What follows belongs to an exercise in optimizing a design on an open flow for a short achievable clock period and few clock cycles; a production flow would make more cautious choices. In this exercise RTL edits were held to simulation tests only and were not proved equivalent to the original. Not every run is shown, and edits may drop behaviour that the tests do not exercise. Power and IR drop assume default switching activity.

==> run_1/power_grid.png <==
Pins as bars on the die edge.
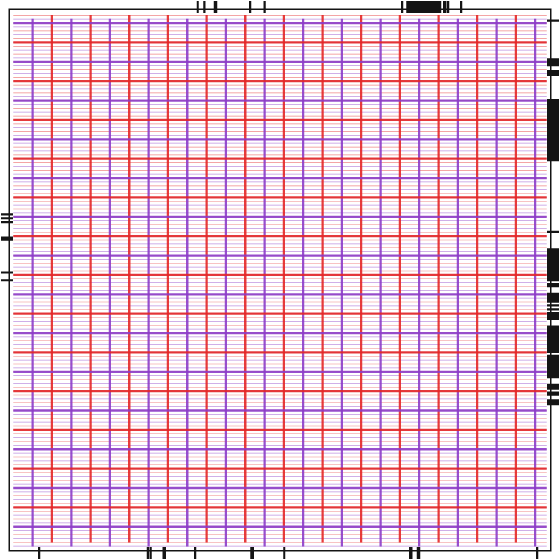
==> run_1/placement_by_type.png <==
The bar under the picture is 100 um long.
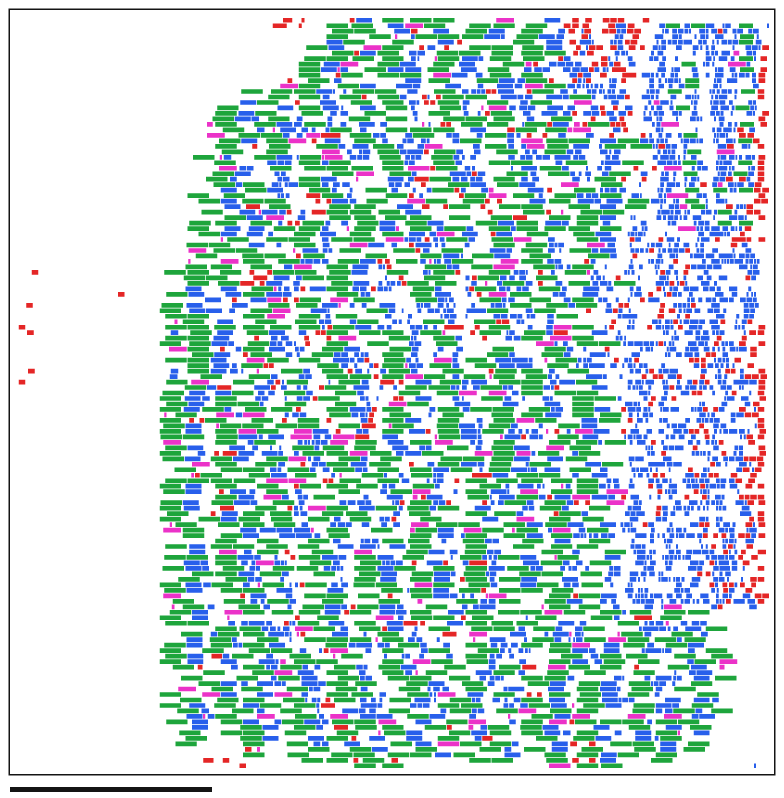
==> run_1/clk_routes.png <==
The bar under the picture is 100 um long.
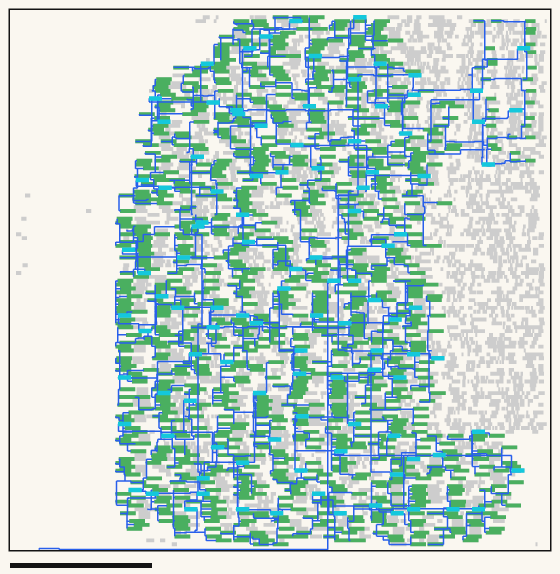
==> flow/config.mk <==
export PLATFORM = sky130hd
export DESIGN_NAME = mips_top
export DESIGN_NICKNAME = mips_top
export VERILOG_FILES = /design/flow/design.v
export SDC_FILE = /design/flow/constraint.sdc
export NUM_CORES = 4
export LEC_CHECK = 0
export CAP_MARGIN = 20
export CORE_MARGIN = 2
export CORE_UTILIZATION = 40
export PLACE_DENSITY = 0.6
export SLEW_MARGIN = 20
==> flow/constraint.sdc <==
create_clock -name core_clock -period 10.5 [get_ports {clk}]
set_input_delay 2.1000 -clock core_clock [delete_from_list [all_inputs] [get_ports {clk}]]
set_output_delay 2.1000 -clock core_clock [all_outputs]
set_load 0.01 [all_outputs]
==> flow/design.v <==
module alu(srca, srcb, alucontrol, aluresult, zero);
  input [31:0] srca, srcb;
  input [2:0] alucontrol;
  output reg[31:0] aluresult;
  output reg zero;
  reg [32:0] a, b, c;
  always @ (*) begin
    a = srca;
    b = srcb;
    a[32] = a[31];
    b[32] = b[31];
    c = a-b;
    case(alucontrol)
      0:aluresult = srca & srcb;
      1:aluresult = srca | srcb;
      2:aluresult = srca + srcb;
      4:aluresult = srca & (~srcb);
      5:aluresult = srca | (~srcb);
      6:aluresult = srca - srcb;
      7:aluresult = c[32];
      default:aluresult = srca + srcb;
    endcase
    zero = aluresult == 0 ? 1'b1:1'b0;
  end
endmodule
module control_unit(opcode, funct, memtoreg, memwrite, branch, alusrc, regdst, regwrite, alucontrol);
  input [5:0] opcode, funct;
  output reg memtoreg, memwrite, branch, alusrc, regdst, regwrite;
  output reg [2:0] alucontrol;
  always @ (*) begin
    regdst = 0;
    regwrite = 0;
    alusrc = 0;
    memwrite = 0;
    memtoreg = 0;
    branch = 0;
    alucontrol = 3'b010;
    case(opcode)
      6'b100011: begin
        regdst = 0;
        regwrite = 1;
        alusrc = 1;
        memwrite = 0;
        memtoreg = 1;
        branch = 0; 
        alucontrol = 3'b010;
      end
      6'b001000: begin
        regwrite = 1;  
        regdst = 0;  
        alusrc = 1;  
        branch = 0;  
        memwrite = 0;  
        memtoreg = 0;  
        alucontrol = 3'b010;  
      end
      6'b101011: begin
        regdst = 0;
        regwrite = 0;
        alusrc = 1;
        memwrite = 1;
        memtoreg = 0;
        branch = 0; 
      	alucontrol = 3'b010;
      end
      6'b000100: begin
        regdst = 0;
        regwrite = 0;
        alusrc = 0;
        memwrite = 0;
        memtoreg = 0;
        branch = 1; 
      	alucontrol = 3'b110;
      end
      6'b000000: begin
        regdst = 1;
        regwrite = 1;
        alusrc = 0;
        memwrite = 0;
        memtoreg = 0;
        branch = 0; 
        case(funct)
          6'b100000: alucontrol = 3'b010; 
          6'b100010: alucontrol = 3'b110; 
          6'b100100: alucontrol = 3'b000; 
          6'b100101: alucontrol = 3'b001; 
          6'b101010: alucontrol = 3'b111; 
          default: alucontrol = 3'b010;
        endcase
        end
    endcase
  end
endmodule
module sign_extend(in, out);
  input [15:0] in;
  output [31:0] out;
  assign out = {{16{in[15]}}, in};
endmodule
module shl_2(in, out);
  input [31:0] in;
  output [31:0] out;
  assign out = {in[29:0], 2'b00};
endmodule
module adder(a, b, out);
  input [31:0] a, b;
  output [31:0] out;
  assign out = a + b;
endmodule
module d_flop(d, clk, rst, q);
  input [31:0] d;
  input clk, rst;
  output reg [31:0] q;
  always @ (posedge clk)
    if (rst)
      q <= 32'b0;
    else
      q <= d;
endmodule
module mux2_32(d0, d1, a, out);
  input [31:0] d0, d1;
  input a;
  output [31:0] out;
  assign out = a ? d1 : d0;
endmodule
module mux2_5(d0, d1, a, out);
  input [4:0] d0, d1;
  input a;
  output [4:0] out;
  assign out = a ? d1 : d0;
endmodule
module register_file(clk, we3, a1, a2, a3, wd3, rd1, rd2);
  input clk, we3;
  input [4:0] a1, a2, a3;
  input [31:0] wd3;
  output reg [31:0] rd1, rd2;
  reg [31:0] adress[31:0];
  always @ (posedge clk) begin
    if(we3) begin
      adress[a3] <= wd3;
    end  
  end
  always @(*) begin
    rd1 = a1 ? adress[a1] : 0;
  end
  always @(*) begin
    rd2 = a2 ? adress[a2] : 0;
  end
endmodule
module mips_cpu(clk, rst, instruction_memory_a, instruction_memory_rd, data_memory_a, data_memory_rd, data_memory_we, data_memory_wd,
                register_a1, register_a2, register_a3, register_we3, register_wd3, register_rd1, register_rd2);
  input clk, rst;
  output data_memory_we;
  output wire [31:0] instruction_memory_a, data_memory_a, data_memory_wd;
    input [31:0] instruction_memory_rd, data_memory_rd;
  output register_we3;
  output wire [4:0] register_a1, register_a2, register_a3;
  output [31:0] register_wd3;
  input [31:0] register_rd1, register_rd2;
  wire [31:0] d, q;
  wire [31:0] pcplus4, pcbranch; 
  wire [31:0] four = 4;
  wire [31:0] sign_imm, shift_imm, srca, srcb, aluresult, result;
  wire memtoreg, memwrite, branch, alusrc, regdst, regwrite, zero, pcsrc;
  wire [2:0] alucontrol;
  wire [4:0] writereg;
  adder add4(four, q, pcplus4);
  sign_extend ext(instruction_memory_rd[15:0], sign_imm);
  shl_2 shift(sign_imm, shift_imm);
  adder add_branch(shift_imm, pcplus4, pcbranch);
  mux2_32 mux_d(pcplus4, pcbranch, pcsrc, d);
  d_flop flop(d, clk, rst, q);
  control_unit unit(instruction_memory_rd[31:26],instruction_memory_rd[5:0], memtoreg, memwrite, branch, alusrc, regdst, regwrite, alucontrol);
  assign register_we3 = regwrite;
  assign instruction_memory_a = q;
  assign register_a1 = instruction_memory_rd[25:21];
  assign register_a2 = instruction_memory_rd[20:16];
  mux2_5 mux_writereg(instruction_memory_rd[20:16], instruction_memory_rd[15:11], regdst, writereg);
  assign register_a3 = writereg;
  mux2_32 mux_res(aluresult, data_memory_rd, memtoreg, result);
  assign register_wd3 = result;
  assign data_memory_we = memwrite;
  assign data_memory_wd = register_rd2 ? register_rd2 : 0;
  assign data_memory_a = aluresult;
  assign srca = register_rd1 ? register_rd1 : 0;
  mux2_32 mux_srcb(register_rd2, sign_imm, alusrc, srcb);
  alu alu1(srca, srcb, alucontrol, aluresult, zero);
  assign pcsrc = branch & zero;
endmodule
module mips_top(clk, rst, imem_addr, imem_rdata, dmem_addr, dmem_we, dmem_wdata, dmem_rdata);
  input clk, rst;
  output [31:0] imem_addr;
  input [31:0] imem_rdata;
  output [31:0] dmem_addr;
  output dmem_we;
  output [31:0] dmem_wdata;
  input [31:0] dmem_rdata;
  wire [4:0] a1, a2, a3;
  wire we3;
  wire [31:0] wd3, rd1, rd2;
  mips_cpu cpu(clk, rst, imem_addr, imem_rdata, dmem_addr, dmem_rdata, dmem_we, dmem_wdata,
               a1, a2, a3, we3, wd3, rd1, rd2);
  register_file rf(clk, we3, a1, a2, a3, wd3, rd1, rd2);
endmodule
==> flow/run.sh <==
#!/bin/bash
# synth_recipe.tcl (not shown) runs the flow's synth.tcl, then flattens the netlist and writes it again
# the make line also repeats each setting of config.mk as NAME=value (left out here)
make -C /OpenROAD-flow-scripts/flow DESIGN_CONFIG=/design/flow/config.mk WORK_HOME=/design/flow/orfs CLKGATE_MAP_FILE= SYNTH_SCRIPT=/design/flow/synth_recipe.tcl finish
==> out/qor.yml, run 1 <==
status: "timing/DRC/antenna clean"
die_y_um: 379
synth_area_mm2: 0.0563
peakVddDrop_mv: 0.164
cts_max_level: 3
synth-edff-count: 1024
reg2regPathDepth: 28
antenna_found_initial: 15
portBuffers: 160
synthDistinctLibCells: 102
path_depth: 21
met1Wirelength_mm: 78.3
relSlewSlack: 0.129
hold_buffers: 0
clock_sinks: 1054
ys_seq_elements: 1054
gp_congestion: 0.929
finalMaxSlewViolations: 0
powerDensity_mw_per_mm2: 182
crit_fanout: 19
drive_gt1_frac: 0.256
met3WireLength_mm: 23.5
synth_ff_type: "edfxtp_1"
grt_overflow: 0
final_common_cell: "edfxtp_1"
max_freq_ghz: 0.0976
layout_common_cells: "edfxtp_1 (1024), mux4_2 (373), mux2i_1 (339)"
coreArea_mm2: 0.140
required_ns: 8.40
nNetsFinal: 4259
antenna_left: 0
dr_total_vias: 39442
initial_utilization: 0.403
grt_max_degree: 73
cts_buffers: 107
worst-slew-pin-transition_ns: 1.31
whs_ns: 0.599
cts-root-buf: "clkbuf_16"
leakage_uw: 0.0226
clk_path_buf_depth: 3
hp-class: "reg -> reg"
cp_num_buf_inv: 2
drtIter0Drc: 5366
slowest_stage: "or4b_2"
clk_pin_slew_ns: 0.07
period_needed_ns: 10.25
crit_arrival_ns: 8.15
timing_hold_violations_final: 0
track_usage: 0.279
area_growth_pct: 16.7
hpwl_mm: 131
post_cts_buffers: 0
multi_input_area_mm2: 0.0238
path_common_cell: "a31o_2"
register_area_mm2: 0.0314
crit_chain: "buf_12 -> mux4_2 -> mux2_2 -> a221oi_1 -> o41a_1 -> o211a_1 -> nand4_1 -> nor2b_2 -> nor2_1 -> xor2_1 -> ha_1 -> a21o_1 -> a31o_2 -> a221o_1 -> or3_1 -> o21ai_2 -> o21ai_0 -> or4b_2 -> a31o_2 -> nand2_1 -> clkdlybuf4s50_1"
finalCritPeriodShare: 0.976
Testbench counts for the RTL of run 1, summed over its fixed seeds: cycles 11,713.
Notes on power_grid.png above:
VDD -> red
VSS -> purple
rows = 137
met4 straps = 27
met1 rails = 138

Notes on placement_by_type.png above:
clock drivers and dummy loads -> magenta  # cells 197
sequential cells -> green  # cells 1054
remaining buffers and delay cells -> red  # cells 498
combinational and other logic -> blue  # cells 2437
cell row count: 137
post-layout util: 0.471
fin area: 0.0657 mm^2

Notes on clk_routes.png above:
clock wires -> blue  # length 12700 um
clock drivers -> cyan  # count 107
flip-flops -> green  # count 1054
routed clock nets = 108
Clock group: 3850 uW
worst-skew pair later-pin latency: 0.74 ns
Setup Skew: 0.0332 ns
share of power burned in the clock network: 0.321

==> run 1: report_power, final <==
group          switching (uW)  internal (uW)
logic                    1840            937
registers                4.28           5350
clock network            1670           2170
total                    3520           8460
==> run 1: logic make-up after synthesis <==
logic type,after synthesis,synth area share
compound gates,687,0.0846
xor+xnor,122,0.0190
fa+ha+maj,98,0.0219
buf+inv,294,0.0282
flops,1054,0.557
mux,791,0.226
other cells,1,0.0000666
simple gates,700,0.0635
==> run 1: final timing paths <==
path                    start              to  slack, ns
min reg2reg     cpu.flop.q[2]   cpu.flop.q[2]       0.60
max reg2reg  rf.adress[11][8]  cpu.flop.q[24]       3.06
min             cpu.flop.q[2]   cpu.flop.q[2]       0.60
max            imem_rdata[16]   dmem_addr[25]       0.25
==> run 1: cells in the mapped netlist (19+ instances only) <==
master,count,area [um^2]
edfxtp_1,1024,30700
mux4_2,373,8400
mux2i_1,340,3400
nand2_1,175,657
nor2_1,160,601
a21oi_1,138,691
a22oi_1,114,856
clkbuf_1,94,353
ha_1,93,1160
xnor2_1,82,718
mux2_2,76,856
o21ai_0,69,345
nand3_1,66,330
buf_2,65,325
o22ai_1,49,307
a21o_1,44,330
xor2_1,40,350
nand4_1,39,244
nor3_1,39,195
inv_1,36,135
and2_1,34,213
a31oi_1,33,206
buf_1,33,124
a221oi_1,31,272
buf_4,30,225
dfxtp_1,30,601
and3_1,29,181
a211oi_1,27,203
buf_6,27,304
nor2b_1,26,163
nand2b_1,22,138
a22o_1,21,184
o221ai_1,19,166
==> run 1: metrics by stage <==
| step | std cells | util | cell area (um^2) | power [uW] | setup WS (ns) |
|---|---|---|---|---|---|
| global placement | 5863 | 0.444 | 62000 | 8120 | 0.133 |
| floorplan | 3748 | - | 56300 | 6850 | 1.06 |
| global route | 6062 | 0.471 | 65700 | 12300 | 0.0143 |
| detailed placement | 5863 | 0.444 | 62000 | 8140 | 0.126 |
| CTS | 6060 | 0.469 | 65500 | 12000 | 0.0946 |
| finish | 6066 | 0.471 | 65700 | 12000 | 0.253 |
==> run 1: flip-flops by register name (all words and copies together) (netlist names) <==
signal and cells:
rf.adress 1024, cpu.flop.q 30
==> run 1: area by class of cell <==
type                            instances  share of cell area
Sequential cell                      1054               0.477
Multi-Input combinational cell       2400               0.362
Timing Repair Buffer                  498              0.0690
Clock buffer                          133              0.0426
Tap cell                             1876              0.0357
Clock inverter                         64              0.0105
Inverter                               37             0.00211
Antenna cell                            4            0.000152
==> run 1: layer usage <==
layer  up-vias  GRT usage
met4        12      0.106
li1      16059          -
met5         -    0.00412
met2      2659      0.442
met3       453     0.0570
met1     20259      0.379
==> run_1/routing.png <==
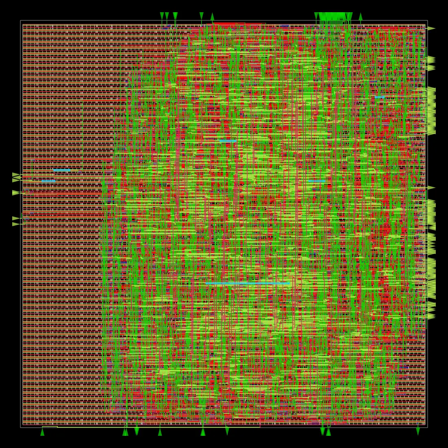

## Run 2: files that changed since run 1, shown whole
==> flow/design.v <==
module alu(srca, srcb, sub, sel_and, sel_or, sel_slt, aluresult);
  input [31:0] srca, srcb;
  input sub, sel_and, sel_or, sel_slt;
  output [31:0] aluresult;
  wire [31:0] sum = srca + (srcb ^ {32{sub}}) + {31'd0, sub};
  wire lt = (srca[31] ^ srcb[31]) ? srca[31] : sum[31];
  assign aluresult = sel_and ? (srca & srcb) :
                     sel_or  ? (srca | srcb) :
                     sel_slt ? {31'd0, lt} : sum;
endmodule
module control_unit(opcode, funct, is_r, is_addi, is_lw, is_sw, is_beq, sub, sel_and, sel_or, sel_slt);
  input [5:0] opcode, funct;
  output is_r, is_addi, is_lw, is_sw, is_beq;
  output sub, sel_and, sel_or, sel_slt;
  assign is_r    = opcode == 6'b000000;
  assign is_addi = opcode == 6'b001000;
  assign is_lw   = opcode == 6'b100011;
  assign is_sw   = opcode == 6'b101011;
  assign is_beq  = opcode == 6'b000100;
  assign sub     = is_r && (funct == 6'b100010 || funct == 6'b101010);
  assign sel_and = is_r && funct == 6'b100100;
  assign sel_or  = is_r && funct == 6'b100101;
  assign sel_slt = is_r && funct == 6'b101010;
endmodule
module register_file(clk, we3, a1, a2, a3, wd3, rd1, rd2);
  input clk, we3;
  input [4:0] a1, a2, a3;
  input [31:0] wd3;
  output [31:0] rd1, rd2;
  reg [31:0] regs [1:31];
  always @(posedge clk)
    if (we3 && a3 != 5'd0)
      regs[a3] <= wd3;
  assign rd1 = (a1 == 5'd0) ? 32'd0 : regs[a1];
  assign rd2 = (a2 == 5'd0) ? 32'd0 : regs[a2];
endmodule
module mips_cpu(clk, rst, instruction_memory_a, instruction_memory_rd, data_memory_a, data_memory_rd, data_memory_we, data_memory_wd,
                register_a1, register_a2, register_a3, register_we3, register_wd3, register_rd1, register_rd2);
  input clk, rst;
  output data_memory_we;
  output [31:0] instruction_memory_a, data_memory_a, data_memory_wd;
  input [31:0] instruction_memory_rd, data_memory_rd;
  output register_we3;
  output [4:0] register_a1, register_a2, register_a3;
  output [31:0] register_wd3;
  input [31:0] register_rd1, register_rd2;
  reg  [31:0] pc;
  wire [31:0] pc4 = pc + 32'd4;
  assign instruction_memory_a = pc;
  reg         v_d;
  reg  [31:0] ir_d;
  reg  [31:0] pc4_d;
  wire [4:0]  rs = ir_d[25:21], rt = ir_d[20:16], rd = ir_d[15:11];
  wire is_r, is_addi, is_lw, is_sw, is_beq, sub_d, and_d, or_d, slt_d;
  control_unit cu(ir_d[31:26], ir_d[5:0], is_r, is_addi, is_lw, is_sw, is_beq, sub_d, and_d, or_d, slt_d);
  wire [31:0] imm_d = {{16{ir_d[15]}}, ir_d[15:0]};
  wire [31:0] tgt_d = pc4_d + {imm_d[29:0], 2'b00};
  wire [4:0]  dst_d = is_r ? rd : rt;
  wire        wr_d  = v_d & (is_r | is_addi | is_lw) & (dst_d != 5'd0);
  wire        beq_static = v_d & is_beq & (rs == rt);
  wire        beq_dyn    = v_d & is_beq & (rs != rt);
  wire        use_rs = is_r | is_addi | is_lw | is_sw | (is_beq & (rs != rt));
  wire        use_rt = is_r | is_sw | (is_beq & (rs != rt));
  reg  [31:0] a_e, b_e, sd_e, tgt_e;
  reg         wr_e, ld_e, st_e, br_e, mem_e;
  reg  [4:0]  rd_e;
  reg         sub_e, and_e, or_e, slt_e;
  reg  [31:0] res_m, addr_m, sd_m;
  reg         wr_m, ld_m, st_m;
  reg  [4:0]  rd_m;
  wire [31:0] alu_e;
  alu alu1(a_e, b_e, sub_e, and_e, or_e, slt_e, alu_e);
  wire taken_e = br_e & (a_e == b_e);
  wire [31:0] res_m_val = ld_m ? data_memory_rd : res_m;
  assign data_memory_a  = addr_m;
  assign data_memory_wd = sd_m;
  assign data_memory_we = st_m;
  assign register_we3 = wr_m;
  assign register_a3  = rd_m;
  assign register_wd3 = res_m_val;
  assign register_a1 = rs;
  assign register_a2 = rt;
  wire [31:0] rs_val = (wr_e && rd_e == rs) ? alu_e :
                       (wr_m && rd_m == rs) ? res_m_val : register_rd1;
  wire [31:0] rt_val = (wr_e && rd_e == rt) ? alu_e :
                       (wr_m && rd_m == rt) ? res_m_val : register_rd2;
  wire stall = ld_e & wr_e & v_d & ((use_rs & rd_e == rs) | (use_rt & rd_e == rt));
  always @(posedge clk) begin
    if (rst) begin
      pc <= 32'd0;
      v_d <= 1'b0;
      wr_e <= 1'b0; ld_e <= 1'b0; st_e <= 1'b0; br_e <= 1'b0; mem_e <= 1'b0;
      wr_m <= 1'b0; ld_m <= 1'b0; st_m <= 1'b0;
    end else begin
      if (taken_e) begin
        pc <= tgt_e;
        v_d <= 1'b0;
      end else if (stall) begin
        pc <= pc;
      end else if (beq_static) begin
        pc <= tgt_d;
        v_d <= 1'b0;
      end else begin
        pc <= pc4;
        v_d <= 1'b1;
      end
      if (taken_e || stall) begin
        wr_e <= 1'b0; ld_e <= 1'b0; st_e <= 1'b0; br_e <= 1'b0; mem_e <= 1'b0;
      end else begin
        wr_e <= wr_d;
        ld_e <= v_d & is_lw;
        st_e <= v_d & is_sw;
        br_e <= beq_dyn;
        mem_e <= v_d & (is_lw | is_sw);
      end
      wr_m <= wr_e;
      ld_m <= ld_e;
      st_m <= st_e;
    end
  end
  always @(posedge clk) begin
    if (!stall) begin
      ir_d  <= instruction_memory_rd;
      pc4_d <= pc4;
    end
    a_e   <= rs_val;
    b_e   <= (is_addi | is_lw | is_sw) ? imm_d : rt_val;
    sd_e  <= rt_val;
    tgt_e <= tgt_d;
    rd_e  <= dst_d;
    sub_e <= sub_d | is_beq;
    and_e <= and_d;
    or_e  <= or_d;
    slt_e <= slt_d;
    res_m <= alu_e;
    rd_m  <= rd_e;
    sd_m  <= sd_e;
    if (mem_e) addr_m <= alu_e;
  end
endmodule
module mips_top(clk, rst, imem_addr, imem_rdata, dmem_addr, dmem_we, dmem_wdata, dmem_rdata);
  input clk, rst;
  output [31:0] imem_addr;
  input [31:0] imem_rdata;
  output [31:0] dmem_addr;
  output dmem_we;
  output [31:0] dmem_wdata;
  input [31:0] dmem_rdata;
  wire [4:0] a1, a2, a3;
  wire we3;
  wire [31:0] wd3, rd1, rd2;
  mips_cpu cpu(clk, rst, imem_addr, imem_rdata, dmem_addr, dmem_rdata, dmem_we, dmem_wdata,
               a1, a2, a3, we3, wd3, rd1, rd2);
  register_file rf(clk, we3, a1, a2, a3, wd3, rd1, rd2);
endmodule
==> flow/config.mk <==
export PLATFORM = sky130hd
export DESIGN_NAME = mips_top
export DESIGN_NICKNAME = mips_top
export VERILOG_FILES = /design/flow/design.v
export SDC_FILE = /design/flow/constraint.sdc
export NUM_CORES = 4
export LEC_CHECK = 0
export ABC_CLOCK_PERIOD_IN_PS = 2500
export CAP_MARGIN = 20
export CORE_MARGIN = 2
export CORE_UTILIZATION = 40
export PLACE_DENSITY = 0.6
export SETUP_SLACK_MARGIN = 5
export SLEW_MARGIN = 20
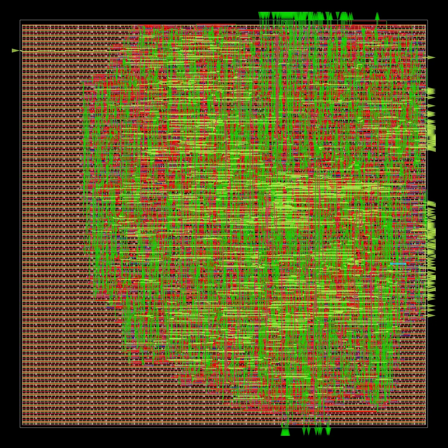
(run_2/routing.png)
wire length per cell: 30.8 um
overall routing resource usage: 0.236
WL met2: 93.1 mm
DR WL met3: 16.5 mm
highest metal used: met5

==> run 2 against run 1 <==
  * Still clean
  * Sequential share of layout area up 4.9 points
  * Area after synthesis up 12%
  * Clock skew down 0.0021 ns
  * Via count down 2.4%
  * Critical endpoint is now cpu.b_e[30]
  * Largest cell class unchanged
==> out/qor.yml, run 2 <==
io_pins: 163
largest_reg_flops: 992  # -3.1%
timing_hold_violations_final: 0  # unchanged
crit_path_end_kind: "flop"
max_freq_ghz: 0.228  # +130%
peakVddDrop_mv: 0.181  # +10%
fillers: 13441
synth.area.top_cells: "edfxtp_1 (52%), mux4_2 (19%), dfxtp_1 (8.1%), mux2i_1 (2.5%), ha_1 (2.5%)"
die_w_um: 402
clock_skew_ns: 0.0311  # -0.00209 ns
grt_pass1_wl_mm: 275
synth_area_mm2: 0.0633  # +12%
setup_viol: 0
dr.pass1.iters: 6
period_needed_ns: 4.39  # -5.85 ns
dr_total_vias: 38479  # -2.4%
finalCritPeriodShare: 0.418  # -0.558
netlist_instances: 3915
synth-edff-count: 1088  # +6.3%
worstSkewPairLatency_ns: 0.79  # +0.05 ns
drc_errors: 0
wirelength_mm: 192
avgSynthCellArea_um2: 16.2
yosysWarnings: 2
startpoint_type: "flop"
maxCapViolations: 0
cts_resized: 0
hp-class: "reg -> reg"
synth_top_area_frac: 0.516  # -0.0302
synth_ff_type: "edfxtp_1"
grt_pass1_vias: 38106
dp.cells: 5964  # +1.7%
cts_tree: "yes"
powerDensity_mw_per_mm2: 189  # +3.5%
synthDistinctLibCells: 89  # -13%
crit_fanout: 32  # +13
yosysMostFrequentCell: "edfxtp_1"
crit_arrival_ns: 5.11  # -3.04 ns
grt_max_degree: 117  # +60%
worst-slew-pin-transition_ns: 1.20  # -0.109 ns
leakage_uw: 0.0245  # +8.4%
cts_buffers: 142  # +33%
gp_congestion: 0.912  # -1.9%
post_cts_buffers: 0  # unchanged
dieArea_mm2: 0.161
initial_utilization: 0.404  # +0.000413
clk_path_buf_depth: 3  # unchanged
nNetsFinal: 4244  # -0.35%
rsz0062_at_grt: "no"
drive_gt1_frac: 0.233  # -0.0237
layout_common_cells: "edfxtp_1 (1088), mux4_2 (543), dfxtp_1 (244)"
finalMaxSlewViolations: 0  # unchanged
die_y_um: 402  # +6.0%
cts-root-buf: "clkbuf_16"
antenna_found_initial: 2  # -13
synth_largest_area_cell: "edfxtp_1"
portBuffers: 162  # +1.3%
relSlewSlack: 0.193  # +0.0641
status: "timing/DRC/antenna clean"
area_growth_pct: 13.7
hpwl_mm: 113  # -14%
antenna_left: 0  # unchanged
regMostFlops: "rf.regs"
synth_common_cells: "edfxtp_1 (1088), mux4_2 (543), dfxtp_1 (257)"
final_common_cell: "edfxtp_1"
final_cells: 6228  # +2.7%
synth-seq-area-share: 0.598
ys_seq_elements: 1345  # +28%
grt_overflow: 0  # unchanged
synth-async-reset-ratio: 0
clock_sinks: 1345  # +28%
worstSetupPathType: "reg -> reg"
drtIter0Drc: 4659  # -13%
hold_buffers: 0  # unchanged
rows: 145  # +5.8%
finalSetupTns_ns: 0
vias_per_cell: 6.18
clk_pin_slew_ns: 0.06  # about the same
required_ns: 11.22  # +2.82 ns
cts_max_level: 4  # +1
Testbench counts for the RTL of run 2, summed over its fixed seeds: cycles 13,220.
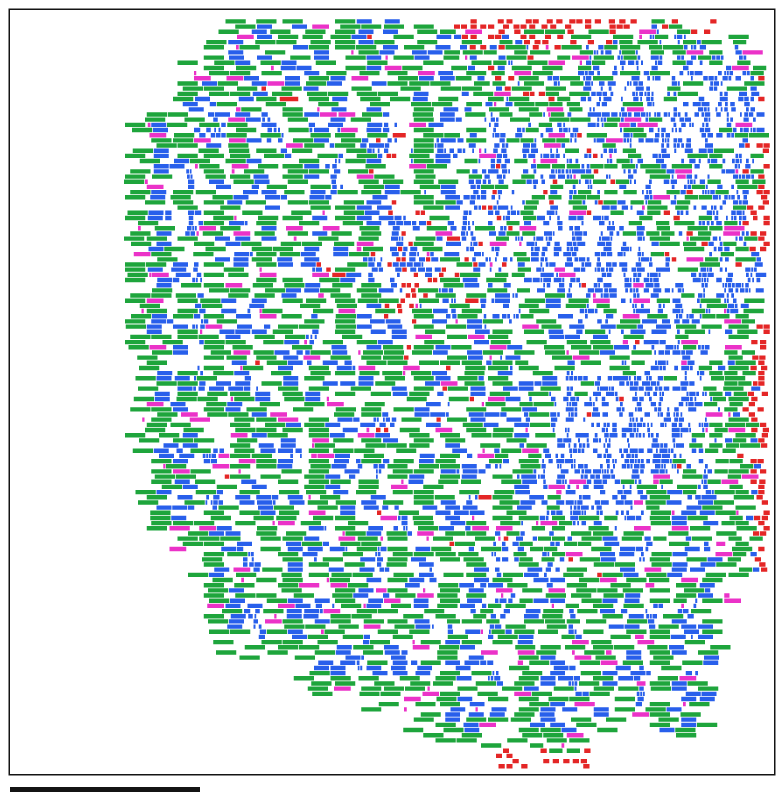
(run_2/placement_by_type.png)
The bar under the picture is 100 um long.
clock drivers and dummy loads -> magenta  # cells 262
combinational and other logic -> blue  # cells 2306
sequential cells -> green  # cells 1345
remaining buffers and delay cells -> red  # cells 256
sequential portion of the cell area: 0.526
fin area: 0.0720 mm^2
Core ar.: 0.157 mm^2
post-layout util: 0.459

-- run 2: cell count changes in the layout (fill, tap and decap cells not counted), moves of 95 or more --
| cell | delta |
|---|---|
| buf_4 | -223 |
| a22oi_1 | -112 |
| mux4_2 | +170 |
| mux2i_1 | -182 |
| dfxtp_1 | +214 |
| a211oi_1 | +95 |
-- run 2: per-layer routing --
layer	GRT usage	wire (um)
met5	0	13
met2	0.386	93100
met1	0.318	76800
met4	0.0733	5610
met3	0.0464	16500
-- run 2: cell families after synthesis --
logic type / after synthesis / synth area share
mux: 760 / 0.229
xor+xnor: 134 / 0.0185
buf+inv: 386 / 0.0249
compound gates: 613 / 0.0648
fa+ha+maj: 127 / 0.0253
flops: 1345 / 0.598
simple gates: 550 / 0.0401
-- run 2: metrics by stage --
stage	setup WS [ns]	util	hold WS (ns)	total power, uW	area, um^2
floorplan	6.42	-	0.310	7940	63300
finish	6.11	0.459	0.325	13600	72000
CTS	6.03	0.459	0.326	13600	71900
global placement	5.96	0.430	0.313	8730	67400
detailed placement	5.92	0.430	0.312	8770	67400
global route	5.82	0.459	0.333	14000	71900
-- run 2: area by class of cell --
class | instances | area [um^2] | share of cell area
diodes | 1 | 2.50 | 0.0000348
clock buffers | 193 | 3870 | 0.0538
clock inverters | 69 | 619 | 0.00861
inverters | 122 | 459 | 0.00638
multi-input cells | 2184 | 24200 | 0.336
flip-flops and latches | 1345 | 37900 | 0.526
well taps | 2058 | 2570 | 0.0358
repair buffers | 256 | 2410 | 0.0335
-- run 2: worst max-delay path, stage by stage, from the launching register on --
cell	delay (ns)
dfxtp_2	0.31
buf_4	0.49
xor2_1	0.25
inv_1	0.08
fa_1	0.38
nor2b_1	0.23
o311ai_1	0.16
a21oi_1	0.30
o21a_1	0.30
o21ai_0	0.18
a2111oi_0	0.55
nor3_1	0.09
a21oi_1	0.58
o21a_1	0.28
a21o_1	0.12
-- run 2: worst paths after layout --
| path | slack [ns] | depth (start not counted) | to | start |
|---|---|---|---|---|
| hold / removal | 0.33 | 0 | cpu.sd_m[20] | cpu.sd_e[20] |
| setup / recovery | 6.11 | 14 | cpu.b_e[30] | cpu.sub_e |
| setup reg to reg | 6.11 | 14 | cpu.b_e[30] | cpu.sub_e |
| hold reg to reg | 0.33 | 0 | cpu.sd_m[20] | cpu.sd_e[20] |
-- run 2: report_power, final --
part           internal, uW  switching, uW
clock network          2770           2120
logic                   629           1400
registers              6520            134
==> run_2/clk_routes.png <==
The bar under the picture is 100 um long.
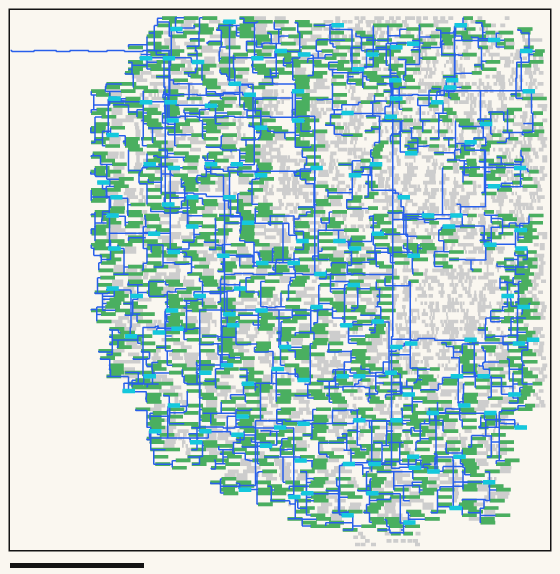

==> inputs of run 3 (changes only) <==
==> flow/flow/run.sh (new file) <==
#!/bin/bash
set -euo pipefail
MARGIN=$(cat flow/margin.txt)
bash standard.sh synth > synth_make.log 2>&1
bash standard.sh SETUP_SLACK_MARGIN=$MARGIN finish > layout_make.log 2>&1
==> flow/flow/margin.txt (new file) <==
7.0
==> flow/standard.sh (new file) <==
#!/bin/bash
# synth_recipe.tcl (not shown) runs the flow's synth.tcl, then flattens the netlist and writes it again
# the make line also repeats each setting of config.mk as NAME=value (left out here)
make -C /OpenROAD-flow-scripts/flow DESIGN_CONFIG=/design/flow/config.mk WORK_HOME=/design/flow/orfs CLKGATE_MAP_FILE= SYNTH_SCRIPT=/design/flow/synth_recipe.tcl "${@:-finish}"
removed: flow/run.sh
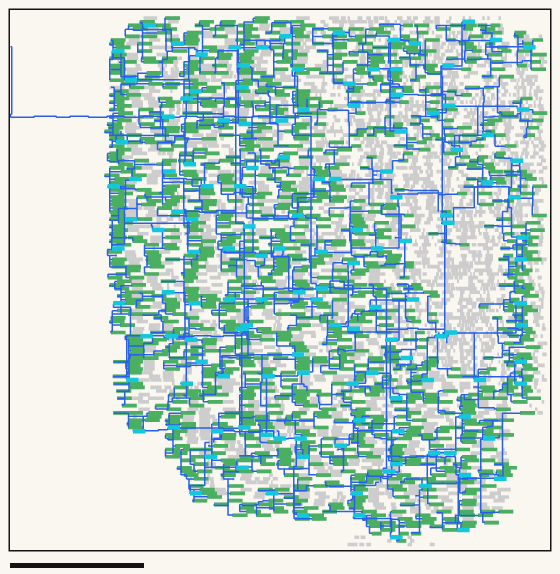
(run_3/clk_routes.png)
The bar under the picture is 100 um long.
clock wires -> blue  # length 16400 um
flip-flops -> green  # count 1345
clock drivers -> cyan  # count 138
flops lie = widely spread
routed clock nets = 139

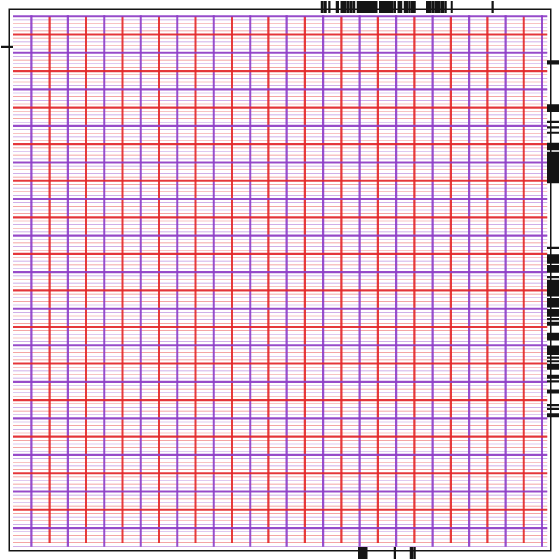
(run_3/power_grid.png)
Pins as bars on the die edge.
VDD -> red
VSS -> purple
met5 straps = 29
met1 rails = 146
signal pins = 163
VDD IR-drop max: 0.182 mV
die height: 402 um
Die Width: 402 um

==> run 3 against run 2 <==
  * First-iteration DRC count is 8.1% higher
  * Sequential power hardly changed
  * Die area stayed put
  * Register-to-register slack better by 0.90 ns
==> out/qor.yml, run 3 <==
status: "timing/DRC/antenna clean"
dp.cells: 5957  # -0.12%
rsz0062_at_grt: "yes"
whs_ns: 0.325  # -0.0000680 ns
synth_common_cells: "edfxtp_1 (1088), mux4_2 (543), dfxtp_1 (257)"
area_growth_pct: 15.8
dr_total_vias: 39414  # +2.4%
synth-edff-count: 1088  # unchanged
crit_arrival_ns: 1.48  # -3.63 ns
synth-seq-area-share: 0.598  # unchanged
p_clk_frac: 0.353  # -0.008
crit_fanout: 1  # -97%
regMostFlops: "rf.regs"
finalSetupTns_ns: 0  # unchanged
antenna_found_initial: 3  # +1
rr_endpoint: "cpu.b_e[26]"
hold_buffers: 0  # unchanged
final_cells: 6282  # +0.87%
hp-class: "reg -> reg"
clk_path_buf_depth: 3  # unchanged
setup_viol: 0  # unchanged
cp_top_family: "flip-flops"
yosysWarnings: 2  # unchanged
slowest_stage: "edfxtp_1"
clk_pin_slew_ns: 0.06  # about the same
dieArea_mm2: 0.161  # unchanged
drc_errors: 0  # unchanged
yosysMostFrequentCell: "edfxtp_1"
avgSynthCellArea_um2: 16.2  # unchanged
worst-slew-pin-transition_ns: 1.12  # -0.0812 ns
synth_ff_type: "edfxtp_1"
coreArea_mm2: 0.157  # unchanged
crit_path_end_kind: "output port"
netlist_instances: 3915  # unchanged
r2r_slack_ns: 7.01  # +0.90 ns
antenna_left: 0  # unchanged
cts-root-buf: "clkbuf_16"
powerDensity_mw_per_mm2: 187  # -0.63%
gp_congestion: 0.912  # about the same
grt_max_degree: 71  # -39%
cts_tree: "yes"
synth_area_mm2: 0.0633  # unchanged
startpoint_type: "flop"
p_seq_frac: 0.484  # -0.006
final_common_cell: "edfxtp_1"
crit_end: "dmem_addr[15]"
finalCritPeriodShare: 0.341  # -0.0775
largest_reg_flops: 992  # unchanged
wirelength_mm: 201  # +4.8%
worstSkewPairLatency_ns: 0.79  # about the same
synth.area.top_cells: "edfxtp_1 (52%), mux4_2 (19%), dfxtp_1 (8.1%), mux2i_1 (2.5%), ha_1 (2.5%)"
initial_utilization: 0.404  # unchanged
combPwrFrac: 0.163  # +0.014
maxCapViolations: 0  # unchanged
leakage_uw: 0.0251  # +2.8%
slowest_delay_ns: 0.50  # -0.08 ns
p_int_uw: 9990  # +0.68%
layout_common_cells: "edfxtp_1 (1088), mux4_2 (543), dfxtp_1 (213)"
rows: 145  # unchanged
dr.pass1.iters: 6  # unchanged
vias_per_cell: 6.27  # +1.5%
path_depth: 1  # -13
p_total_uw: 13700  # +1.2%
period_needed_ns: 3.58  # -0.813 ns
grt_overflow: 0  # unchanged
grt_pass1_vias: 38916  # +2.1%
timing_hold_violations_final: 0  # unchanged
track_usage: 0.246  # +0.0105
synth_largest_area_cell: "edfxtp_1"
io_pins: 163  # unchanged
synthDistinctLibCells: 89  # unchanged
cts_buffers: 138  # -2.8%
rr_startpoint: "cpu.sub_e"
clock_sinks: 1345  # unchanged
ys_seq_elements: 1345  # unchanged
reg2regPathDepth: 14  # unchanged
max_freq_ghz: 0.279  # +23%
worstSetupPathType: "reg -> out"
post_drt_wl_per_cell_um: 32.0  # +3.9%
cts_max_level: 4  # unchanged
p_switching_uw: 3750  # +2.7%
startpoint: "cpu.addr_m[15]"
grt_pass1_wl_mm: 286  # +3.8%
clock_skew_ns: 0.0385  # +0.00735 ns
run 3: logic make-up (layout without fill, tap and decap cells):
family | Yosys count | in the layout | synth area share
AOI/OAI and AO/OA | 613 | 613 | 0.0648
other | 0 | 1 | 0
adders and majority gates | 127 | 127 | 0.0253
muxes | 760 | 760 | 0.229
buffers and inverters | 386 | 694 | 0.0249
xor gates and xnor gates | 134 | 134 | 0.0185
DFF | 1345 | 1345 | 0.598
and+or+nand+nor | 550 | 550 | 0.0401
run 3: worst register-to-register path, stage by stage, from the launching register on:
cell and delay, ns:
dfxtp_4 0.35, buf_12 0.15, buf_4 0.14, xor2_2 0.18, ha_4 0.25, a21o_1 0.16
a21o_1 0.20, a21o_1 0.20, o21a_2 0.25, o21a_1 0.24, or3_1 0.38, a311oi_2 0.28
a21oi_2 0.16, o21a_1 0.30, a21o_1 0.17
run 3: metrics by stage:
| step | setup slack, ns | util |
|---|---|---|
| finish | 6.92 | 0.468 |
| global route | 6.90 | 0.468 |
| CTS | 6.90 | 0.464 |
| detailed placement | 6.00 | 0.431 |
| global placement | 5.62 | 0.430 |
| floorplan | 7.00 | - |
run 3: timing repair:
item                                    in CTS  in global routing
gates cloned                                 9                  3
setup buffers                               34                 28
resized for setup                          401                 82
pin swaps                                    7                 23
endpoints found under the setup margin     330                147
run 3: final cells by class:
type,instances,area [um^2]
diodes,1,2.50
clock buffers,177,3740
clock inverters,73,648
fillers,13361,83500
inverters,122,478
multi-input cells,2184,24600
flip-flops and latches,1345,38000
well taps,2058,2570
repair buffers,320,3240
repair inverters,2,15.0
run 3: power groups by stage:
stage / Combinational [uW] / Sequential [uW] / Clock, uW
4_1_cts: 2110 / 6650 / 4910
3_3_place_gp: 2000 / 6770 / 0
3_5_place_dp: 2030 / 6770 / 0
6_report: 2250 / 6650 / 4850
2_1_floorplan: 1260 / 6680 / 0
5_1_grt: 2400 / 6660 / 5110
run 3: metal layers:
layer | GRT usage | wire (um)
met2 | 0.400 | 96000
met1 | 0.328 | 79100
met3 | 0.0486 | 18100
met4 | 0.0941 | 8060
met5 | 0 | 13
run 3: worst min path at each step:
stage / start / end / slack (ns) / cells past startpoint
3_5_place_dp: cpu.sd_e[23] / cpu.sd_m[23] / 0.31 / 0
5_1_grt: cpu.sd_e[20] / cpu.sd_m[20] / 0.33 / 0
4_1_cts: cpu.sd_e[25] / cpu.sd_m[25] / 0.32 / 0
2_1_floorplan: cpu.sd_e[0] / cpu.sd_m[0] / 0.31 / 0
3_3_place_gp: cpu.sd_e[11] / cpu.sd_m[11] / 0.31 / 0
6_report: cpu.sd_e[25] / cpu.sd_m[25] / 0.33 / 0
==> run_3/wires.png <==
The bar under the picture is 100 um long. Two of the layers only.
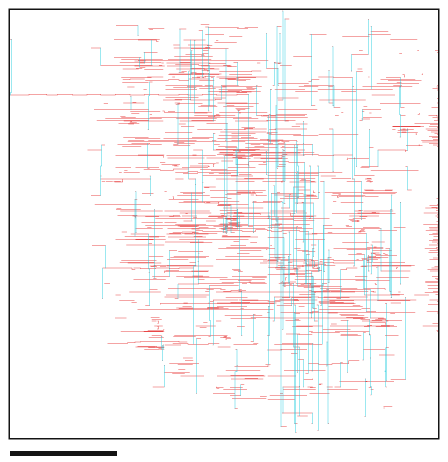

==> inputs of run 4 (changes only) <==
--- a/flow/design.v
+++ b/flow/design.v
@@ -47,6 +47,15 @@
   reg  [31:0] pc;
   wire [31:0] pc4 = pc + 32'd4;
   assign instruction_memory_a = pc;
+  wire [31:0] ins_f = instruction_memory_rd;
+  wire        static_f = (ins_f[31:26] == 6'b000100) && (ins_f[25:21] == ins_f[20:16]);
+  wire [16:0] lo_f = {1'b0, pc4[17:2]} + {1'b0, ins_f[15:0]};
+  wire [13:0] hi_f = pc4[31:18];
+  wire [13:0] hi_inc = hi_f + 14'd1;
+  wire [13:0] hi_dec = hi_f - 14'd1;
+  wire [13:0] hi_sel = (lo_f[16] & ~ins_f[15]) ? hi_inc :
+                       (~lo_f[16] & ins_f[15]) ? hi_dec : hi_f;
+  wire [31:0] tgt_f = {hi_sel, lo_f[15:0], 2'b00};
   reg         v_d;
   reg  [31:0] ir_d;
   reg  [31:0] pc4_d;
@@ -57,7 +66,6 @@
   wire [31:0] tgt_d = pc4_d + {imm_d[29:0], 2'b00};
   wire [4:0]  dst_d = is_r ? rd : rt;
   wire        wr_d  = v_d & (is_r | is_addi | is_lw) & (dst_d != 5'd0);
-  wire        beq_static = v_d & is_beq & (rs == rt);
   wire        beq_dyn    = v_d & is_beq & (rs != rt);
   wire        use_rs = is_r | is_addi | is_lw | is_sw | (is_beq & (rs != rt));
   wire        use_rt = is_r | is_sw | (is_beq & (rs != rt));
@@ -97,9 +105,9 @@
         v_d <= 1'b0;
       end else if (stall) begin
         pc <= pc;
-      end else if (beq_static) begin
-        pc <= tgt_d;
-        v_d <= 1'b0;
+      end else if (static_f) begin
+        pc <= tgt_f;
+        v_d <= 1'b1;
       end else begin
         pc <= pc4;
         v_d <= 1'b1;
@@ -135,7 +143,7 @@
     res_m <= alu_e;
     rd_m  <= rd_e;
     sd_m  <= sd_e;
-    if (mem_e) addr_m <= alu_e;
+    addr_m <= mem_e ? alu_e : 32'd0;
   end
 endmodule
 module mips_top(clk, rst, imem_addr, imem_rdata, dmem_addr, dmem_we, dmem_wdata, dmem_rdata);
==> flow/flow/margin.txt (replaced) <==
7.4
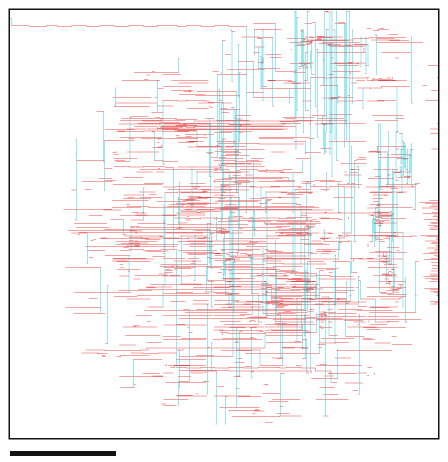
(run_4/wires.png)
The bar under the picture is 100 um long. Two of the layers only.
metal 3 -> red  # wire length 21.7 mm
metal 4 -> cyan  # wire length 10600 um
Post-Route WL: 220 mm
DR vias: 43.0k
wire length per cell: 32.0 um
overall routing resource usage: 0.260

==> run 4 against run 3 <==
  * Still clean on timing, DRC and antenna
  * Utilization grew 2.9 points
  * Wire length grew 9.5%
  * Clock power is essentially flat
  * Sequential share of layout area shrank 4.4 points
  * Non-clock buffer count grew 209
  * Cell area grew 8.6%
  * Area after synthesis grew 1.8%
  * Highest routed layer unchanged
==> out/qor.yml, run 4 <==
rows: 147  # +1.4%
synth-compound-area-share: 0.0702  # +0.00543
p_total_uw: 14400  # +5.0%
yosysMostFrequentCell: "edfxtp_1"
hold_start: "cpu.sd_e[1]"
area_growth_pct: 23.5
io_pins: 163  # unchanged
antenna_found_initial: 13  # +10
largest_reg_flops: 992  # unchanged
final_common_cell: "edfxtp_1"
muxShareOfSynthArea: 0.219  # -0.00952
startpoint: "imem_rdata[0]"
crit_fanout: 3  # +2
synth_ff_type: "edfxtp_1"
avgSynthCellArea_um2: 15.4  # -4.9%
antenna_left: 0  # unchanged
grt_overflow: 0  # unchanged
synth_top_family_by_area: "multiplexers"
setup_viol: 0  # unchanged
clk_pin_slew_ns: 0.07  # about the same
status: "timing/DRC/antenna clean"
crit_path_end_kind: "flop"
worstSkewPairLatency_ns: 0.81  # +0.02 ns
dr.pass1.iters: 7  # +1
period_needed_ns: 4.46  # +0.884 ns
initial_utilization: 0.402  # -0.00140
netlist_instances: 4192  # +7.1%
top_layer: "met5"
yosysWarnings: 2  # unchanged
met3WireLength_mm: 21.7  # +20%
crit_arrival_ns: 5.16  # +3.68 ns
rsz0062_at_grt: "yes"
layout_common_cells: "edfxtp_1 (1056), mux4_2 (539), buf_4 (215)"
hp-class: "reg -> reg"
finalCritPeriodShare: 0.425  # +0.0842
drc_errors: 0  # unchanged
synth.area.top_cells: "edfxtp_1 (49%), mux4_2 (19%), dfxtp_1 (9.0%), ha_1 (2.8%), mux2i_1 (2.1%)"
die_y_um: 405  # +0.91%
finalSetupTns_ns: 0  # unchanged
met1Wirelength_mm: 84.7  # +7.1%
rr_startpoint: "cpu.pc[8]"
timing_hold_violations_final: 0  # unchanged
Testbench counts for the RTL of run 4, summed over its fixed seeds: cycles 12,311.
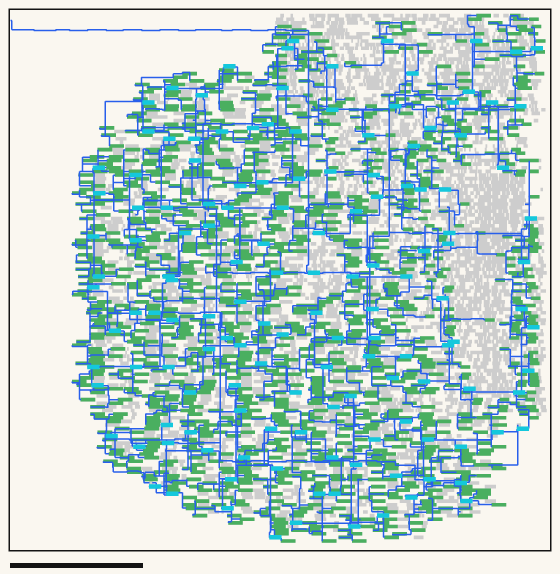
(run_4/clk_routes.png)
The bar under the picture is 100 um long.
clock wires -> blue  # length 17000 um
clock drivers -> cyan  # count 143
flip-flops -> green  # count 1345
flops lie = widely spread
routed clock nets = 144
Clock group: 4850 uW
Setup Skew: 0.0278 ns

==> run 4: final timing paths <==
| path | endpoint | slack, ns | depth (start not counted) |
|---|---|---|---|
| max | cpu.pc[29] | 6.04 | 14 |
| min | cpu.sd_m[1] | 0.32 | 0 |
| max reg2reg | cpu.pc[29] | 6.30 | 15 |
| min reg2reg | cpu.sd_m[1] | 0.32 | 0 |
==> run 4: timing repair <==
item / in CTS / in global routing
pin swaps: 129 / 155
resized for setup: 1070 / 288
setup buffers: 159 / 94
endpoints found under the setup margin: 651 / 437
cloned: 30 / 11
hold buffers: 0 / 0
==> run 4: through the flow <==
| stage | instances | cell area (um^2) | setup WS (ns) | utilization | hold slack [ns] |
|---|---|---|---|---|---|
| 6_report | 6878 | 79600 | 6.04 | 0.497 | 0.324 |
| 5_1_grt | 6877 | 79600 | 6.00 | 0.497 | 0.328 |
| 4_1_cts | 6766 | 77400 | 6.02 | 0.483 | 0.319 |
| 3_5_place_dp | 6319 | 69000 | 4.55 | 0.431 | 0.312 |
| 3_3_place_gp | 6318 | 69000 | 4.54 | 0.431 | 0.312 |
| 2_1_floorplan | 4192 | 64800 | 5.41 | - | 0.310 |
==> run 4: kinds of logic (layout without fill, tap and decap cells) <==
family / after synthesis / count (layout)
other cells: 0 / 7
xor+xnor: 159 / 159
fa+ha+maj: 146 / 146
flops: 1345 / 1345
buf+inv: 418 / 933
simple gates: 712 / 712
compound gates: 681 / 683
mux: 731 / 733
==> run 4: metal layers <==
layer,up-vias,GRT usage
met2,2396,0.414
met1,22438,0.344
met4,6,0.114
met3,517,0.0567
li1,17609,-
met5,-,0
==> run 4: layout make-up <==
cell class / count / area (um^2)
repair inverters: 9 / 65.1
diodes: 7 / 17.5
multi-input cells: 2433 / 28300
repair buffers: 529 / 5790
flip-flops and latches: 1345 / 37700
inverters: 137 / 558
well taps: 2160 / 2700
clock buffers: 190 / 3900
clock inverters: 68 / 485
fillers: 13199 / 80600
==> run 4: report_power, final <==
part,internal (uW),switching (uW),total [uW]
logic,1140,1840,2990
clock network,2680,2170,4850
registers,6460,139,6600
total,10300,4150,14400
==> run_4/power_grid.png <==
Pins as bars on the die edge.
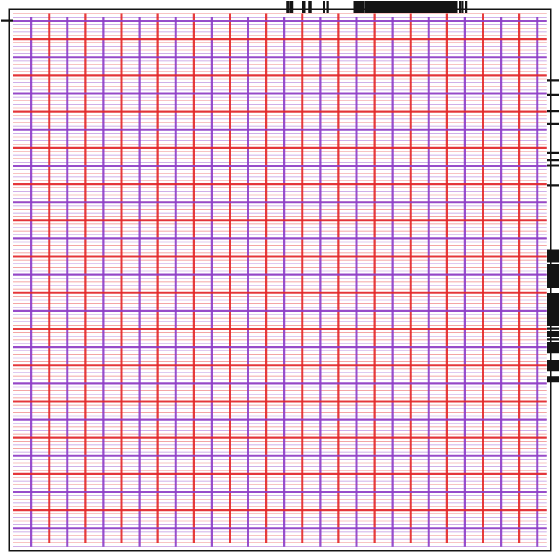

==> inputs of run 5 (changes only) <==
==> flow/run.sh (new file) <==
#!/bin/bash
# synth_recipe.tcl (not shown) runs the flow's synth.tcl, then flattens the netlist and writes it again
# the make line also repeats each setting of config.mk as NAME=value (left out here)
make -C /OpenROAD-flow-scripts/flow DESIGN_CONFIG=/design/flow/config.mk WORK_HOME=/design/flow/orfs CLKGATE_MAP_FILE= SYNTH_SCRIPT=/design/flow/synth_recipe.tcl finish
removed: flow/flow/run.sh
removed: flow/flow/margin.txt
removed: flow/standard.sh
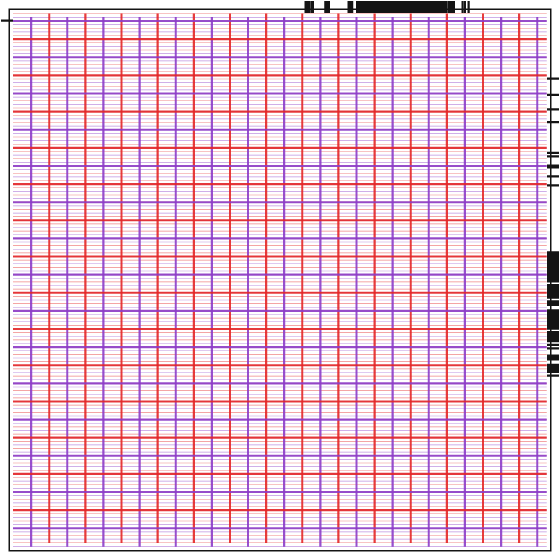
(run_5/power_grid.png)
Pins as bars on the die edge.
VDD -> red
VSS -> purple
rows = 147
met1 rails = 148
signal pins = 163
met4 straps = 29

==> run 5 against run 4 <==
  * Total power down 4.2%
  * Sequential power hardly changed
  * Critical path depth did not move
  * Utilization down 3.8 points
  * Cell count is 4.1% lower
  * Setup slack got worse by 0.81 ns
  * Die area did not move
  * Via count decreased by 6.0%
==> out/qor.yml, run 5 <==
finalCritPeriodShare: 0.502  # +0.0768
max_freq_ghz: 0.190
layout_common_cells: "edfxtp_1 (1056), mux4_2 (539), dfxtp_1 (277)"
clk_pin_slew_ns: 0.06  # about the same
hold_start: "cpu.sd_e[8]"
hp-class: "reg -> reg"
leakage_uw: 0.0251
die_w_um: 405
crit_path_end_kind: "flop"
vias_per_cell: 6.12
rr_startpoint: "cpu.pc[8]"
synth-compound-area-share: 0.0702  # unchanged
synth_top_family_by_area: "multiplexers"
rr_endpoint: "cpu.pc[26]"
muxShareOfSynthArea: 0.219  # unchanged
largest_reg_flops: 992  # unchanged
hold_depth: 0  # unchanged
dp.cells: 6330  # +0.17%
grt_max_degree: 108
rows: 147  # unchanged
final_common_cell: "edfxtp_1"
synth.area.top_cells: "edfxtp_1 (49%), mux4_2 (19%), dfxtp_1 (9.0%), ha_1 (2.8%), mux2i_1 (2.1%)"
r2r_slack_ns: 5.50  # -0.80 ns
crit_arrival_ns: 5.95  # +0.79 ns
dr.pass1.iters: 6  # -1
dr_total_vias: 40371  # -6.0%
grt_overflow: 0  # unchanged
track_usage: 0.242  # -0.0185
netlist_instances: 4192  # unchanged
setup_viol: 0  # unchanged
finalMaxSlewViolations: 0
cts_resized: 0  # -100%
yosysMostFrequentCell: "edfxtp_1"
rsz0062_at_grt: "no"
io_pins: 163  # unchanged
crit_fanout: 8  # +5
maxCapViolations: 0
avgSynthCellArea_um2: 15.4  # unchanged
hold_end: "cpu.sd_m[8]"
worst-slew-pin-transition_ns: 1.14
startpoint_type: "input pin"
reg2regPathDepth: 15  # unchanged
timing_hold_violations_final: 0  # unchanged
initial_utilization: 0.402  # unchanged
antenna_found_initial: 10  # -3
synth_ff_type: "edfxtp_1"
finalSetupTns_ns: 0  # unchanged
drc_errors: 0  # unchanged
period_needed_ns: 5.27  # +0.806 ns
final_cells: 6597  # -4.1%
area_growth_pct: 14.0
antenna_left: 0  # unchanged
wirelength_mm: 200  # -9.5%
die_y_um: 405  # unchanged
yosysWarnings: 2  # unchanged
post_drt_wl_per_cell_um: 30.2  # -5.6%
status: "timing/DRC/antenna clean"
relSlewSlack: 0.239
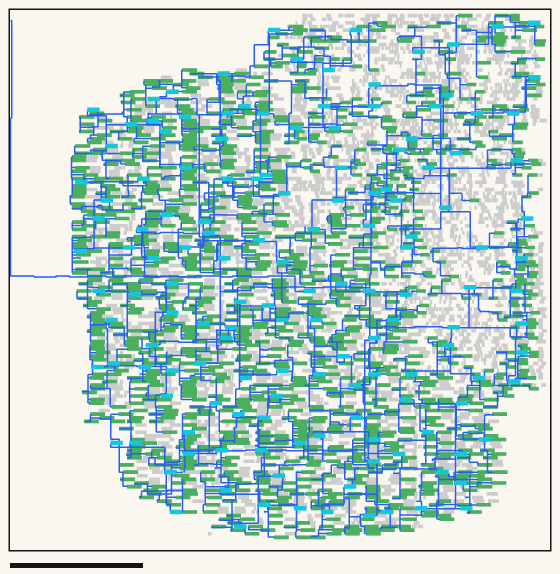
(run_5/clk_routes.png)
The bar under the picture is 100 um long.
clock wires -> blue  # length 17100 um
flip-flops -> green  # count 1345
clock drivers -> cyan  # count 145
flops lie = widely spread
routed clock nets = 146
Setup Skew: 0.0327 ns
share of power burned in the clock network: 0.369
Clock group: 5100 uW
worst-skew pair later-pin latency: 0.81 ns

==> run 5: cell counts after synthesis <==
No cell type changed its count.
==> run 5: area by class of cell <==
cell class | count | area (um^2)
Timing Repair Buffer | 261 | 2420
Clock inverter | 76 | 762
Fill cell | 13914 | 86800
Sequential cell | 1345 | 37500
Multi-Input combinational cell | 2429 | 25600
Inverter | 137 | 514
Tap cell | 2160 | 2700
Clock buffer | 182 | 3900
Antenna cell | 7 | 17.5
==> run 5: how the worst max path moves through the flow <==
stage                   from         end
3_3_place_gp   imem_rdata[0]  cpu.pc[29]
4_1_cts        imem_rdata[0]  cpu.pc[29]
6_report       imem_rdata[0]  cpu.pc[29]
2_1_floorplan  imem_rdata[0]  cpu.pc[29]
5_1_grt        imem_rdata[0]  cpu.pc[30]
3_5_place_dp   imem_rdata[0]  cpu.pc[29]
==> run 5: timing repair <==
item | 4_1_cts | 5_1_grt
hold buffers | 0 | 0
hold endpoints to repair | 0 | 0
buffers inserted | 0 | 1
setup endpoints to repair | 0 | 1
==> run 5: power breakdown <==
| part | switching [uW] | internal [uW] |
|---|---|---|
| clock | 2150 | 2950 |
| sequential | 136 | 6470 |
| combinational | 1450 | 667 |
==> run 5: worst max-delay path, cell delays in order <==
cell and delay, ns:
clkdlybuf4s50_1 0.47, ha_1 0.17, inv_1 0.06, fa_1 0.42
and2b_1 0.23, o31ai_1 0.13, a211o_1 0.39, a211o_1 0.35
a21oi_1 0.53, nand3_1 0.15, a221o_1 0.44, o21bai_1 0.19
xnor2_1 0.13, o21a_1 0.18
==> run 5: logic make-up (layout without fill, tap and decap cells) <==
logic type / count (synthesis) / after routing
AOI/OAI and AO/OA: 681 / 681
xor gates and xnor gates: 159 / 159
adders and majority gates: 146 / 146
buffers and inverters: 418 / 656
DFF: 1345 / 1345
muxes: 731 / 731
other: 0 / 7
and+or+nand+nor: 712 / 712
==> run 5: stage by stage <==
stage               instance area, um^2  hold WS, ns  power [uW]  setup WS [ns]  utilization
detailed placement                68700        0.312        8790           4.34        0.429
finish                            73400        0.304       13800           5.23        0.458
floorplan                         64500        0.310        7940           5.23            -
global route                      73400        0.313       14300           5.02        0.458
global placement                  68700        0.311        8760           4.34        0.429
CTS                               73400        0.305       13900           5.16        0.458
==> run 5: layer usage <==
layer	wire length, um	part of all wire	GRT usage
met5	13	0.000065	0
met1	81400	0.41	0.328
met3	15600	0.078	0.0440
met4	8060	0.040	0.0931
met2	94500	0.47	0.387
==> run_5/routing.png <==
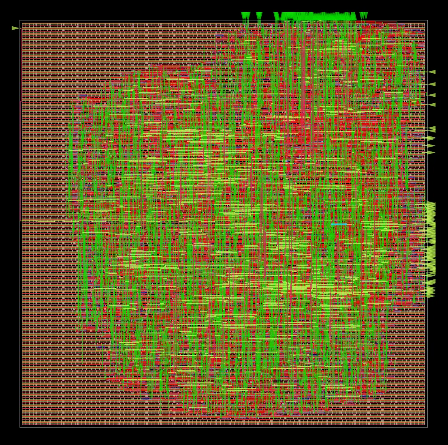

==> inputs of run 6 (changes only) <==
--- a/flow/design.v
+++ b/flow/design.v
@@ -2,8 +2,8 @@
   input [31:0] srca, srcb;
   input sub, sel_and, sel_or, sel_slt;
   output [31:0] aluresult;
-  wire [31:0] sum = srca + (srcb ^ {32{sub}}) + {31'd0, sub};
-  wire lt = (srca[31] ^ srcb[31]) ? srca[31] : sum[31];
+  wire [31:0] sum = srca + srcb + {31'd0, sub};
+  wire lt = (srca[31] == srcb[31]) ? srca[31] : sum[31];
   assign aluresult = sel_and ? (srca & srcb) :
                      sel_or  ? (srca | srcb) :
                      sel_slt ? {31'd0, lt} : sum;
@@ -21,6 +21,22 @@
   assign sel_and = is_r && funct == 6'b100100;
   assign sel_or  = is_r && funct == 6'b100101;
   assign sel_slt = is_r && funct == 6'b101010;
+endmodule
+module hi_adjust(hi, hi_inc, hi_dec);
+  input  [13:0] hi;
+  output [13:0] hi_inc, hi_dec;
+  assign hi_inc = hi + 14'd1;
+  assign hi_dec = hi - 14'd1;
+endmodule
+module branch_target(pc, imm, hi_inc, hi_dec, tgt);
+  input  [31:2] pc;
+  input  [15:0] imm;
+  input  [13:0] hi_inc, hi_dec;
+  output [31:2] tgt;
+  wire [16:0] lo = {1'b0, pc[17:2]} + {1'b0, imm} + 17'd1;
+  wire up   = lo[16] & ~imm[15];
+  wire down = ~lo[16] & imm[15];
+  assign tgt = {up ? hi_inc : down ? hi_dec : pc[31:18], lo[15:0]};
 endmodule
 module register_file(clk, we3, a1, a2, a3, wd3, rd1, rd2);
   input clk, we3;
@@ -49,13 +65,10 @@
   assign instruction_memory_a = pc;
   wire [31:0] ins_f = instruction_memory_rd;
   wire        static_f = (ins_f[31:26] == 6'b000100) && (ins_f[25:21] == ins_f[20:16]);
-  wire [16:0] lo_f = {1'b0, pc4[17:2]} + {1'b0, ins_f[15:0]};
-  wire [13:0] hi_f = pc4[31:18];
-  wire [13:0] hi_inc = hi_f + 14'd1;
-  wire [13:0] hi_dec = hi_f - 14'd1;
-  wire [13:0] hi_sel = (lo_f[16] & ~ins_f[15]) ? hi_inc :
-                       (~lo_f[16] & ins_f[15]) ? hi_dec : hi_f;
-  wire [31:0] tgt_f = {hi_sel, lo_f[15:0], 2'b00};
+  wire [13:0] hi_inc, hi_dec;
+  wire [31:2] tgt_f;
+  hi_adjust hadj(pc[31:18], hi_inc, hi_dec);
+  branch_target btf(pc[31:2], ins_f[15:0], hi_inc, hi_dec, tgt_f);
   reg         v_d;
   reg  [31:0] ir_d;
   reg  [31:0] pc4_d;
@@ -106,7 +119,7 @@
       end else if (stall) begin
         pc <= pc;
       end else if (static_f) begin
-        pc <= tgt_f;
+        pc <= {tgt_f, 2'b00};
         v_d <= 1'b1;
       end else begin
         pc <= pc4;
@@ -132,11 +145,11 @@
       pc4_d <= pc4;
     end
     a_e   <= rs_val;
-    b_e   <= (is_addi | is_lw | is_sw) ? imm_d : rt_val;
+    b_e   <= ((is_addi | is_lw | is_sw) ? imm_d : rt_val) ^ {32{sub_d}};
     sd_e  <= rt_val;
     tgt_e <= tgt_d;
     rd_e  <= dst_d;
-    sub_e <= sub_d | is_beq;
+    sub_e <= sub_d;
     and_e <= and_d;
     or_e  <= or_d;
     slt_e <= slt_d;
==> flow/flow/run.sh (new file) <==
#!/bin/bash
set -euo pipefail
MARGIN=$(cat flow/margin.txt)
bash standard.sh synth > synth_make.log 2>&1
bash standard.sh SETUP_SLACK_MARGIN=$MARGIN finish > layout_make.log 2>&1
==> flow/flow/margin.txt (new file) <==
7.4
==> flow/standard.sh (new file) <==
#!/bin/bash
# synth_recipe.tcl (not shown) runs the flow's synth.tcl, then flattens the netlist and writes it again
# the make line also repeats each setting of config.mk as NAME=value (left out here)
make -C /OpenROAD-flow-scripts/flow DESIGN_CONFIG=/design/flow/config.mk WORK_HOME=/design/flow/orfs CLKGATE_MAP_FILE= SYNTH_SCRIPT=/design/flow/synth_recipe.tcl "${@:-finish}"
--- a/flow/config.mk
+++ b/flow/config.mk
@@ -12,3 +12,4 @@
 export PLACE_DENSITY = 0.6
 export SETUP_SLACK_MARGIN = 5
 export SLEW_MARGIN = 20
+export SYNTH_HIERARCHICAL = 1
removed: flow/run.sh
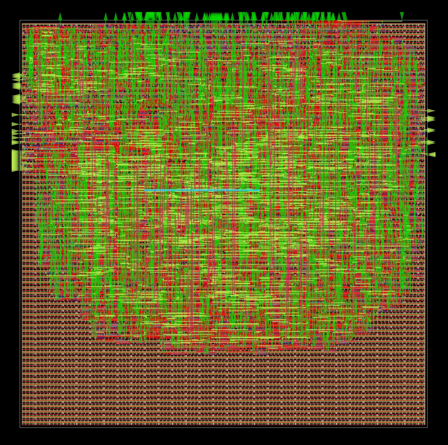
(run_6/routing.png)
Post-Route WL: 237 mm
Metal-1 WL: 94.2 mm
DR vias: 46.7k
overall routing resource usage: 0.269

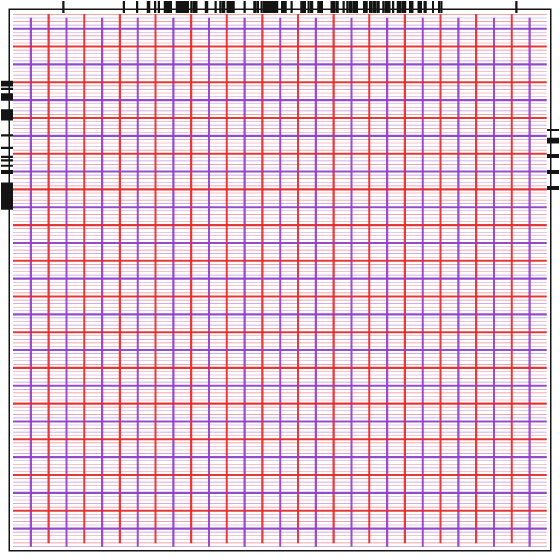
(run_6/power_grid.png)
Pins as bars on the die edge.
VSS -> purple
VDD -> red
signal pins = 163
met1 rails = 150
met4 straps = 29
met5 straps = 29

==> run 6 against run 5 <==
  * Setup slack better by 1.3 ns
  * Critical path type unchanged
  * Still clean on timing, DRC and antenna
  * Clock power fell by 5.7%
  * Sequential cell count down 10
  * Non-clock buffer count rose by 286
  * Global-route usage grew 2.8 points
  * Cell count increased by 12%
  * Utilization grew 3.2 points
==> out/qor.yml, run 6 <==
initial_utilization: 0.403  # +0.000470
relSlewSlack: 0.242  # +0.00286
setup_viol: 0  # unchanged
final_area_mm2: 0.0808  # +10%
finalMaxSlewViolations: 0  # unchanged
finalCritPeriodShare: 0.378  # -0.123
yosysMostFrequentCell: "edfxtp_1"
layout_common_cells: "edfxtp_1 (1056), mux2i_1 (369), mux4_2 (339)"
status: "timing/DRC/antenna clean"
cp_num_buf_inv: 4  # +2
crit_arrival_ns: 4.59  # -1.36 ns
clock_skew_ns: 0.0329  # +0.000152 ns
final_common_cell: "edfxtp_1"
avgSynthCellArea_um2: 14.1  # -8.6%
crit_path_end_kind: "flop"
slowest_delay_ns: 0.34  # -0.19 ns
crit_chain: "dlygate4sd2_1 -> ha_4 -> nand2_1 -> o21ai_2 -> a41oi_4 -> buf_12 -> buf_8 -> o21bai_4 -> buf_4 -> a211oi_2 -> a311o_1 -> mux2i_1 -> mux2_4 -> a211oi_2"
clk_pin_slew_ns: 0.06  # about the same
post_drt_wl_per_cell_um: 32.1  # +6.0%
synth.area.top_cells: "edfxtp_1 (48%), mux4_2 (12%), dfxtp_1 (8.4%), mux2i_1 (5.7%), mux2_2 (2.4%)"
max_freq_ghz: 0.252  # +33%
hp-class: "reg -> reg"
cp_top_family: "compound AO/OA/AOI/OAI gates"
die_y_um: 411  # +1.5%
netlist_instances: 4724  # +13%
whs_ns: 0.326  # +0.0214 ns
r2r_slack_ns: 6.83  # +1.33 ns
dpl_cell_area_mm2: 0.0708  # +3.1%
leakage_uw: 0.0293  # +16%
period_needed_ns: 3.97  # -1.30 ns
worstSkewPairLatency_ns: 0.80  # about the same
synth_ff_type: "edfxtp_1"
yosysWarnings: 8  # +6
area_growth_pct: 21.7
worst-slew-pin-transition_ns: 1.14  # -0.00153 ns
startpoint_type: "input pin"
grt_max_degree: 65  # -40%
rsz0062_at_grt: "yes"
antenna_left: 0  # unchanged
dp.cells: 6866  # +8.5%
largest_reg_flops: 992  # unchanged
rows: 149  # +1.4%
antenna_found_initial: 1  # -9
maxCapViolations: 0  # unchanged
slowest_stage: "ha_4"
path_common_cell: "a211oi_2"
die_w_um: 411  # +1.5%
post-route-util: 0.490  # +0.0316
grt_overflow: 0  # unchanged
synth-compound-area-share: 0.0839  # +0.0137
muxShareOfSynthArea: 0.201  # -0.0186
io_pins: 163  # unchanged
Testbench counts for the RTL of run 6, summed over its fixed seeds: cycles 12,311.
==> run 6: worst reg2reg max path, cell delays in order (launching register included) <==
cell and delay, ns:
dfxtp_4 0.35, inv_2 0.06, fa_2 0.21, inv_2 0.04, fa_2 0.34, a21o_1 0.22, a221oi_4 0.37, o211ai_4 0.14
a2111oi_4 0.53, nor3_2 0.12, or3_4 0.38, a31o_4 0.27, mux2_4 0.28, o21ai_2 0.12, xnor2_1 0.08
==> run 6: final timing paths <==
path                 start      endpoint  cells after the start
max reg2reg     cpu.a_e[0]   cpu.b_e[26]                     14
min           cpu.sd_e[17]  cpu.sd_m[17]                      0
max          imem_rdata[7]    cpu.pc[19]                     14
min reg2reg   cpu.sd_e[17]  cpu.sd_m[17]                      0
==> run 6: where the power goes <==
part | leakage (uW) | switching [uW] | internal, uW
Sequential | 0.0120 | 129 | 6400
Clock | 0.00214 | 2120 | 2690
Combinational | 0.0151 | 1760 | 1030
==> run 6: kinds of logic after synthesis <==
| family | Yosys count |
|---|---|
| XOR/XNOR | 205 |
| AND/OR/NAND/NOR | 929 |
| AO/OA/AOI/OAI | 807 |
| adder cells (fa/ha/maj) | 116 |
| flip-flops | 1335 |
| buffers and inverters | 458 |
| multiplexers | 874 |
==> run 6: layout make-up <==
type,count,area [um^2]
repair inverters,1,5.00
diodes,1,2.50
clock inverters,65,448
fillers,14038,84000
flip-flops and latches,1335,37500
repair buffers,547,6450
well taps,2189,2740
multi-input cells,2948,29200
clock buffers,188,3900
inverters,131,514
==> run 6: per-layer routing <==
layer | GRT usage | routed length (um)
met4 | 0.121 | 11300
met5 | 0.00283 | 115
met1 | 0.371 | 94200
met2 | 0.415 | 107000
met3 | 0.0502 | 24500
==> run 6: per-stage QoR <==
stage / setup WS (ns) / total power [uW]
global route: 6.45 / 14500
finish: 6.53 / 14100
global placement: 5.01 / 8780
CTS: 6.56 / 13900
floorplan: 6.07 / 7910
detailed placement: 4.99 / 8800
==> run 6: per-module statistics from Yosys (local to each module, per instance), excerpt <==
module / flip-flops and latches / times used / cell area [um^2]
register_file: 992 / 1 / 46500
mips_cpu: 343 / 1 / 14400
alu: 0 / 1 / 3300
branch_target: 0 / 1 / 1490
hi_adjust: 0 / 1 / 551
control_unit: 0 / 1 / 120
==> run 6: timing repair <==
item,in CTS,in global routing
cloned,48,16
hold buffers,0,0
pin swaps,114,106
gates resized for setup,966,205
setup endpoints to repair,330,237
buffers inserted,150,71
==> run_6/placement_by_type.png <==
The bar under the picture is 100 um long.
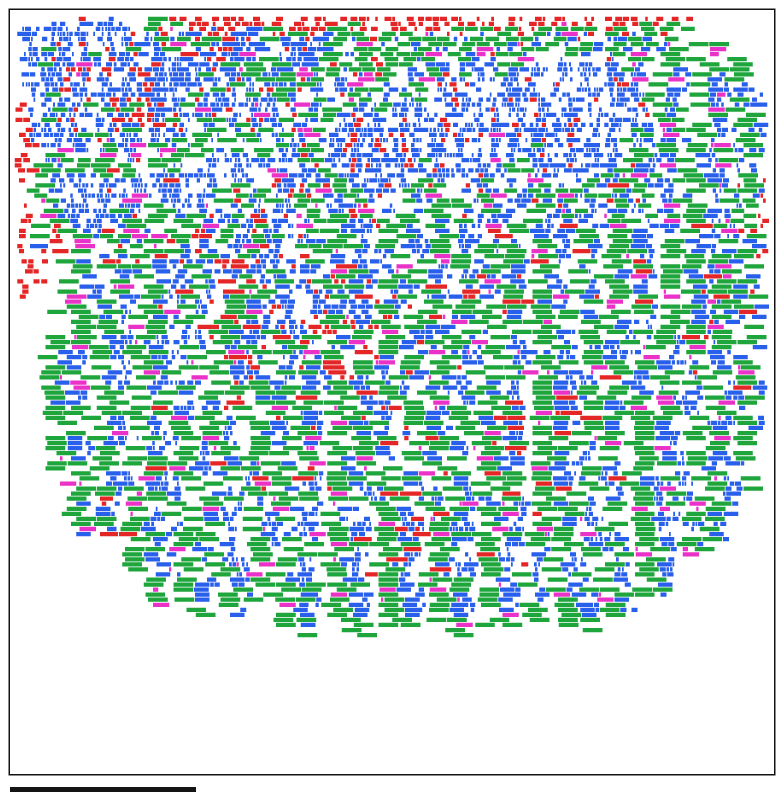

==> inputs of run 7 (changes only) <==
--- a/flow/design.v
+++ b/flow/design.v
@@ -22,21 +22,14 @@
   assign sel_or  = is_r && funct == 6'b100101;
   assign sel_slt = is_r && funct == 6'b101010;
 endmodule
-module hi_adjust(hi, hi_inc, hi_dec);
-  input  [13:0] hi;
-  output [13:0] hi_inc, hi_dec;
-  assign hi_inc = hi + 14'd1;
-  assign hi_dec = hi - 14'd1;
-endmodule
-module branch_target(pc, imm, hi_inc, hi_dec, tgt);
-  input  [31:2] pc;
+module branch_target(pc_lo, imm, tgt_lo, outside);
+  input  [15:0] pc_lo;
   input  [15:0] imm;
-  input  [13:0] hi_inc, hi_dec;
-  output [31:2] tgt;
-  wire [16:0] lo = {1'b0, pc[17:2]} + {1'b0, imm} + 17'd1;
-  wire up   = lo[16] & ~imm[15];
-  wire down = ~lo[16] & imm[15];
-  assign tgt = {up ? hi_inc : down ? hi_dec : pc[31:18], lo[15:0]};
+  output [15:0] tgt_lo;
+  output outside;
+  wire [16:0] lo = {1'b0, pc_lo} + {1'b0, imm} + 17'd1;
+  assign tgt_lo = lo[15:0];
+  assign outside = lo[16] ^ imm[15];
 endmodule
 module register_file(clk, we3, a1, a2, a3, wd3, rd1, rd2);
   input clk, we3;
@@ -65,11 +58,11 @@
   assign instruction_memory_a = pc;
   wire [31:0] ins_f = instruction_memory_rd;
   wire        static_f = (ins_f[31:26] == 6'b000100) && (ins_f[25:21] == ins_f[20:16]);
-  wire [13:0] hi_inc, hi_dec;
-  wire [31:2] tgt_f;
-  hi_adjust hadj(pc[31:18], hi_inc, hi_dec);
-  branch_target btf(pc[31:2], ins_f[15:0], hi_inc, hi_dec, tgt_f);
+  wire [15:0] tgt_lo_f;
+  wire        cross_f;
+  branch_target btf(pc[17:2], ins_f[15:0], tgt_lo_f, cross_f);
   reg         v_d;
+  reg         fix_d;    
   reg  [31:0] ir_d;
   reg  [31:0] pc4_d;
   wire [4:0]  rs = ir_d[25:21], rt = ir_d[20:16], rd = ir_d[15:11];
@@ -80,10 +73,11 @@
   wire [4:0]  dst_d = is_r ? rd : rt;
   wire        wr_d  = v_d & (is_r | is_addi | is_lw) & (dst_d != 5'd0);
   wire        beq_dyn    = v_d & is_beq & (rs != rt);
+  wire        sum_d      = is_addi | (is_r & (ir_d[5:0] == 6'b100000 || ir_d[5:0] == 6'b100010));
   wire        use_rs = is_r | is_addi | is_lw | is_sw | (is_beq & (rs != rt));
   wire        use_rt = is_r | is_sw | (is_beq & (rs != rt));
   reg  [31:0] a_e, b_e, sd_e, tgt_e;
-  reg         wr_e, ld_e, st_e, br_e, mem_e;
+  reg         wr_e, ld_e, st_e, br_e, mem_e, sum_e;
   reg  [4:0]  rd_e;
   reg         sub_e, and_e, or_e, slt_e;
   reg  [31:0] res_m, addr_m, sd_m;
@@ -92,6 +86,7 @@
   wire [31:0] alu_e;
   alu alu1(a_e, b_e, sub_e, and_e, or_e, slt_e, alu_e);
   wire taken_e = br_e & (a_e == b_e);
+  wire zero_e = ((a_e ^ b_e) == {a_e[30:0] | b_e[30:0], sub_e});
   wire [31:0] res_m_val = ld_m ? data_memory_rd : res_m;
   assign data_memory_a  = addr_m;
   assign data_memory_wd = sd_m;
@@ -105,33 +100,38 @@
                        (wr_m && rd_m == rs) ? res_m_val : register_rd1;
   wire [31:0] rt_val = (wr_e && rd_e == rt) ? alu_e :
                        (wr_m && rd_m == rt) ? res_m_val : register_rd2;
+  wire fast_d  = beq_dyn & wr_e & sum_e & (((rt == 5'd0) & (rs == rd_e)) | ((rs == 5'd0) & (rt == rd_e)));
+  wire taken_d = fast_d & zero_e;
   wire stall = ld_e & wr_e & v_d & ((use_rs & rd_e == rs) | (use_rt & rd_e == rt));
+  wire fix_now = v_d & fix_d;
+  wire take_f = static_f & ~rst & ~taken_e & ~stall & ~taken_d & ~fix_now;
+  wire [31:0] pc_other = rst ? 32'd0 :
+                         taken_e ? tgt_e :
+                         stall ? pc :
+                         (taken_d | fix_now) ? tgt_d : pc4;
+  wire [31:0] pc_next = take_f ? {pc[31:18], tgt_lo_f, 2'b00} : pc_other;
+  always @(posedge clk) pc <= pc_next;
   always @(posedge clk) begin
     if (rst) begin
-      pc <= 32'd0;
       v_d <= 1'b0;
-      wr_e <= 1'b0; ld_e <= 1'b0; st_e <= 1'b0; br_e <= 1'b0; mem_e <= 1'b0;
+      fix_d <= 1'b0;
+      wr_e <= 1'b0; ld_e <= 1'b0; st_e <= 1'b0; br_e <= 1'b0; mem_e <= 1'b0; sum_e <= 1'b0;
       wr_m <= 1'b0; ld_m <= 1'b0; st_m <= 1'b0;
     end else begin
-      if (taken_e) begin
-        pc <= tgt_e;
+      if (taken_e || taken_d || fix_now) begin
         v_d <= 1'b0;
-      end else if (stall) begin
-        pc <= pc;
-      end else if (static_f) begin
-        pc <= {tgt_f, 2'b00};
-        v_d <= 1'b1;
-      end else begin
-        pc <= pc4;
+      end else if (!stall) begin
         v_d <= 1'b1;
       end
+      fix_d <= take_f & cross_f;
       if (taken_e || stall) begin
-        wr_e <= 1'b0; ld_e <= 1'b0; st_e <= 1'b0; br_e <= 1'b0; mem_e <= 1'b0;
+        wr_e <= 1'b0; ld_e <= 1'b0; st_e <= 1'b0; br_e <= 1'b0; mem_e <= 1'b0; sum_e <= 1'b0;
       end else begin
         wr_e <= wr_d;
         ld_e <= v_d & is_lw;
         st_e <= v_d & is_sw;
-        br_e <= beq_dyn;
+        br_e <= beq_dyn & ~fast_d;
+        sum_e <= v_d & sum_d;
         mem_e <= v_d & (is_lw | is_sw);
       end
       wr_m <= wr_e;
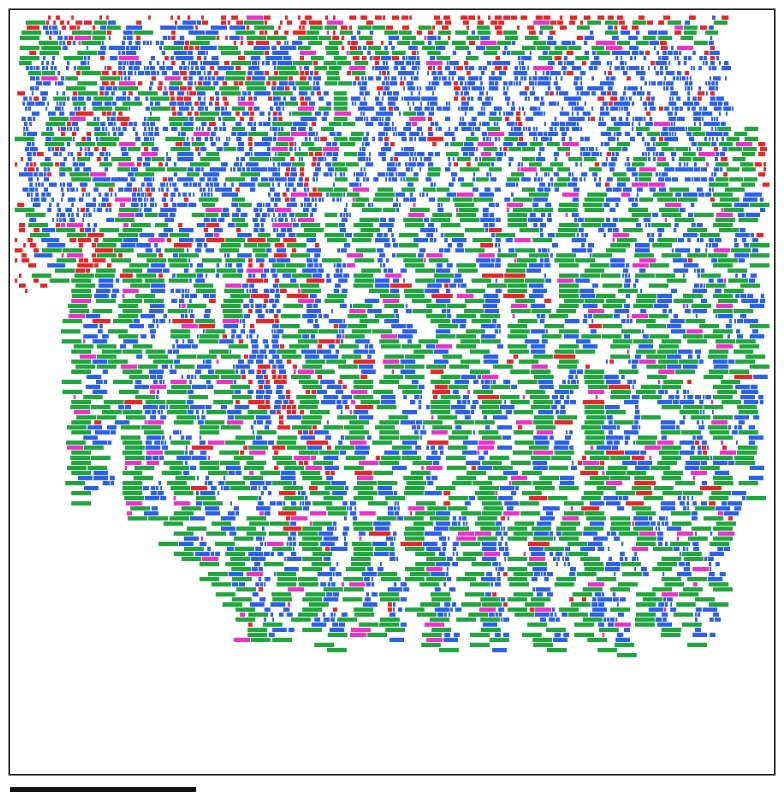
(run_7/placement_by_type.png)
The bar under the picture is 100 um long.
sequential cells -> green  # cells 1337
clock drivers and dummy loads -> magenta  # cells 254
combinational and other logic -> blue  # cells 3091
remaining buffers and delay cells -> red  # cells 576
sequential portion of the cell area: 0.467
Core ar.: 0.165 mm^2
fin area: 0.0807 mm^2
cell row count: 149

==> run 7 against run 6 <==
  * Register-to-register slack better by 0.12 ns
  * Fmax up 12%
  * Critical path type is now reg -> reg
  * Sequential cell count up 2
  * Utilization about the same
  * Cell area about the same
  * Total power up 2.5%
==> out/qor.yml, run 7 <==
netlist_instances: 4713  # -0.23%
initial_utilization: 0.402  # -0.000866
finalCritPeriodShare: 0.339  # -0.0399
io_pins: 163  # unchanged
antenna_left: 0  # unchanged
synth-seq-area-share: 0.569
largest_reg_flops: 992  # unchanged
setup_viol: 0  # unchanged
ys_seq_elements: 1337
multi_input_area_mm2: 0.0289  # -1.2%
finalMaxSlewViolations: 0  # unchanged
crit_fanout: 3
register_area_mm2: 0.0377  # +0.73%
portBuffers: 162
clk_path_buf_depth: 3
clock_skew_ns: 0.0368  # +0.00393 ns
area_growth_pct: 22.0
slowest_delay_ns: 0.39  # +0.05 ns
cts_buffers: 142
cts-root-buf: "clkbuf_16"
yosysMostFrequentCell: "edfxtp_1"
hp-class: "reg -> reg"
maxCapViolations: 0  # unchanged
cts_max_level: 4
synth.area.top_cells: "edfxtp_1 (49%), mux4_2 (12%), dfxtp_1 (7.6%), mux2i_1 (6.3%), ha_1 (2.7%)"
status: "timing/DRC/antenna clean"
track_usage: 0.271  # +0.00179
rsz0062_at_grt: "yes"
final_common_cell: "edfxtp_1"
die_w_um: 411  # -0.16%
grt_overflow: 0  # unchanged
startpoint_type: "flop"
crit_chain: "inv_2 -> fa_2 -> inv_2 -> fa_2 -> a21o_1 -> a221oi_4 -> o211ai_4 -> a2111oi_4 -> buf_4 -> nor3_4 -> or3_4 -> a31o_4 -> nand2_4 -> o21ai_4 -> o21ai_2 -> xnor2_1"
crit_path_end_kind: "flop"
layout_common_cells: "edfxtp_1 (1086), mux2i_1 (403), mux4_2 (339)"
finalSetupTns_ns: 0
gp_congestion: 0.919
hpwl_mm: 135
post_drt_wl_per_cell_um: 32.2  # +0.42%
max_freq_ghz: 0.281  # +12%
synth_common_cells: "edfxtp_1 (1086), mux2i_1 (417), mux4_2 (339)"
nNetsFinal: 5359
period_needed_ns: 3.55  # -0.419 ns
grt_max_degree: 65  # unchanged
drtIter0Drc: 6453
leakage_uw: 0.0293  # +0.10%
relSlewSlack: 0.289  # +0.0477
clk_pin_slew_ns: 0.06  # about the same
fillers: 14006  # -0.23%
post-route-util: 0.491  # about the same
crit_arrival_ns: 4.20  # -0.39 ns
die_y_um: 411  # -0.16%
synth_ff_type: "edfxtp_1"
wirelength_mm: 240  # +1.0%
antenna_found_initial: 8  # +7
avgSynthCellArea_um2: 14.0  # about the same
slowest_stage: "or3_4"
dieArea_mm2: 0.169
hold_buffers: 0  # unchanged
yosysWarnings: 8  # unchanged
dr_total_vias: 46674  # -0.11%
worstSkewPairLatency_ns: 0.79  # about the same
worst-slew-pin-transition_ns: 1.06  # -0.0741 ns
Testbench counts for the RTL of run 7, summed over its fixed seeds: cycles 12,158.
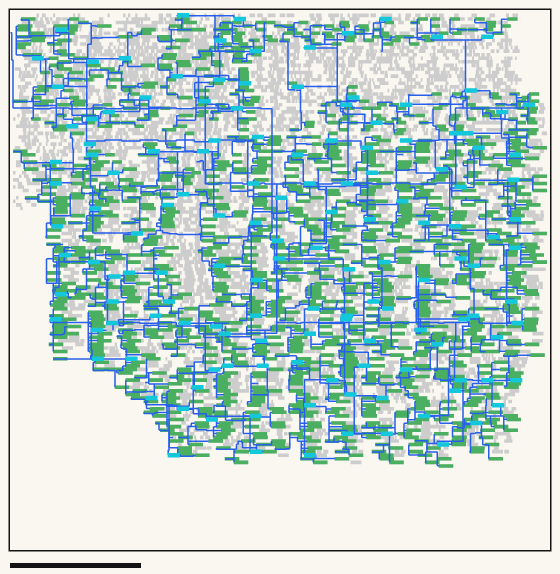
(run_7/clk_routes.png)
The bar under the picture is 100 um long.
clock wires -> blue  # length 16400 um
flip-flops -> green  # count 1337
clock drivers -> cyan  # count 142
routed clock nets = 143

run 7: power by group:
| part | switching (uW) | internal [uW] | total, uW | leakage (uW) |
|---|---|---|---|---|
| clock network | 2130 | 2900 | 5030 | 0.00221 |
| logic | 1860 | 1010 | 2870 | 0.0150 |
| registers | 142 | 6430 | 6570 | 0.0121 |
run 7: modules after synthesis, one instance, submodules excluded, a selection:
module	area, um^2	cells
mips_cpu	15400	1467
branch_target	882	118
control_unit	120	17
alu	3300	510
register_file	46500	2601
run 7: kinds of logic after synthesis:
| logic type | after synthesis | share of synthesized area |
|---|---|---|
| AO/OA/AOI/OAI | 793 | 0.0804 |
| flip-flops | 1337 | 0.569 |
| multiplexers | 845 | 0.196 |
| AND/OR/NAND/NOR | 932 | 0.0703 |
| XOR/XNOR | 175 | 0.0233 |
| buffers and inverters | 486 | 0.0336 |
| adder cells (fa/ha/maj) | 145 | 0.0279 |
run 7: final timing paths:
| path | start | endpoint | slack [ns] | depth (start not counted) |
|---|---|---|---|---|
| setup / recovery | cpu.b_e[0] | cpu.b_e[26] | 6.95 | 16 |
| hold / removal | cpu.sd_e[25] | cpu.sd_m[25] | 0.33 | 0 |
| setup reg to reg | cpu.b_e[0] | cpu.b_e[26] | 6.95 | 16 |
| hold reg to reg | cpu.sd_e[25] | cpu.sd_m[25] | 0.33 | 0 |
run 7: layout make-up:
cell class | count | share of cell area
multi-input combinational | 2905 | 0.358
sequential | 1337 | 0.467
clock buffer | 190 | 0.0491
clock inverter | 64 | 0.00765
inverter | 185 | 0.00885
tap | 2189 | 0.0339
antenna | 2 | 0.0000620
timing repair buffer | 576 | 0.0751
timing repair inverter | 1 | 0.0000930
run 7: critical path, delay by kind of cell, from the launching register on:
| kind | cells | cell delay [ns] |
|---|---|---|
| AND/OR/NAND/NOR | 3 | 0.51 |
| XOR/XNOR | 1 | 0.09 |
| adder cells (fa/ha/maj) | 2 | 0.61 |
| flip-flops | 1 | 0.34 |
| AO/OA/AOI/OAI | 7 | 1.56 |
| buffers and inverters | 3 | 0.32 |
run 7: what timing repair did:
action	CTS	global route
buffers inserted	152	119
setup endpoints to repair	454	358
resized for setup	886	248
pin swaps	114	106
gates cloned	44	14
run 7: metrics by stage:
step	cells	total power [uW]	setup slack [ns]	hold slack, ns	area (um^2)
final	7449	14500	6.95	0.325	80700
after global routing	7447	14800	6.86	0.337	80700
after CTS	7314	14300	6.91	0.326	78600
after detailed placement	6864	8890	5.43	0.313	70500
after global placement	6864	8870	5.37	0.311	70500
after floorplan	4713	7950	6.36	0.310	66500
run 7: routing by layer:
layer,vias up,track usage,part of all wire
met4,10,0.116,0.047
met3,515,0.0581,0.11
li1,19301,-,-
met1,24127,0.373,0.40
met5,-,0,0.00030
met2,2721,0.415,0.45
==> run_7/wires.png <==
The bar under the picture is 100 um long. Two of the layers only.
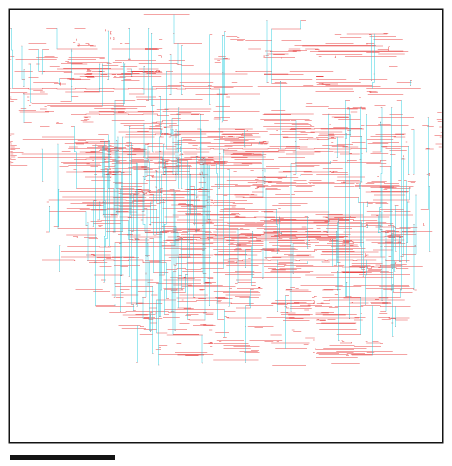

==> inputs of run 8 (changes only) <==
--- a/flow/config.mk
+++ b/flow/config.mk
@@ -8,8 +8,8 @@
 export ABC_CLOCK_PERIOD_IN_PS = 2500
 export CAP_MARGIN = 20
 export CORE_MARGIN = 2
-export CORE_UTILIZATION = 40
-export PLACE_DENSITY = 0.6
+export CORE_UTILIZATION = 60
+export PLACE_DENSITY = 0.7
 export SETUP_SLACK_MARGIN = 5
 export SLEW_MARGIN = 20
 export SYNTH_HIERARCHICAL = 1
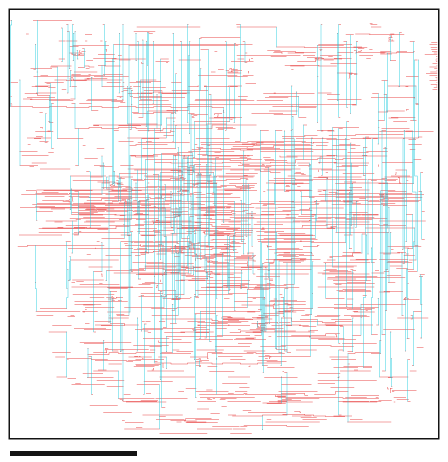
(run_8/wires.png)
The bar under the picture is 100 um long. Two of the layers only.
metal 3 -> red  # wire length 22.9 mm
metal 4 -> cyan  # wire length 15000 um

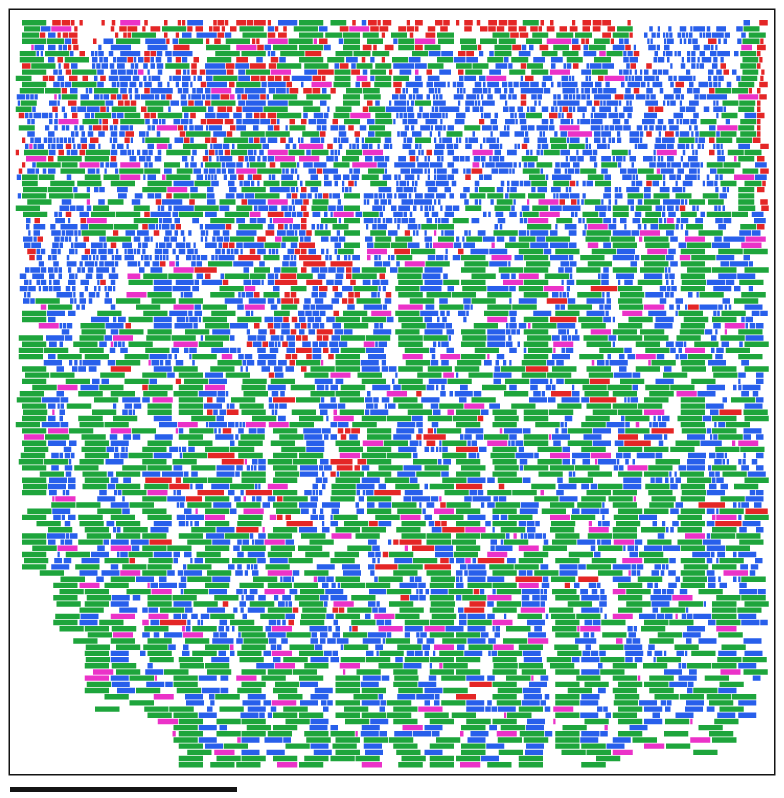
(run_8/placement_by_type.png)
The bar under the picture is 100 um long.
sequential cells -> green  # cells 1337
combinational and other logic -> blue  # cells 3086
clock drivers and dummy loads -> magenta  # cells 251
remaining buffers and delay cells -> red  # cells 494
sequential portion of the cell area: 0.480
cell row count: 121
post-layout util: 0.720
Core ar.: 0.109 mm^2

==> run 8 against run 7 <==
  * Clock power increased by 2%
  * Sequential share of layout area is 1.2 points higher
  * Global-route usage increased by 10 points
  * Sequential cell count did not move
  * Critical path type unchanged
  * Largest cell class unchanged
  * Still clean
  * Total power shrank 1.2%
  * Clock skew shrank 0.0085 ns
==> out/qor.yml, run 8 <==
finalSetupTns_ns: 0  # unchanged
portBuffers: 162  # unchanged
leakage_uw: 0.0287  # -2.1%
synth_area_mm2: 0.0662
grt_overflow: 0  # unchanged
finalMaxSlewViolations: 0  # unchanged
crit_chain: "inv_2 -> fa_2 -> inv_2 -> fa_2 -> a21o_4 -> a221oi_4 -> o211ai_4 -> a2111oi_4 -> buf_4 -> nor3_2 -> or3_1 -> a31o_4 -> nand2_2 -> o21ai_2 -> o21ai_2 -> xnor2_1"
relSlewSlack: 0.178  # -0.111
rsz0062_at_grt: "yes"
p_switching_uw: 3960  # -4.1%
final_common_cell: "edfxtp_1"
combPwrFrac: 0.185  # -0.013
post-place-ws_ns: 5.55  # +0.122 ns
clk_path_buf_depth: 3  # unchanged
netlist_instances: 4713  # unchanged
slowest_stage: "a221oi_4"
regMostFlops: "rf.regs"
die_y_um: 336  # -18%
gp_congestion: 0.940  # +2.3%
setup_viol: 0  # unchanged
grt_max_degree: 73  # +12%
dr.pass1.iters: 5
finalCritPeriodShare: 0.351  # +0.0121
cp_num_buf_inv: 3  # unchanged
startpoint_type: "flop"
synth-seq-area-share: 0.569  # unchanged
nNetsFinal: 5270  # -1.7%
synth_common_cells: "edfxtp_1 (1086), mux2i_1 (417), mux4_2 (339)"
track_usage: 0.373  # +0.102
hpwl_mm: 123  # -9.0%
p_int_uw: 10300  # about the same
avgSynthCellArea_um2: 14.0  # unchanged
yosysWarnings: 8  # unchanged
status: "timing/DRC/antenna clean"
p_total_uw: 14300  # -1.2%
worstSkewPairLatency_ns: 0.77  # -0.02 ns
wirelength_mm: 216  # -10%
crit_fanout: 4  # +1
max_freq_ghz: 0.272  # -3.5%
final_cells: 6647  # -11%
cts_max_level: 4  # unchanged
drtIter0Drc: 5997  # -7.1%
post_drt_wl_per_cell_um: 32.5  # +0.86%
dp.cells: 6143  # -11%
clk_pin_slew_ns: 0.06  # about the same
p_clk_frac: 0.357  # +0.009
dieArea_mm2: 0.113  # -33%
initial_utilization: 0.606  # +0.204
slowest_delay_ns: 0.39  # about the same
yosysMostFrequentCell: "edfxtp_1"
crit_arrival_ns: 4.30  # +0.10 ns
p_seq_frac: 0.458  # +0.004
layout_common_cells: "edfxtp_1 (1086), mux2i_1 (415), mux4_2 (339)"
synth_ff_type: "edfxtp_1"
die_w_um: 336  # -18%
setup_ws_ns: 6.82  # -0.127 ns
antenna_found_initial: 1  # -7
synth.area.top_cells: "edfxtp_1 (49%), mux4_2 (12%), dfxtp_1 (7.6%), mux2i_1 (6.3%), ha_1 (2.7%)"
cp_top_family: "compound AO/OA/AOI/OAI gates"
period_needed_ns: 3.68  # +0.127 ns
maxCapViolations: 0  # unchanged
dr_total_vias: 45801  # -1.9%
cts-root-buf: "clkbuf_16"
hp-class: "reg -> reg"
switching_share: 0.277  # -0.00856
io_pins: 163  # unchanged
clock_skew_ns: 0.0283  # -0.00851 ns
worst-slew-pin-transition_ns: 1.23  # +0.168 ns
ys_seq_elements: 1337  # unchanged
cts_buffers: 140  # -1.4%
antenna_left: 0  # unchanged
[run 8: cell count changes in the layout (fill, tap and decap cells not counted), sizes merged, moves of 2 or more]
| cell | change |
|---|---|
| buf | -79 |
| bufbuf | -3 |
| bufinv | +5 |
| clkbuf | -15 |
| clkdlybuf4s15 | -3 |
| clkdlybuf4s50 | +8 |
| clkinv | +6 |
| mux2 | -6 |
| nor2 | +2 |
[run 8: layout make-up]
type | instances | area (um^2)
repair buffers | 494 | 5170
fillers | 7121 | 30600
diodes | 3 | 7.51
well taps | 1476 | 1850
multi-input cells | 2899 | 28400
repair inverters | 2 | 15.0
clock buffers | 178 | 3920
inverters | 185 | 718
flip-flops and latches | 1337 | 37700
clock inverters | 73 | 782
[run 8: metrics by stage]
step / cell area [um^2] / hold WS, ns
2_1_floorplan: 66500 / 0.310
3_3_place_gp: 69500 / 0.312
3_5_place_dp: 69500 / 0.312
4_1_cts: 76700 / 0.326
5_1_grt: 78600 / 0.327
6_report: 78600 / 0.326
[run 8: final timing paths]
check                             startpoint            to  slack (ns)  depth (start not counted)
worst max-delay path              cpu.b_e[0]   cpu.b_e[26]        6.82                         16
worst max register to register    cpu.b_e[0]   cpu.b_e[26]        6.82                         16
worst min-delay path            cpu.sd_e[25]  cpu.sd_m[25]        0.33                          0
worst min register to register  cpu.sd_e[25]  cpu.sd_m[25]        0.33                          0
[run 8: metal layers]
layer	up-vias	wire length, um	global-route usage
met5	-	0	0
met4	0	15000	0.228
met3	691	22900	0.0731
met2	2922	101000	0.589
met1	23106	77000	0.481
li1	19082	-	-
[run 8: modules after synthesis (local to each module, per instance), a selection]
module	cell area, um^2	flip-flops and latches	copies in the design	cells inside
register_file	46500	992	1	2601
mips_cpu	15400	345	1	1467
control_unit	120	0	1	17
alu	3300	0	1	510
branch_target	882	0	1	118
[run 8: worst reg2reg max path, delay by kind of cell, from the launching register on]
kind                       cells  cell delay (ns)
and+or+nand+nor                3             0.51
adders and majority gates      2             0.61
buffers and inverters          3             0.31
xor gates and xnor gates       1             0.08
AOI/OAI and AO/OA              7             1.70
DFF                            1             0.33
[run 8: what timing repair did]
action                                  in CTS  in global routing
hold buffers                                 0                  0
gates cloned                                28                 14
endpoints found under the hold margin        0                  0
endpoints found under the setup margin     350                418
setup buffers                              123                 85
pin swaps                                   78                 93
resized for setup                          734                230
[run 8: logic make-up after synthesis]
family / synth area share
simple gates: 0.0703
xor+xnor: 0.0233
mux: 0.196
compound gates: 0.0804
flops: 0.569
buf+inv: 0.0336
fa+ha+maj: 0.0279
[run 8: power groups by stage]
stage                     Clock, uW  Combinational, uW  Sequential (uW)
after floorplan                   0               1360             6590
after global placement            0               2150             6630
after detailed placement          0               2180             6640
after CTS                      5120               2410             6530
after global routing           5340               2760             6550
final                          5110               2650             6550
==> run_8/power_grid.png <==
Pins as bars on the die edge.
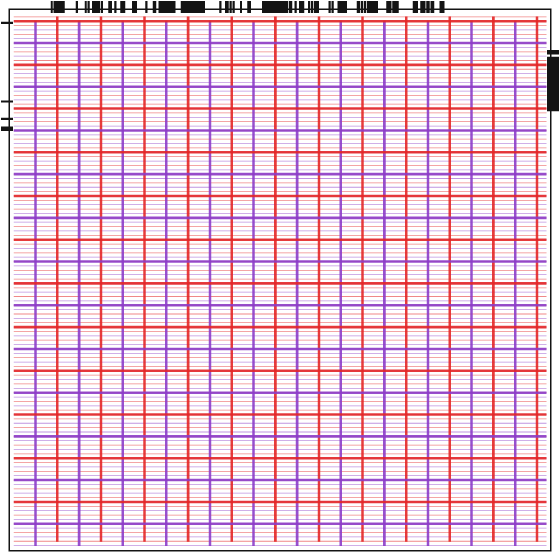

==> inputs of run 9 (changes only) <==
--- a/flow/design.v
+++ b/flow/design.v
@@ -1,12 +1,13 @@
-module alu(srca, srcb, sub, sel_and, sel_or, sel_slt, aluresult);
+module alu(srca, srcb, sub, sel_sum, sel_and, sel_or, sel_slt, aluresult);
   input [31:0] srca, srcb;
-  input sub, sel_and, sel_or, sel_slt;
+  input sub, sel_sum, sel_and, sel_or, sel_slt;
   output [31:0] aluresult;
   wire [31:0] sum = srca + srcb + {31'd0, sub};
   wire lt = (srca[31] == srcb[31]) ? srca[31] : sum[31];
-  assign aluresult = sel_and ? (srca & srcb) :
-                     sel_or  ? (srca | srcb) :
-                     sel_slt ? {31'd0, lt} : sum;
+  assign aluresult = ({32{sel_sum}} & sum) |
+                     ({32{sel_and}} & (srca & srcb)) |
+                     ({32{sel_or}}  & (srca | srcb)) |
+                     {31'd0, sel_slt & lt};
 endmodule
 module control_unit(opcode, funct, is_r, is_addi, is_lw, is_sw, is_beq, sub, sel_and, sel_or, sel_slt);
   input [5:0] opcode, funct;
@@ -22,12 +23,12 @@
   assign sel_or  = is_r && funct == 6'b100101;
   assign sel_slt = is_r && funct == 6'b101010;
 endmodule
-module branch_target(pc_lo, imm, tgt_lo, outside);
-  input  [15:0] pc_lo;
+module branch_target(pc4_lo, imm, tgt_lo, outside);
+  input  [15:0] pc4_lo;
   input  [15:0] imm;
   output [15:0] tgt_lo;
   output outside;
-  wire [16:0] lo = {1'b0, pc_lo} + {1'b0, imm} + 17'd1;
+  wire [16:0] lo = {1'b0, pc4_lo} + {1'b0, imm};
   assign tgt_lo = lo[15:0];
   assign outside = lo[16] ^ imm[15];
 endmodule
@@ -60,7 +61,7 @@
   wire        static_f = (ins_f[31:26] == 6'b000100) && (ins_f[25:21] == ins_f[20:16]);
   wire [15:0] tgt_lo_f;
   wire        cross_f;
-  branch_target btf(pc[17:2], ins_f[15:0], tgt_lo_f, cross_f);
+  branch_target btf(pc4[17:2], ins_f[15:0], tgt_lo_f, cross_f);
   reg         v_d;
   reg         fix_d;    
   reg  [31:0] ir_d;
@@ -79,12 +80,12 @@
   reg  [31:0] a_e, b_e, sd_e, tgt_e;
   reg         wr_e, ld_e, st_e, br_e, mem_e, sum_e;
   reg  [4:0]  rd_e;
-  reg         sub_e, and_e, or_e, slt_e;
+  reg         sub_e, and_e, or_e, slt_e, add_e;
   reg  [31:0] res_m, addr_m, sd_m;
   reg         wr_m, ld_m, st_m;
   reg  [4:0]  rd_m;
   wire [31:0] alu_e;
-  alu alu1(a_e, b_e, sub_e, and_e, or_e, slt_e, alu_e);
+  alu alu1(a_e, b_e, sub_e, add_e, and_e, or_e, slt_e, alu_e);
   wire taken_e = br_e & (a_e == b_e);
   wire zero_e = ((a_e ^ b_e) == {a_e[30:0] | b_e[30:0], sub_e});
   wire [31:0] res_m_val = ld_m ? data_memory_rd : res_m;
@@ -96,10 +97,15 @@
   assign register_wd3 = res_m_val;
   assign register_a1 = rs;
   assign register_a2 = rt;
-  wire [31:0] rs_val = (wr_e && rd_e == rs) ? alu_e :
-                       (wr_m && rd_m == rs) ? res_m_val : register_rd1;
-  wire [31:0] rt_val = (wr_e && rd_e == rt) ? alu_e :
-                       (wr_m && rd_m == rt) ? res_m_val : register_rd2;
+  wire        fwd_e_rs = wr_e && rd_e == rs;
+  wire        fwd_e_rt = wr_e && rd_e == rt;
+  wire [31:0] rs_old = (wr_m && rd_m == rs) ? res_m_val : register_rd1;
+  wire [31:0] rt_old = (wr_m && rd_m == rt) ? res_m_val : register_rd2;
+  wire        use_imm = is_addi | is_lw | is_sw;
+  wire [31:0] a_next  = fwd_e_rs ? alu_e : rs_old;
+  wire [31:0] sd_next = fwd_e_rt ? alu_e : rt_old;
+  wire [31:0] b_other = (use_imm ? imm_d : rt_old) ^ {32{sub_d}};
+  wire [31:0] b_next  = (fwd_e_rt & ~use_imm) ? (alu_e ^ {32{sub_d}}) : b_other;
   wire fast_d  = beq_dyn & wr_e & sum_e & (((rt == 5'd0) & (rs == rd_e)) | ((rs == 5'd0) & (rt == rd_e)));
   wire taken_d = fast_d & zero_e;
   wire stall = ld_e & wr_e & v_d & ((use_rs & rd_e == rs) | (use_rt & rd_e == rt));
@@ -107,9 +113,9 @@
   wire take_f = static_f & ~rst & ~taken_e & ~stall & ~taken_d & ~fix_now;
   wire [31:0] pc_other = rst ? 32'd0 :
                          taken_e ? tgt_e :
-                         stall ? pc :
+                         stall ? pc4_d :    
                          (taken_d | fix_now) ? tgt_d : pc4;
-  wire [31:0] pc_next = take_f ? {pc[31:18], tgt_lo_f, 2'b00} : pc_other;
+  wire [31:0] pc_next = take_f ? {pc4[31:18], tgt_lo_f, 2'b00} : pc_other;
   always @(posedge clk) pc <= pc_next;
   always @(posedge clk) begin
     if (rst) begin
@@ -144,15 +150,16 @@
       ir_d  <= instruction_memory_rd;
       pc4_d <= pc4;
     end
-    a_e   <= rs_val;
-    b_e   <= ((is_addi | is_lw | is_sw) ? imm_d : rt_val) ^ {32{sub_d}};
-    sd_e  <= rt_val;
+    a_e   <= a_next;
+    b_e   <= b_next;
+    sd_e  <= sd_next;
     tgt_e <= tgt_d;
     rd_e  <= dst_d;
     sub_e <= sub_d;
     and_e <= and_d;
     or_e  <= or_d;
     slt_e <= slt_d;
+    add_e <= ~(and_d | or_d | slt_d);
     res_m <= alu_e;
     rd_m  <= rd_e;
     sd_m  <= sd_e;
--- a/flow/config.mk
+++ b/flow/config.mk
@@ -8,8 +8,8 @@
 export ABC_CLOCK_PERIOD_IN_PS = 2500
 export CAP_MARGIN = 20
 export CORE_MARGIN = 2
-export CORE_UTILIZATION = 60
-export PLACE_DENSITY = 0.7
+export CORE_UTILIZATION = 40
+export PLACE_DENSITY = 0.6
 export SETUP_SLACK_MARGIN = 5
 export SLEW_MARGIN = 20
 export SYNTH_HIERARCHICAL = 1
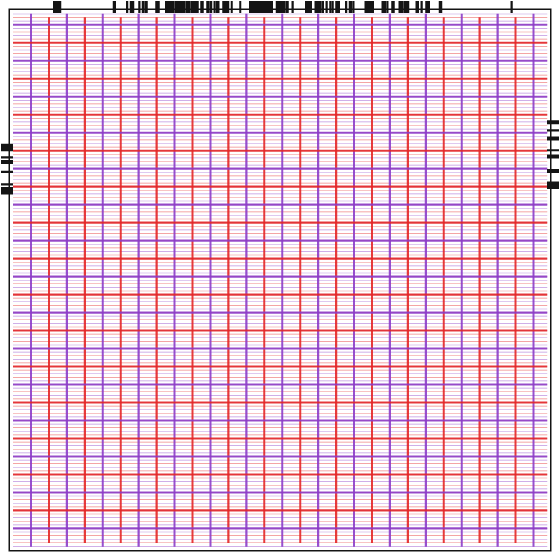
(run_9/power_grid.png)
Pins as bars on the die edge.
VSS -> purple
VDD -> red
signal pins = 163
met5 straps = 29
rows = 148
met4 straps = 29

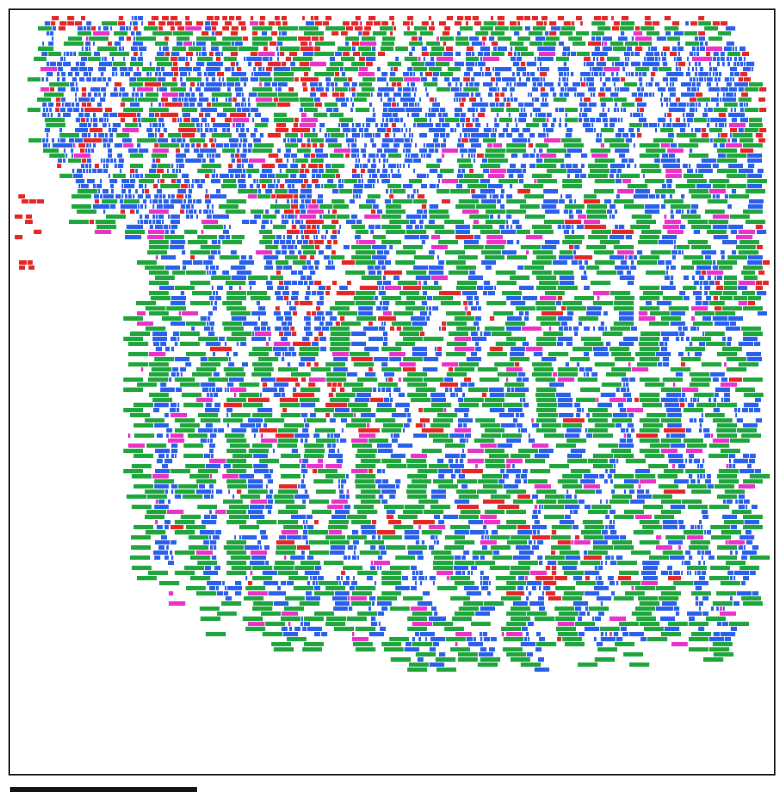
(run_9/placement_by_type.png)
The bar under the picture is 100 um long.
remaining buffers and delay cells -> red  # cells 548
combinational and other logic -> blue  # cells 2998
clock drivers and dummy loads -> magenta  # cells 258
sequential cells -> green  # cells 1338

==> run 9 against run 8 <==
  * Clock skew grew 0.0099 ns
  * Largest cell class unchanged
  * Hold slack gained 0.00065 ns
  * Utilization shrank 23 points
  * Critical endpoint is now cpu.b_e[31]
  * Setup slack gained 0.16 ns
  * Critical path type unchanged
  * Fmax grew 4.6%
  * Cell area grew 1.8%
  * Via count shrank 0.42%
  * Die area grew 48%
  * Wire length grew 9.4%
==> out/qor.yml, run 9 <==
ys_seq_elements: 1338  # +0.075%
dieArea_mm2: 0.167  # +48%
synth_ff_type: "edfxtp_1"
synth_area_mm2: 0.0654  # -1.2%
io_pins: 163  # unchanged
cts-root-buf: "clkbuf_16"
relSlewSlack: 0.272  # +0.0934
wirelength_mm: 236  # +9.4%
hold_buffers: 0  # unchanged
r2r_slack_ns: 6.98  # +0.16 ns
antenna_left: 0  # unchanged
leakage_uw: 0.0290  # +0.97%
yosysMostFrequentCell: "edfxtp_1"
initial_utilization: 0.402  # -0.204
crit_chain: "fa_2 -> a211oi_2 -> o211ai_1 -> a31o_4 -> o21a_1 -> o31a_1 -> a311oi_4 -> buf_6 -> xor2_2 -> o221ai_2 -> nand2_1 -> o21ai_2 -> o21ai_1 -> xnor2_1"
hold_start: "cpu.sd_e[23]"
max_freq_ghz: 0.284  # +4.6%
grt_overflow: 0  # unchanged
hp-class: "reg -> reg"
fillers: 13801  # +94%
post-route-util: 0.492  # -0.228
post-place-ws_ns: 5.57  # +0.0115 ns
netlist_instances: 4627  # -1.8%
worst-slew-pin-transition_ns: 1.09  # -0.141 ns
startpoint: "cpu.a_e[0]"
drtIter0Drc: 6219  # +3.7%
nNetsFinal: 5238  # -0.61%
hpwl_mm: 126  # +2.6%
multi_input_area_mm2: 0.0281  # -1.2%
maxCapViolations: 0  # unchanged
cp_top_family: "compound AO/OA/AOI/OAI gates"
rr_startpoint: "cpu.a_e[0]"
clk_pin_slew_ns: 0.06  # about the same
slowest_delay_ns: 0.43  # +0.04 ns
cp_num_buf_inv: 1  # -2
status: "timing/DRC/antenna clean"
cts_max_level: 4  # unchanged
synth-seq-area-share: 0.571  # +0.00250
layout_common_cells: "edfxtp_1 (1056), mux2i_1 (397), mux4_2 (339)"
track_usage: 0.275  # -0.0975
Testbench counts for the RTL of run 9, summed over its fixed seeds: cycles 12,158.
run 9: cell count changes after synthesis, sizes merged, moves of 16 or more:
cell,previous run,this run
a21oi,180,154
edfxtp,1086,1056
dfxtp,251,282
nand4,49,33
o21ai,194,178
xnor2,96,132
o221ai,4,29
xor2,79,50
inv,185,158
run 9: what timing repair did:
| action | 4_1_cts | 5_1_grt |
|---|---|---|
| gates resized for setup | 976 | 234 |
| gates cloned | 45 | 4 |
| endpoints found under the setup margin | 345 | 339 |
| pin swaps | 98 | 97 |
| setup buffers | 160 | 76 |
run 9: area by class of cell:
cell class | count | area share
sequential | 1338 | 0.470
multi-input combinational | 2840 | 0.351
timing repair buffer | 548 | 0.0800
clock buffer | 193 | 0.0500
tap | 2175 | 0.0340
inverter | 158 | 0.00779
clock inverter | 65 | 0.00717
run 9: per-module statistics from Yosys (local to each module, per instance), excerpt:
module,flip-flops and latches,cells,cell area (um^2)
branch_target,0,115,845
mips_cpu,346,1465,15000
register_file,992,2601,46500
control_unit,0,17,120
alu,0,429,2870
run 9: path summary, 6_finish.rpt:
kind                  endpoint  depth (start not counted)
setup / recovery   cpu.b_e[31]                         14
hold / removal    cpu.sd_m[23]                          0
setup reg to reg   cpu.b_e[31]                         14
hold reg to reg   cpu.sd_m[23]                          0
run 9: metrics by stage:
stage | total power [uW] | instances | hold WS [ns]
finish | 14300 | 7317 | 0.327
global route | 14600 | 7317 | 0.332
CTS | 14100 | 7236 | 0.326
detailed placement | 8760 | 6773 | 0.312
global placement | 8730 | 6773 | 0.311
floorplan | 7900 | 4627 | 0.310
run 9: where the power goes:
part	switching [uW]	total, uW	internal (uW)
Clock	2160	4990	2830
Sequential	127	6530	6400
Combinational	1740	2750	1010
run 9: worst reg2reg max path: stages, from the launching register on:
cell and delay (ns):
dfxtp_4 0.36, fa_2 0.43, a211oi_2 0.29, o211ai_1 0.16, a31o_4 0.29, o21a_1 0.22
o31a_1 0.41, a311oi_4 0.34, buf_6 0.17, xor2_2 0.17, o221ai_2 0.12, nand2_1 0.10
o21ai_2 0.07, o21ai_1 0.17, xnor2_1 0.08
run 9: kinds of logic after synthesis:
kind of cell | synth area share
xor gates and xnor gates | 0.0244
buffers and inverters | 0.0326
muxes | 0.195
DFF | 0.571
and+or+nand+nor | 0.0678
adders and majority gates | 0.0282
AOI/OAI and AO/OA | 0.0803
run 9: per-layer routing:
metal	track usage	vias up	wire, um
met5	0	-	11
met4	0.124	2	12500
met3	0.0456	527	22600
met2	0.440	2696	110000
met1	0.369	23476	91200
li1	-	18907	-
==> run_9/clk_routes.png <==
The bar under the picture is 100 um long.
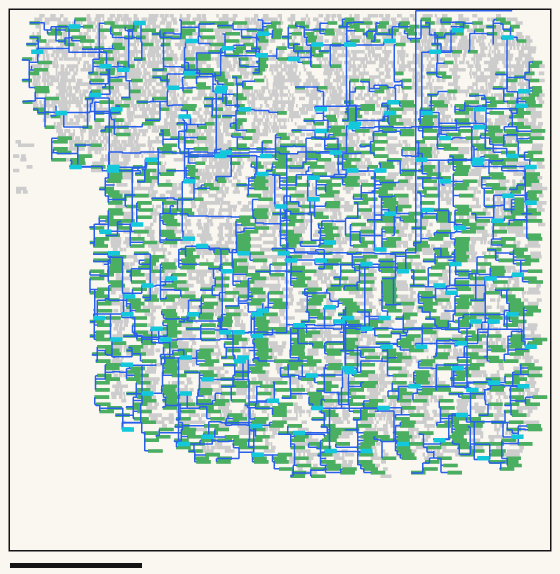

==> inputs of run 10 (changes only) <==
--- a/flow/design.v
+++ b/flow/design.v
@@ -2,7 +2,24 @@
   input [31:0] srca, srcb;
   input sub, sel_sum, sel_and, sel_or, sel_slt;
   output [31:0] aluresult;
-  wire [31:0] sum = srca + srcb + {31'd0, sub};
+  reg [31:0] g, p, gn, pn, sum;
+  integer i, d;
+  always @(*) begin
+    p = srca ^ srcb;
+    g = srca & srcb;
+    g[0] = g[0] | (p[0] & sub);
+    for (d = 1; d < 32; d = d * 2) begin
+      gn = g;
+      pn = p;
+      for (i = d; i < 32; i = i + 1) begin
+        gn[i] = g[i] | (p[i] & g[i - d]);
+        pn[i] = p[i] & p[i - d];
+      end
+      g = gn;
+      p = pn;
+    end
+    sum = (srca ^ srcb) ^ {g[30:0], sub};
+  end
   wire lt = (srca[31] == srcb[31]) ? srca[31] : sum[31];
   assign aluresult = ({32{sel_sum}} & sum) |
                      ({32{sel_and}} & (srca & srcb)) |
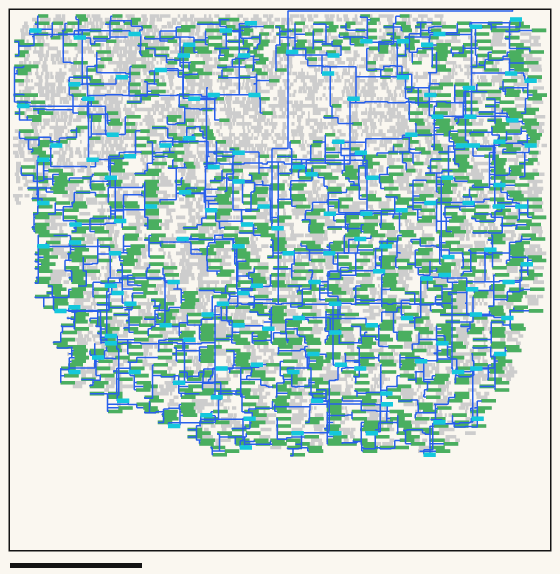
(run_10/clk_routes.png)
The bar under the picture is 100 um long.
flip-flops -> green  # count 1338
clock drivers -> cyan  # count 144
clock wires -> blue  # length 16600 um
routed clock nets = 145
Clock group: 5070 uW
share of power burned in the clock network: 0.355
Setup Skew: 0.0299 ns

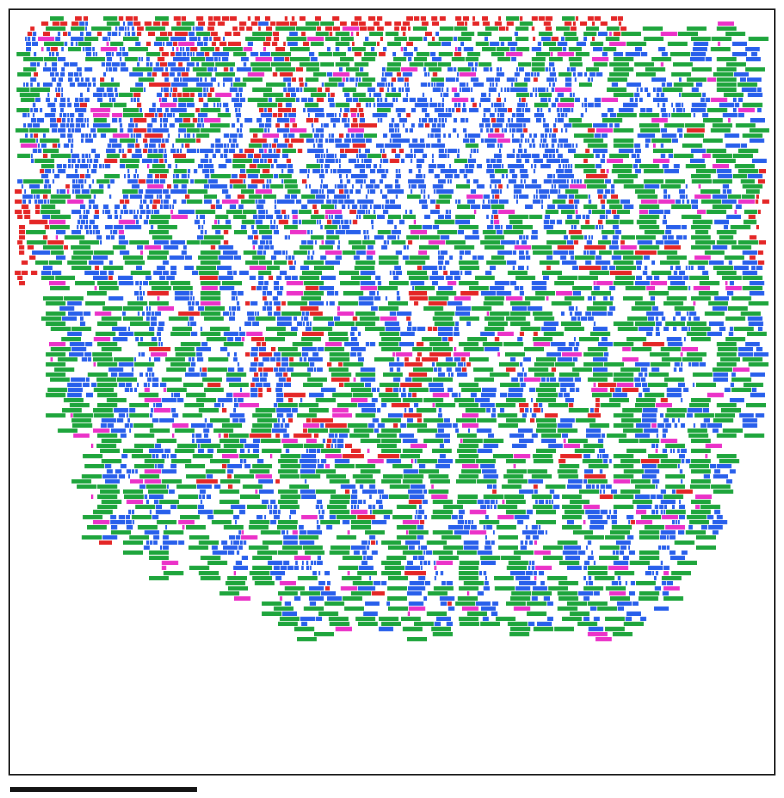
(run_10/placement_by_type.png)
The bar under the picture is 100 um long.
clock drivers and dummy loads -> magenta  # cells 265
combinational and other logic -> blue  # cells 3002
remaining buffers and delay cells -> red  # cells 508
sequential cells -> green  # cells 1338
fin area: 0.0795 mm^2
post-layout util: 0.489
cell row count: 148
sequential portion of the cell area: 0.472

==> run 10 against run 9 <==
  * Die area about the same
  * Largest cell class unchanged
  * Fmax up 3.7%
  * Critical endpoint is now cpu.fix_d
  * First-iteration DRC count down 3.6%
  * Critical path type is now in -> reg
  * Total power about the same
==> out/qor.yml, run 10 <==
startpoint_type: "input pin"
vias_per_cell: 6.21
startpoint: "imem_rdata[13]"
crit_end: "cpu.fix_d"
track_usage: 0.268  # -0.00766
hpwl_mm: 129  # +2.4%
antenna_left: 0  # unchanged
worstSetupPathType: "in -> reg"
maxCapViolations: 0  # unchanged
synth_ff_type: "edfxtp_1"
yosysWarnings: 9
initial_utilization: 0.402  # about the same
synth-seq-area-share: 0.571  # about the same
gp_congestion: 0.950
cts-root-buf: "clkbuf_16"
status: "timing/DRC/antenna clean"
wirelength_mm: 232  # -1.9%
leakage_uw: 0.0286  # -1.4%
avgSynthCellArea_um2: 14.1
drc_errors: 0
worst-slew-pin-transition_ns: 1.28  # +0.193 ns
die_y_um: 408
clk_pin_slew_ns: 0.06  # about the same
r2r_slack_ns: 7.14  # +0.16 ns
yosysMostFrequentCell: "edfxtp_1"
netlist_instances: 4635  # +0.17%
max_freq_ghz: 0.295  # +3.7%
rr_startpoint: "cpu.b_e[0]"
ys_seq_elements: 1338  # unchanged
post_drt_wl_per_cell_um: 31.8
required_ns: 11.23
grt_overflow: 0  # unchanged
rsz0062_at_grt: "yes"
peakVddDrop_mv: 0.177
synth-edff-count: 1056
relSlewSlack: 0.145  # -0.127
layout_common_cells: "edfxtp_1 (1056), mux2i_1 (399), mux4_2 (339)"
period_needed_ns: 3.39
synth_area_mm2: 0.0654  # about the same
antenna_found_initial: 6
drtIter0Drc: 5998  # -3.6%
nNetsFinal: 5205  # -0.63%
io_pins: 163  # unchanged
rr_endpoint: "cpu.addr_m[25]"
dr.pass1.iters: 6
cts_max_level: 4  # unchanged
worstSkewPairLatency_ns: 0.81
die_w_um: 408
whs_ns: 0.327  # -0.0000930 ns
grt_max_degree: 82
reg2regPathDepth: 16  # +2
dieArea_mm2: 0.167  # about the same
setup_viol: 0
hp-class: "reg -> reg"
synth-async-reset-ratio: 0
Testbench counts for the RTL of run 10, summed over its fixed seeds: cycles 12,158.
-- run 10: cell families after synthesis --
logic type	Yosys count	synth area share
AOI/OAI and AO/OA	760	0.0791
xor gates and xnor gates	185	0.0248
adders and majority gates	145	0.0282
buffers and inverters	468	0.0333
DFF	1338	0.571
muxes	828	0.195
and+or+nand+nor	911	0.0685
-- run 10: power by group --
| group | leakage (uW) | internal [uW] | switching (uW) |
|---|---|---|---|
| Combinational | 0.0143 | 952 | 1710 |
| Sequential | 0.0120 | 6410 | 136 |
| Clock | 0.00228 | 2900 | 2170 |
| Total | 0.0286 | 10300 | 4010 |
-- run 10: worst max-delay path: stages --
cell and delay [ns]:
clkdlybuf4s50_1 0.45, ha_2 0.42, a21oi_1 0.12, o21ai_2 0.20, mux2i_1 0.21, o211ai_1 0.11, a311oi_2 0.31, and3_1 0.20
-- run 10: per-module statistics from Yosys (local to each module, per instance), a selection --
module / flops+latches / cell area (um^2)
control_unit: 0 / 120
alu: 0 / 2930
mips_cpu: 346 / 15000
register_file: 992 / 46500
branch_target: 0 / 845
-- run 10: final cells by class --
cell class                 count  area (um^2)
fill                       13878        83100
tap                         2175         2720
sequential                  1338        37500
antenna                        2         5.00
clock buffer                 196         4030
multi-input combinational   2847        28200
inverter                     155          594
timing repair buffer         508         5750
clock inverter                69          626
-- run 10: what timing repair did --
item | 4_1_cts | 5_1_grt
endpoints found under the setup margin | 322 | 278
gates resized for setup | 907 | 219
cloned | 45 | 9
buffers inserted | 131 | 72
pin swaps | 82 | 74
hold buffers | 0 | 0
-- run 10: routing by layer --
| metal | global-route usage | vias up | part of all wire |
|---|---|---|---|
| li1 | - | 18814 | - |
| met1 | 0.357 | 23273 | 0.39 |
| met2 | 0.427 | 2615 | 0.46 |
| met3 | 0.0504 | 563 | 0.098 |
| met4 | 0.116 | 6 | 0.051 |
| met5 | 0 | - | 0.00015 |
-- run 10: worst min-delay path by stage --
stage	startpoint	to	slack, ns	cells past startpoint
global placement	cpu.sd_e[3]	cpu.sd_m[3]	0.32	0
global route	cpu.sd_e[27]	cpu.sd_m[27]	0.33	0
CTS	cpu.sd_e[27]	cpu.sd_m[27]	0.33	0
detailed placement	cpu.sd_e[27]	cpu.sd_m[27]	0.32	0
finish	cpu.sd_e[30]	cpu.sd_m[30]	0.33	0
floorplan	cpu.sd_e[0]	cpu.sd_m[0]	0.31	0
-- run 10: per-stage QoR --
stage               utilization  cell area (um^2)  worst slack, ns  cells  total power, uW
floorplan                     -             65700             6.62   4635             7910
global placement          0.428             69600             5.44   6765             8730
detailed placement        0.428             69600             5.42   6766             8760
CTS                       0.479             77900             7.05   7207            14100
global route              0.489             79500             7.06   7288            14700
finish                    0.489             79500             7.11   7290            14300

==> layout pictures side by side <==
Signal routing as the flow saved it.
picture 1
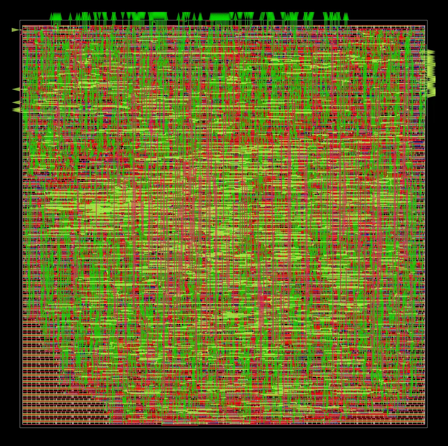
picture 2
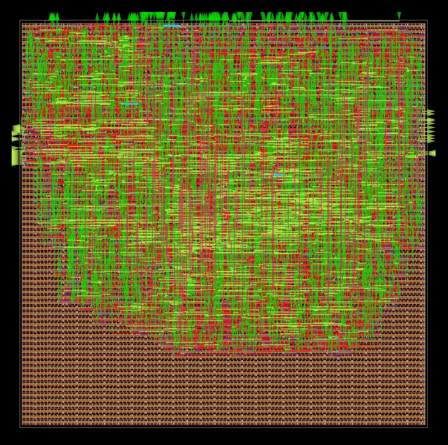
picture 3
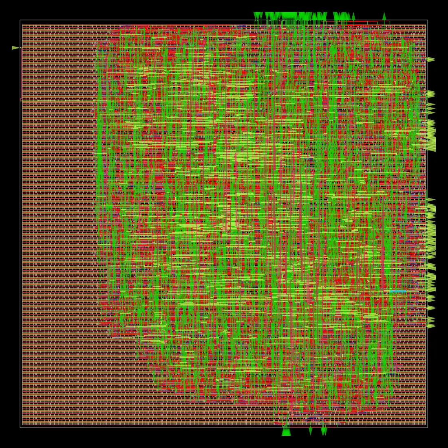
picture 4
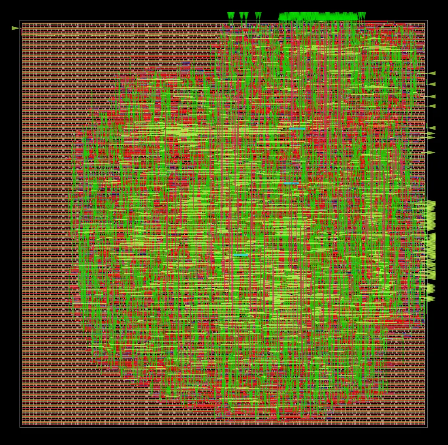
run 4 -> picture 4
run 10 -> picture 2
run 3 -> picture 3
run 8 -> picture 1
The one with the highest track usage is picture 1.


## Gallery

Placed cells, one colour a class.
The bar under the picture is 100 um long.
Plate I
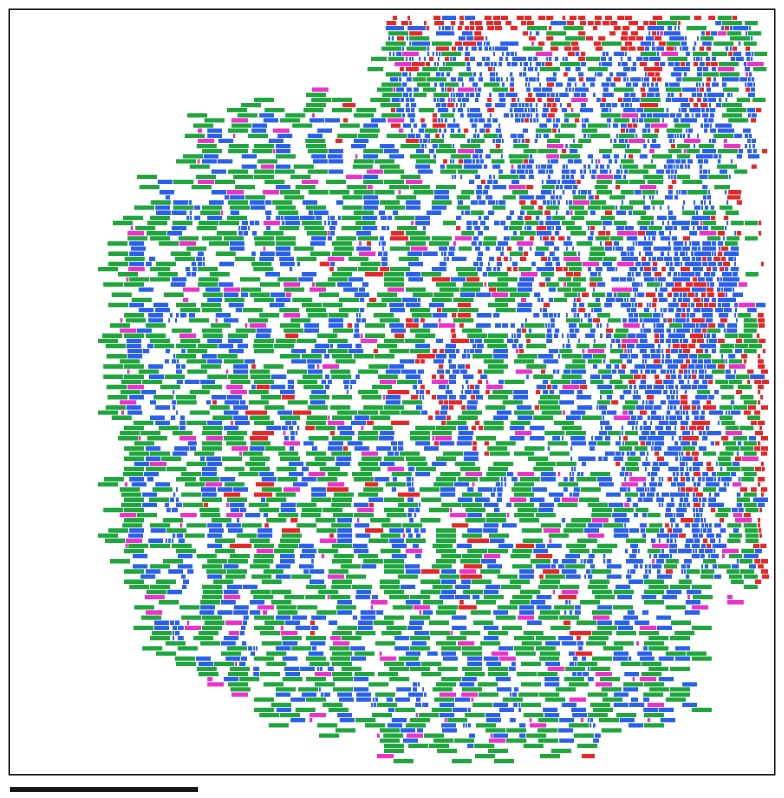
Plate II
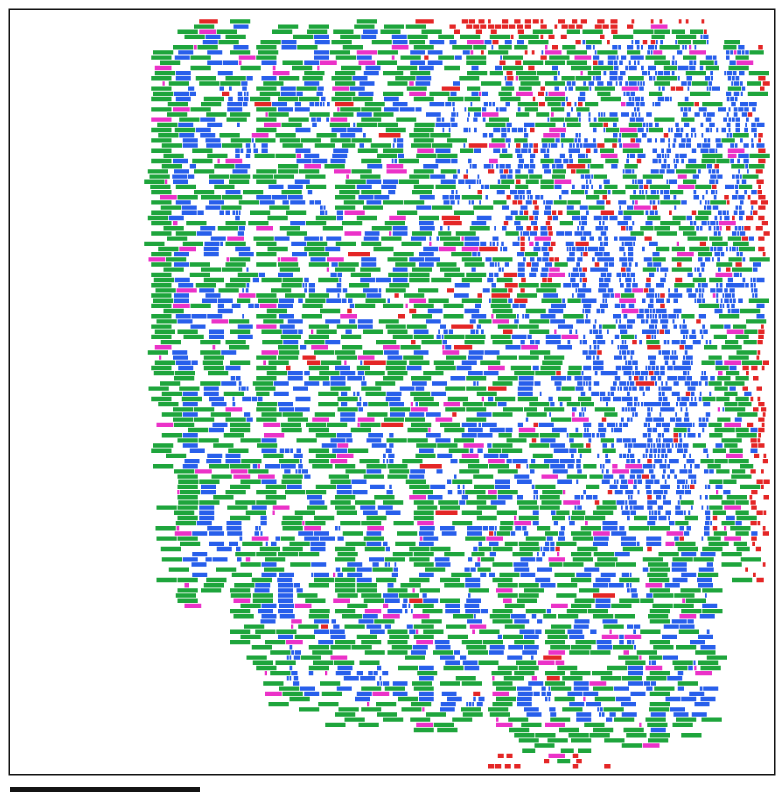
Plate II comes from run 3.
Plate I comes from run 4.

Key to Plate I:
sequential cells -> green  # cells 1345
combinational and other logic -> blue  # cells 2579
remaining buffers and delay cells -> red  # cells 529
clock drivers and dummy loads -> magenta  # cells 258

-- port drivers added, routing unchanged --
Ports are ideal in the flow. The routed layouts listed here were re-timed in OpenROAD. Step 1, drivers: a clkbuf_16 drives clk and a buf_2 each remaining input, both assumed. Step 2 adds t to the input delays and takes it off the output delays; t is the mean of the earliest and latest rising clock arrival at the registers after step 1. Input paths then give back, and output paths get back, about the clock's delay inside the block. Slacks: no drivers / after step 1 / after step 2; pairs: no drivers / after step 1.
| run | t (ns) | setup WS [ns] | worst setup path after step 2 |
|---|---|---|---|
| run 1 | 0.803 | 0.253 / 0.190 / 0.190 | input to output |
| run 2 | 0.865 | 6.107 / 6.107 / 5.980 | input to register |
| run 3 | 0.861 | 6.921 / 6.829 / 6.191 | input to register |
| run 4 | 0.883 | 6.036 / 6.074 / 5.192 | input to register |
| run 5 | 0.869 | 5.230 / 5.283 / 4.414 | input to register |
| run 6 | 0.870 | 6.526 / 6.572 / 5.702 | input to register |
| run 7 | 0.853 | 6.945 / 6.881 / 6.188 | input to register |
| run 8 | 0.841 | 6.818 / 6.818 / 6.161 | input to register |
| run 9 | 0.853 | 6.979 / 6.979 / 6.313 | input to register |
| run 10 | 0.867 | 7.105 / 7.035 / 6.289 | input to register |
After both steps every run listed still meets setup and hold. The setup slack of run 4, which loses most, moves by +0.038 ns with the drivers and by -0.844 ns with both steps.
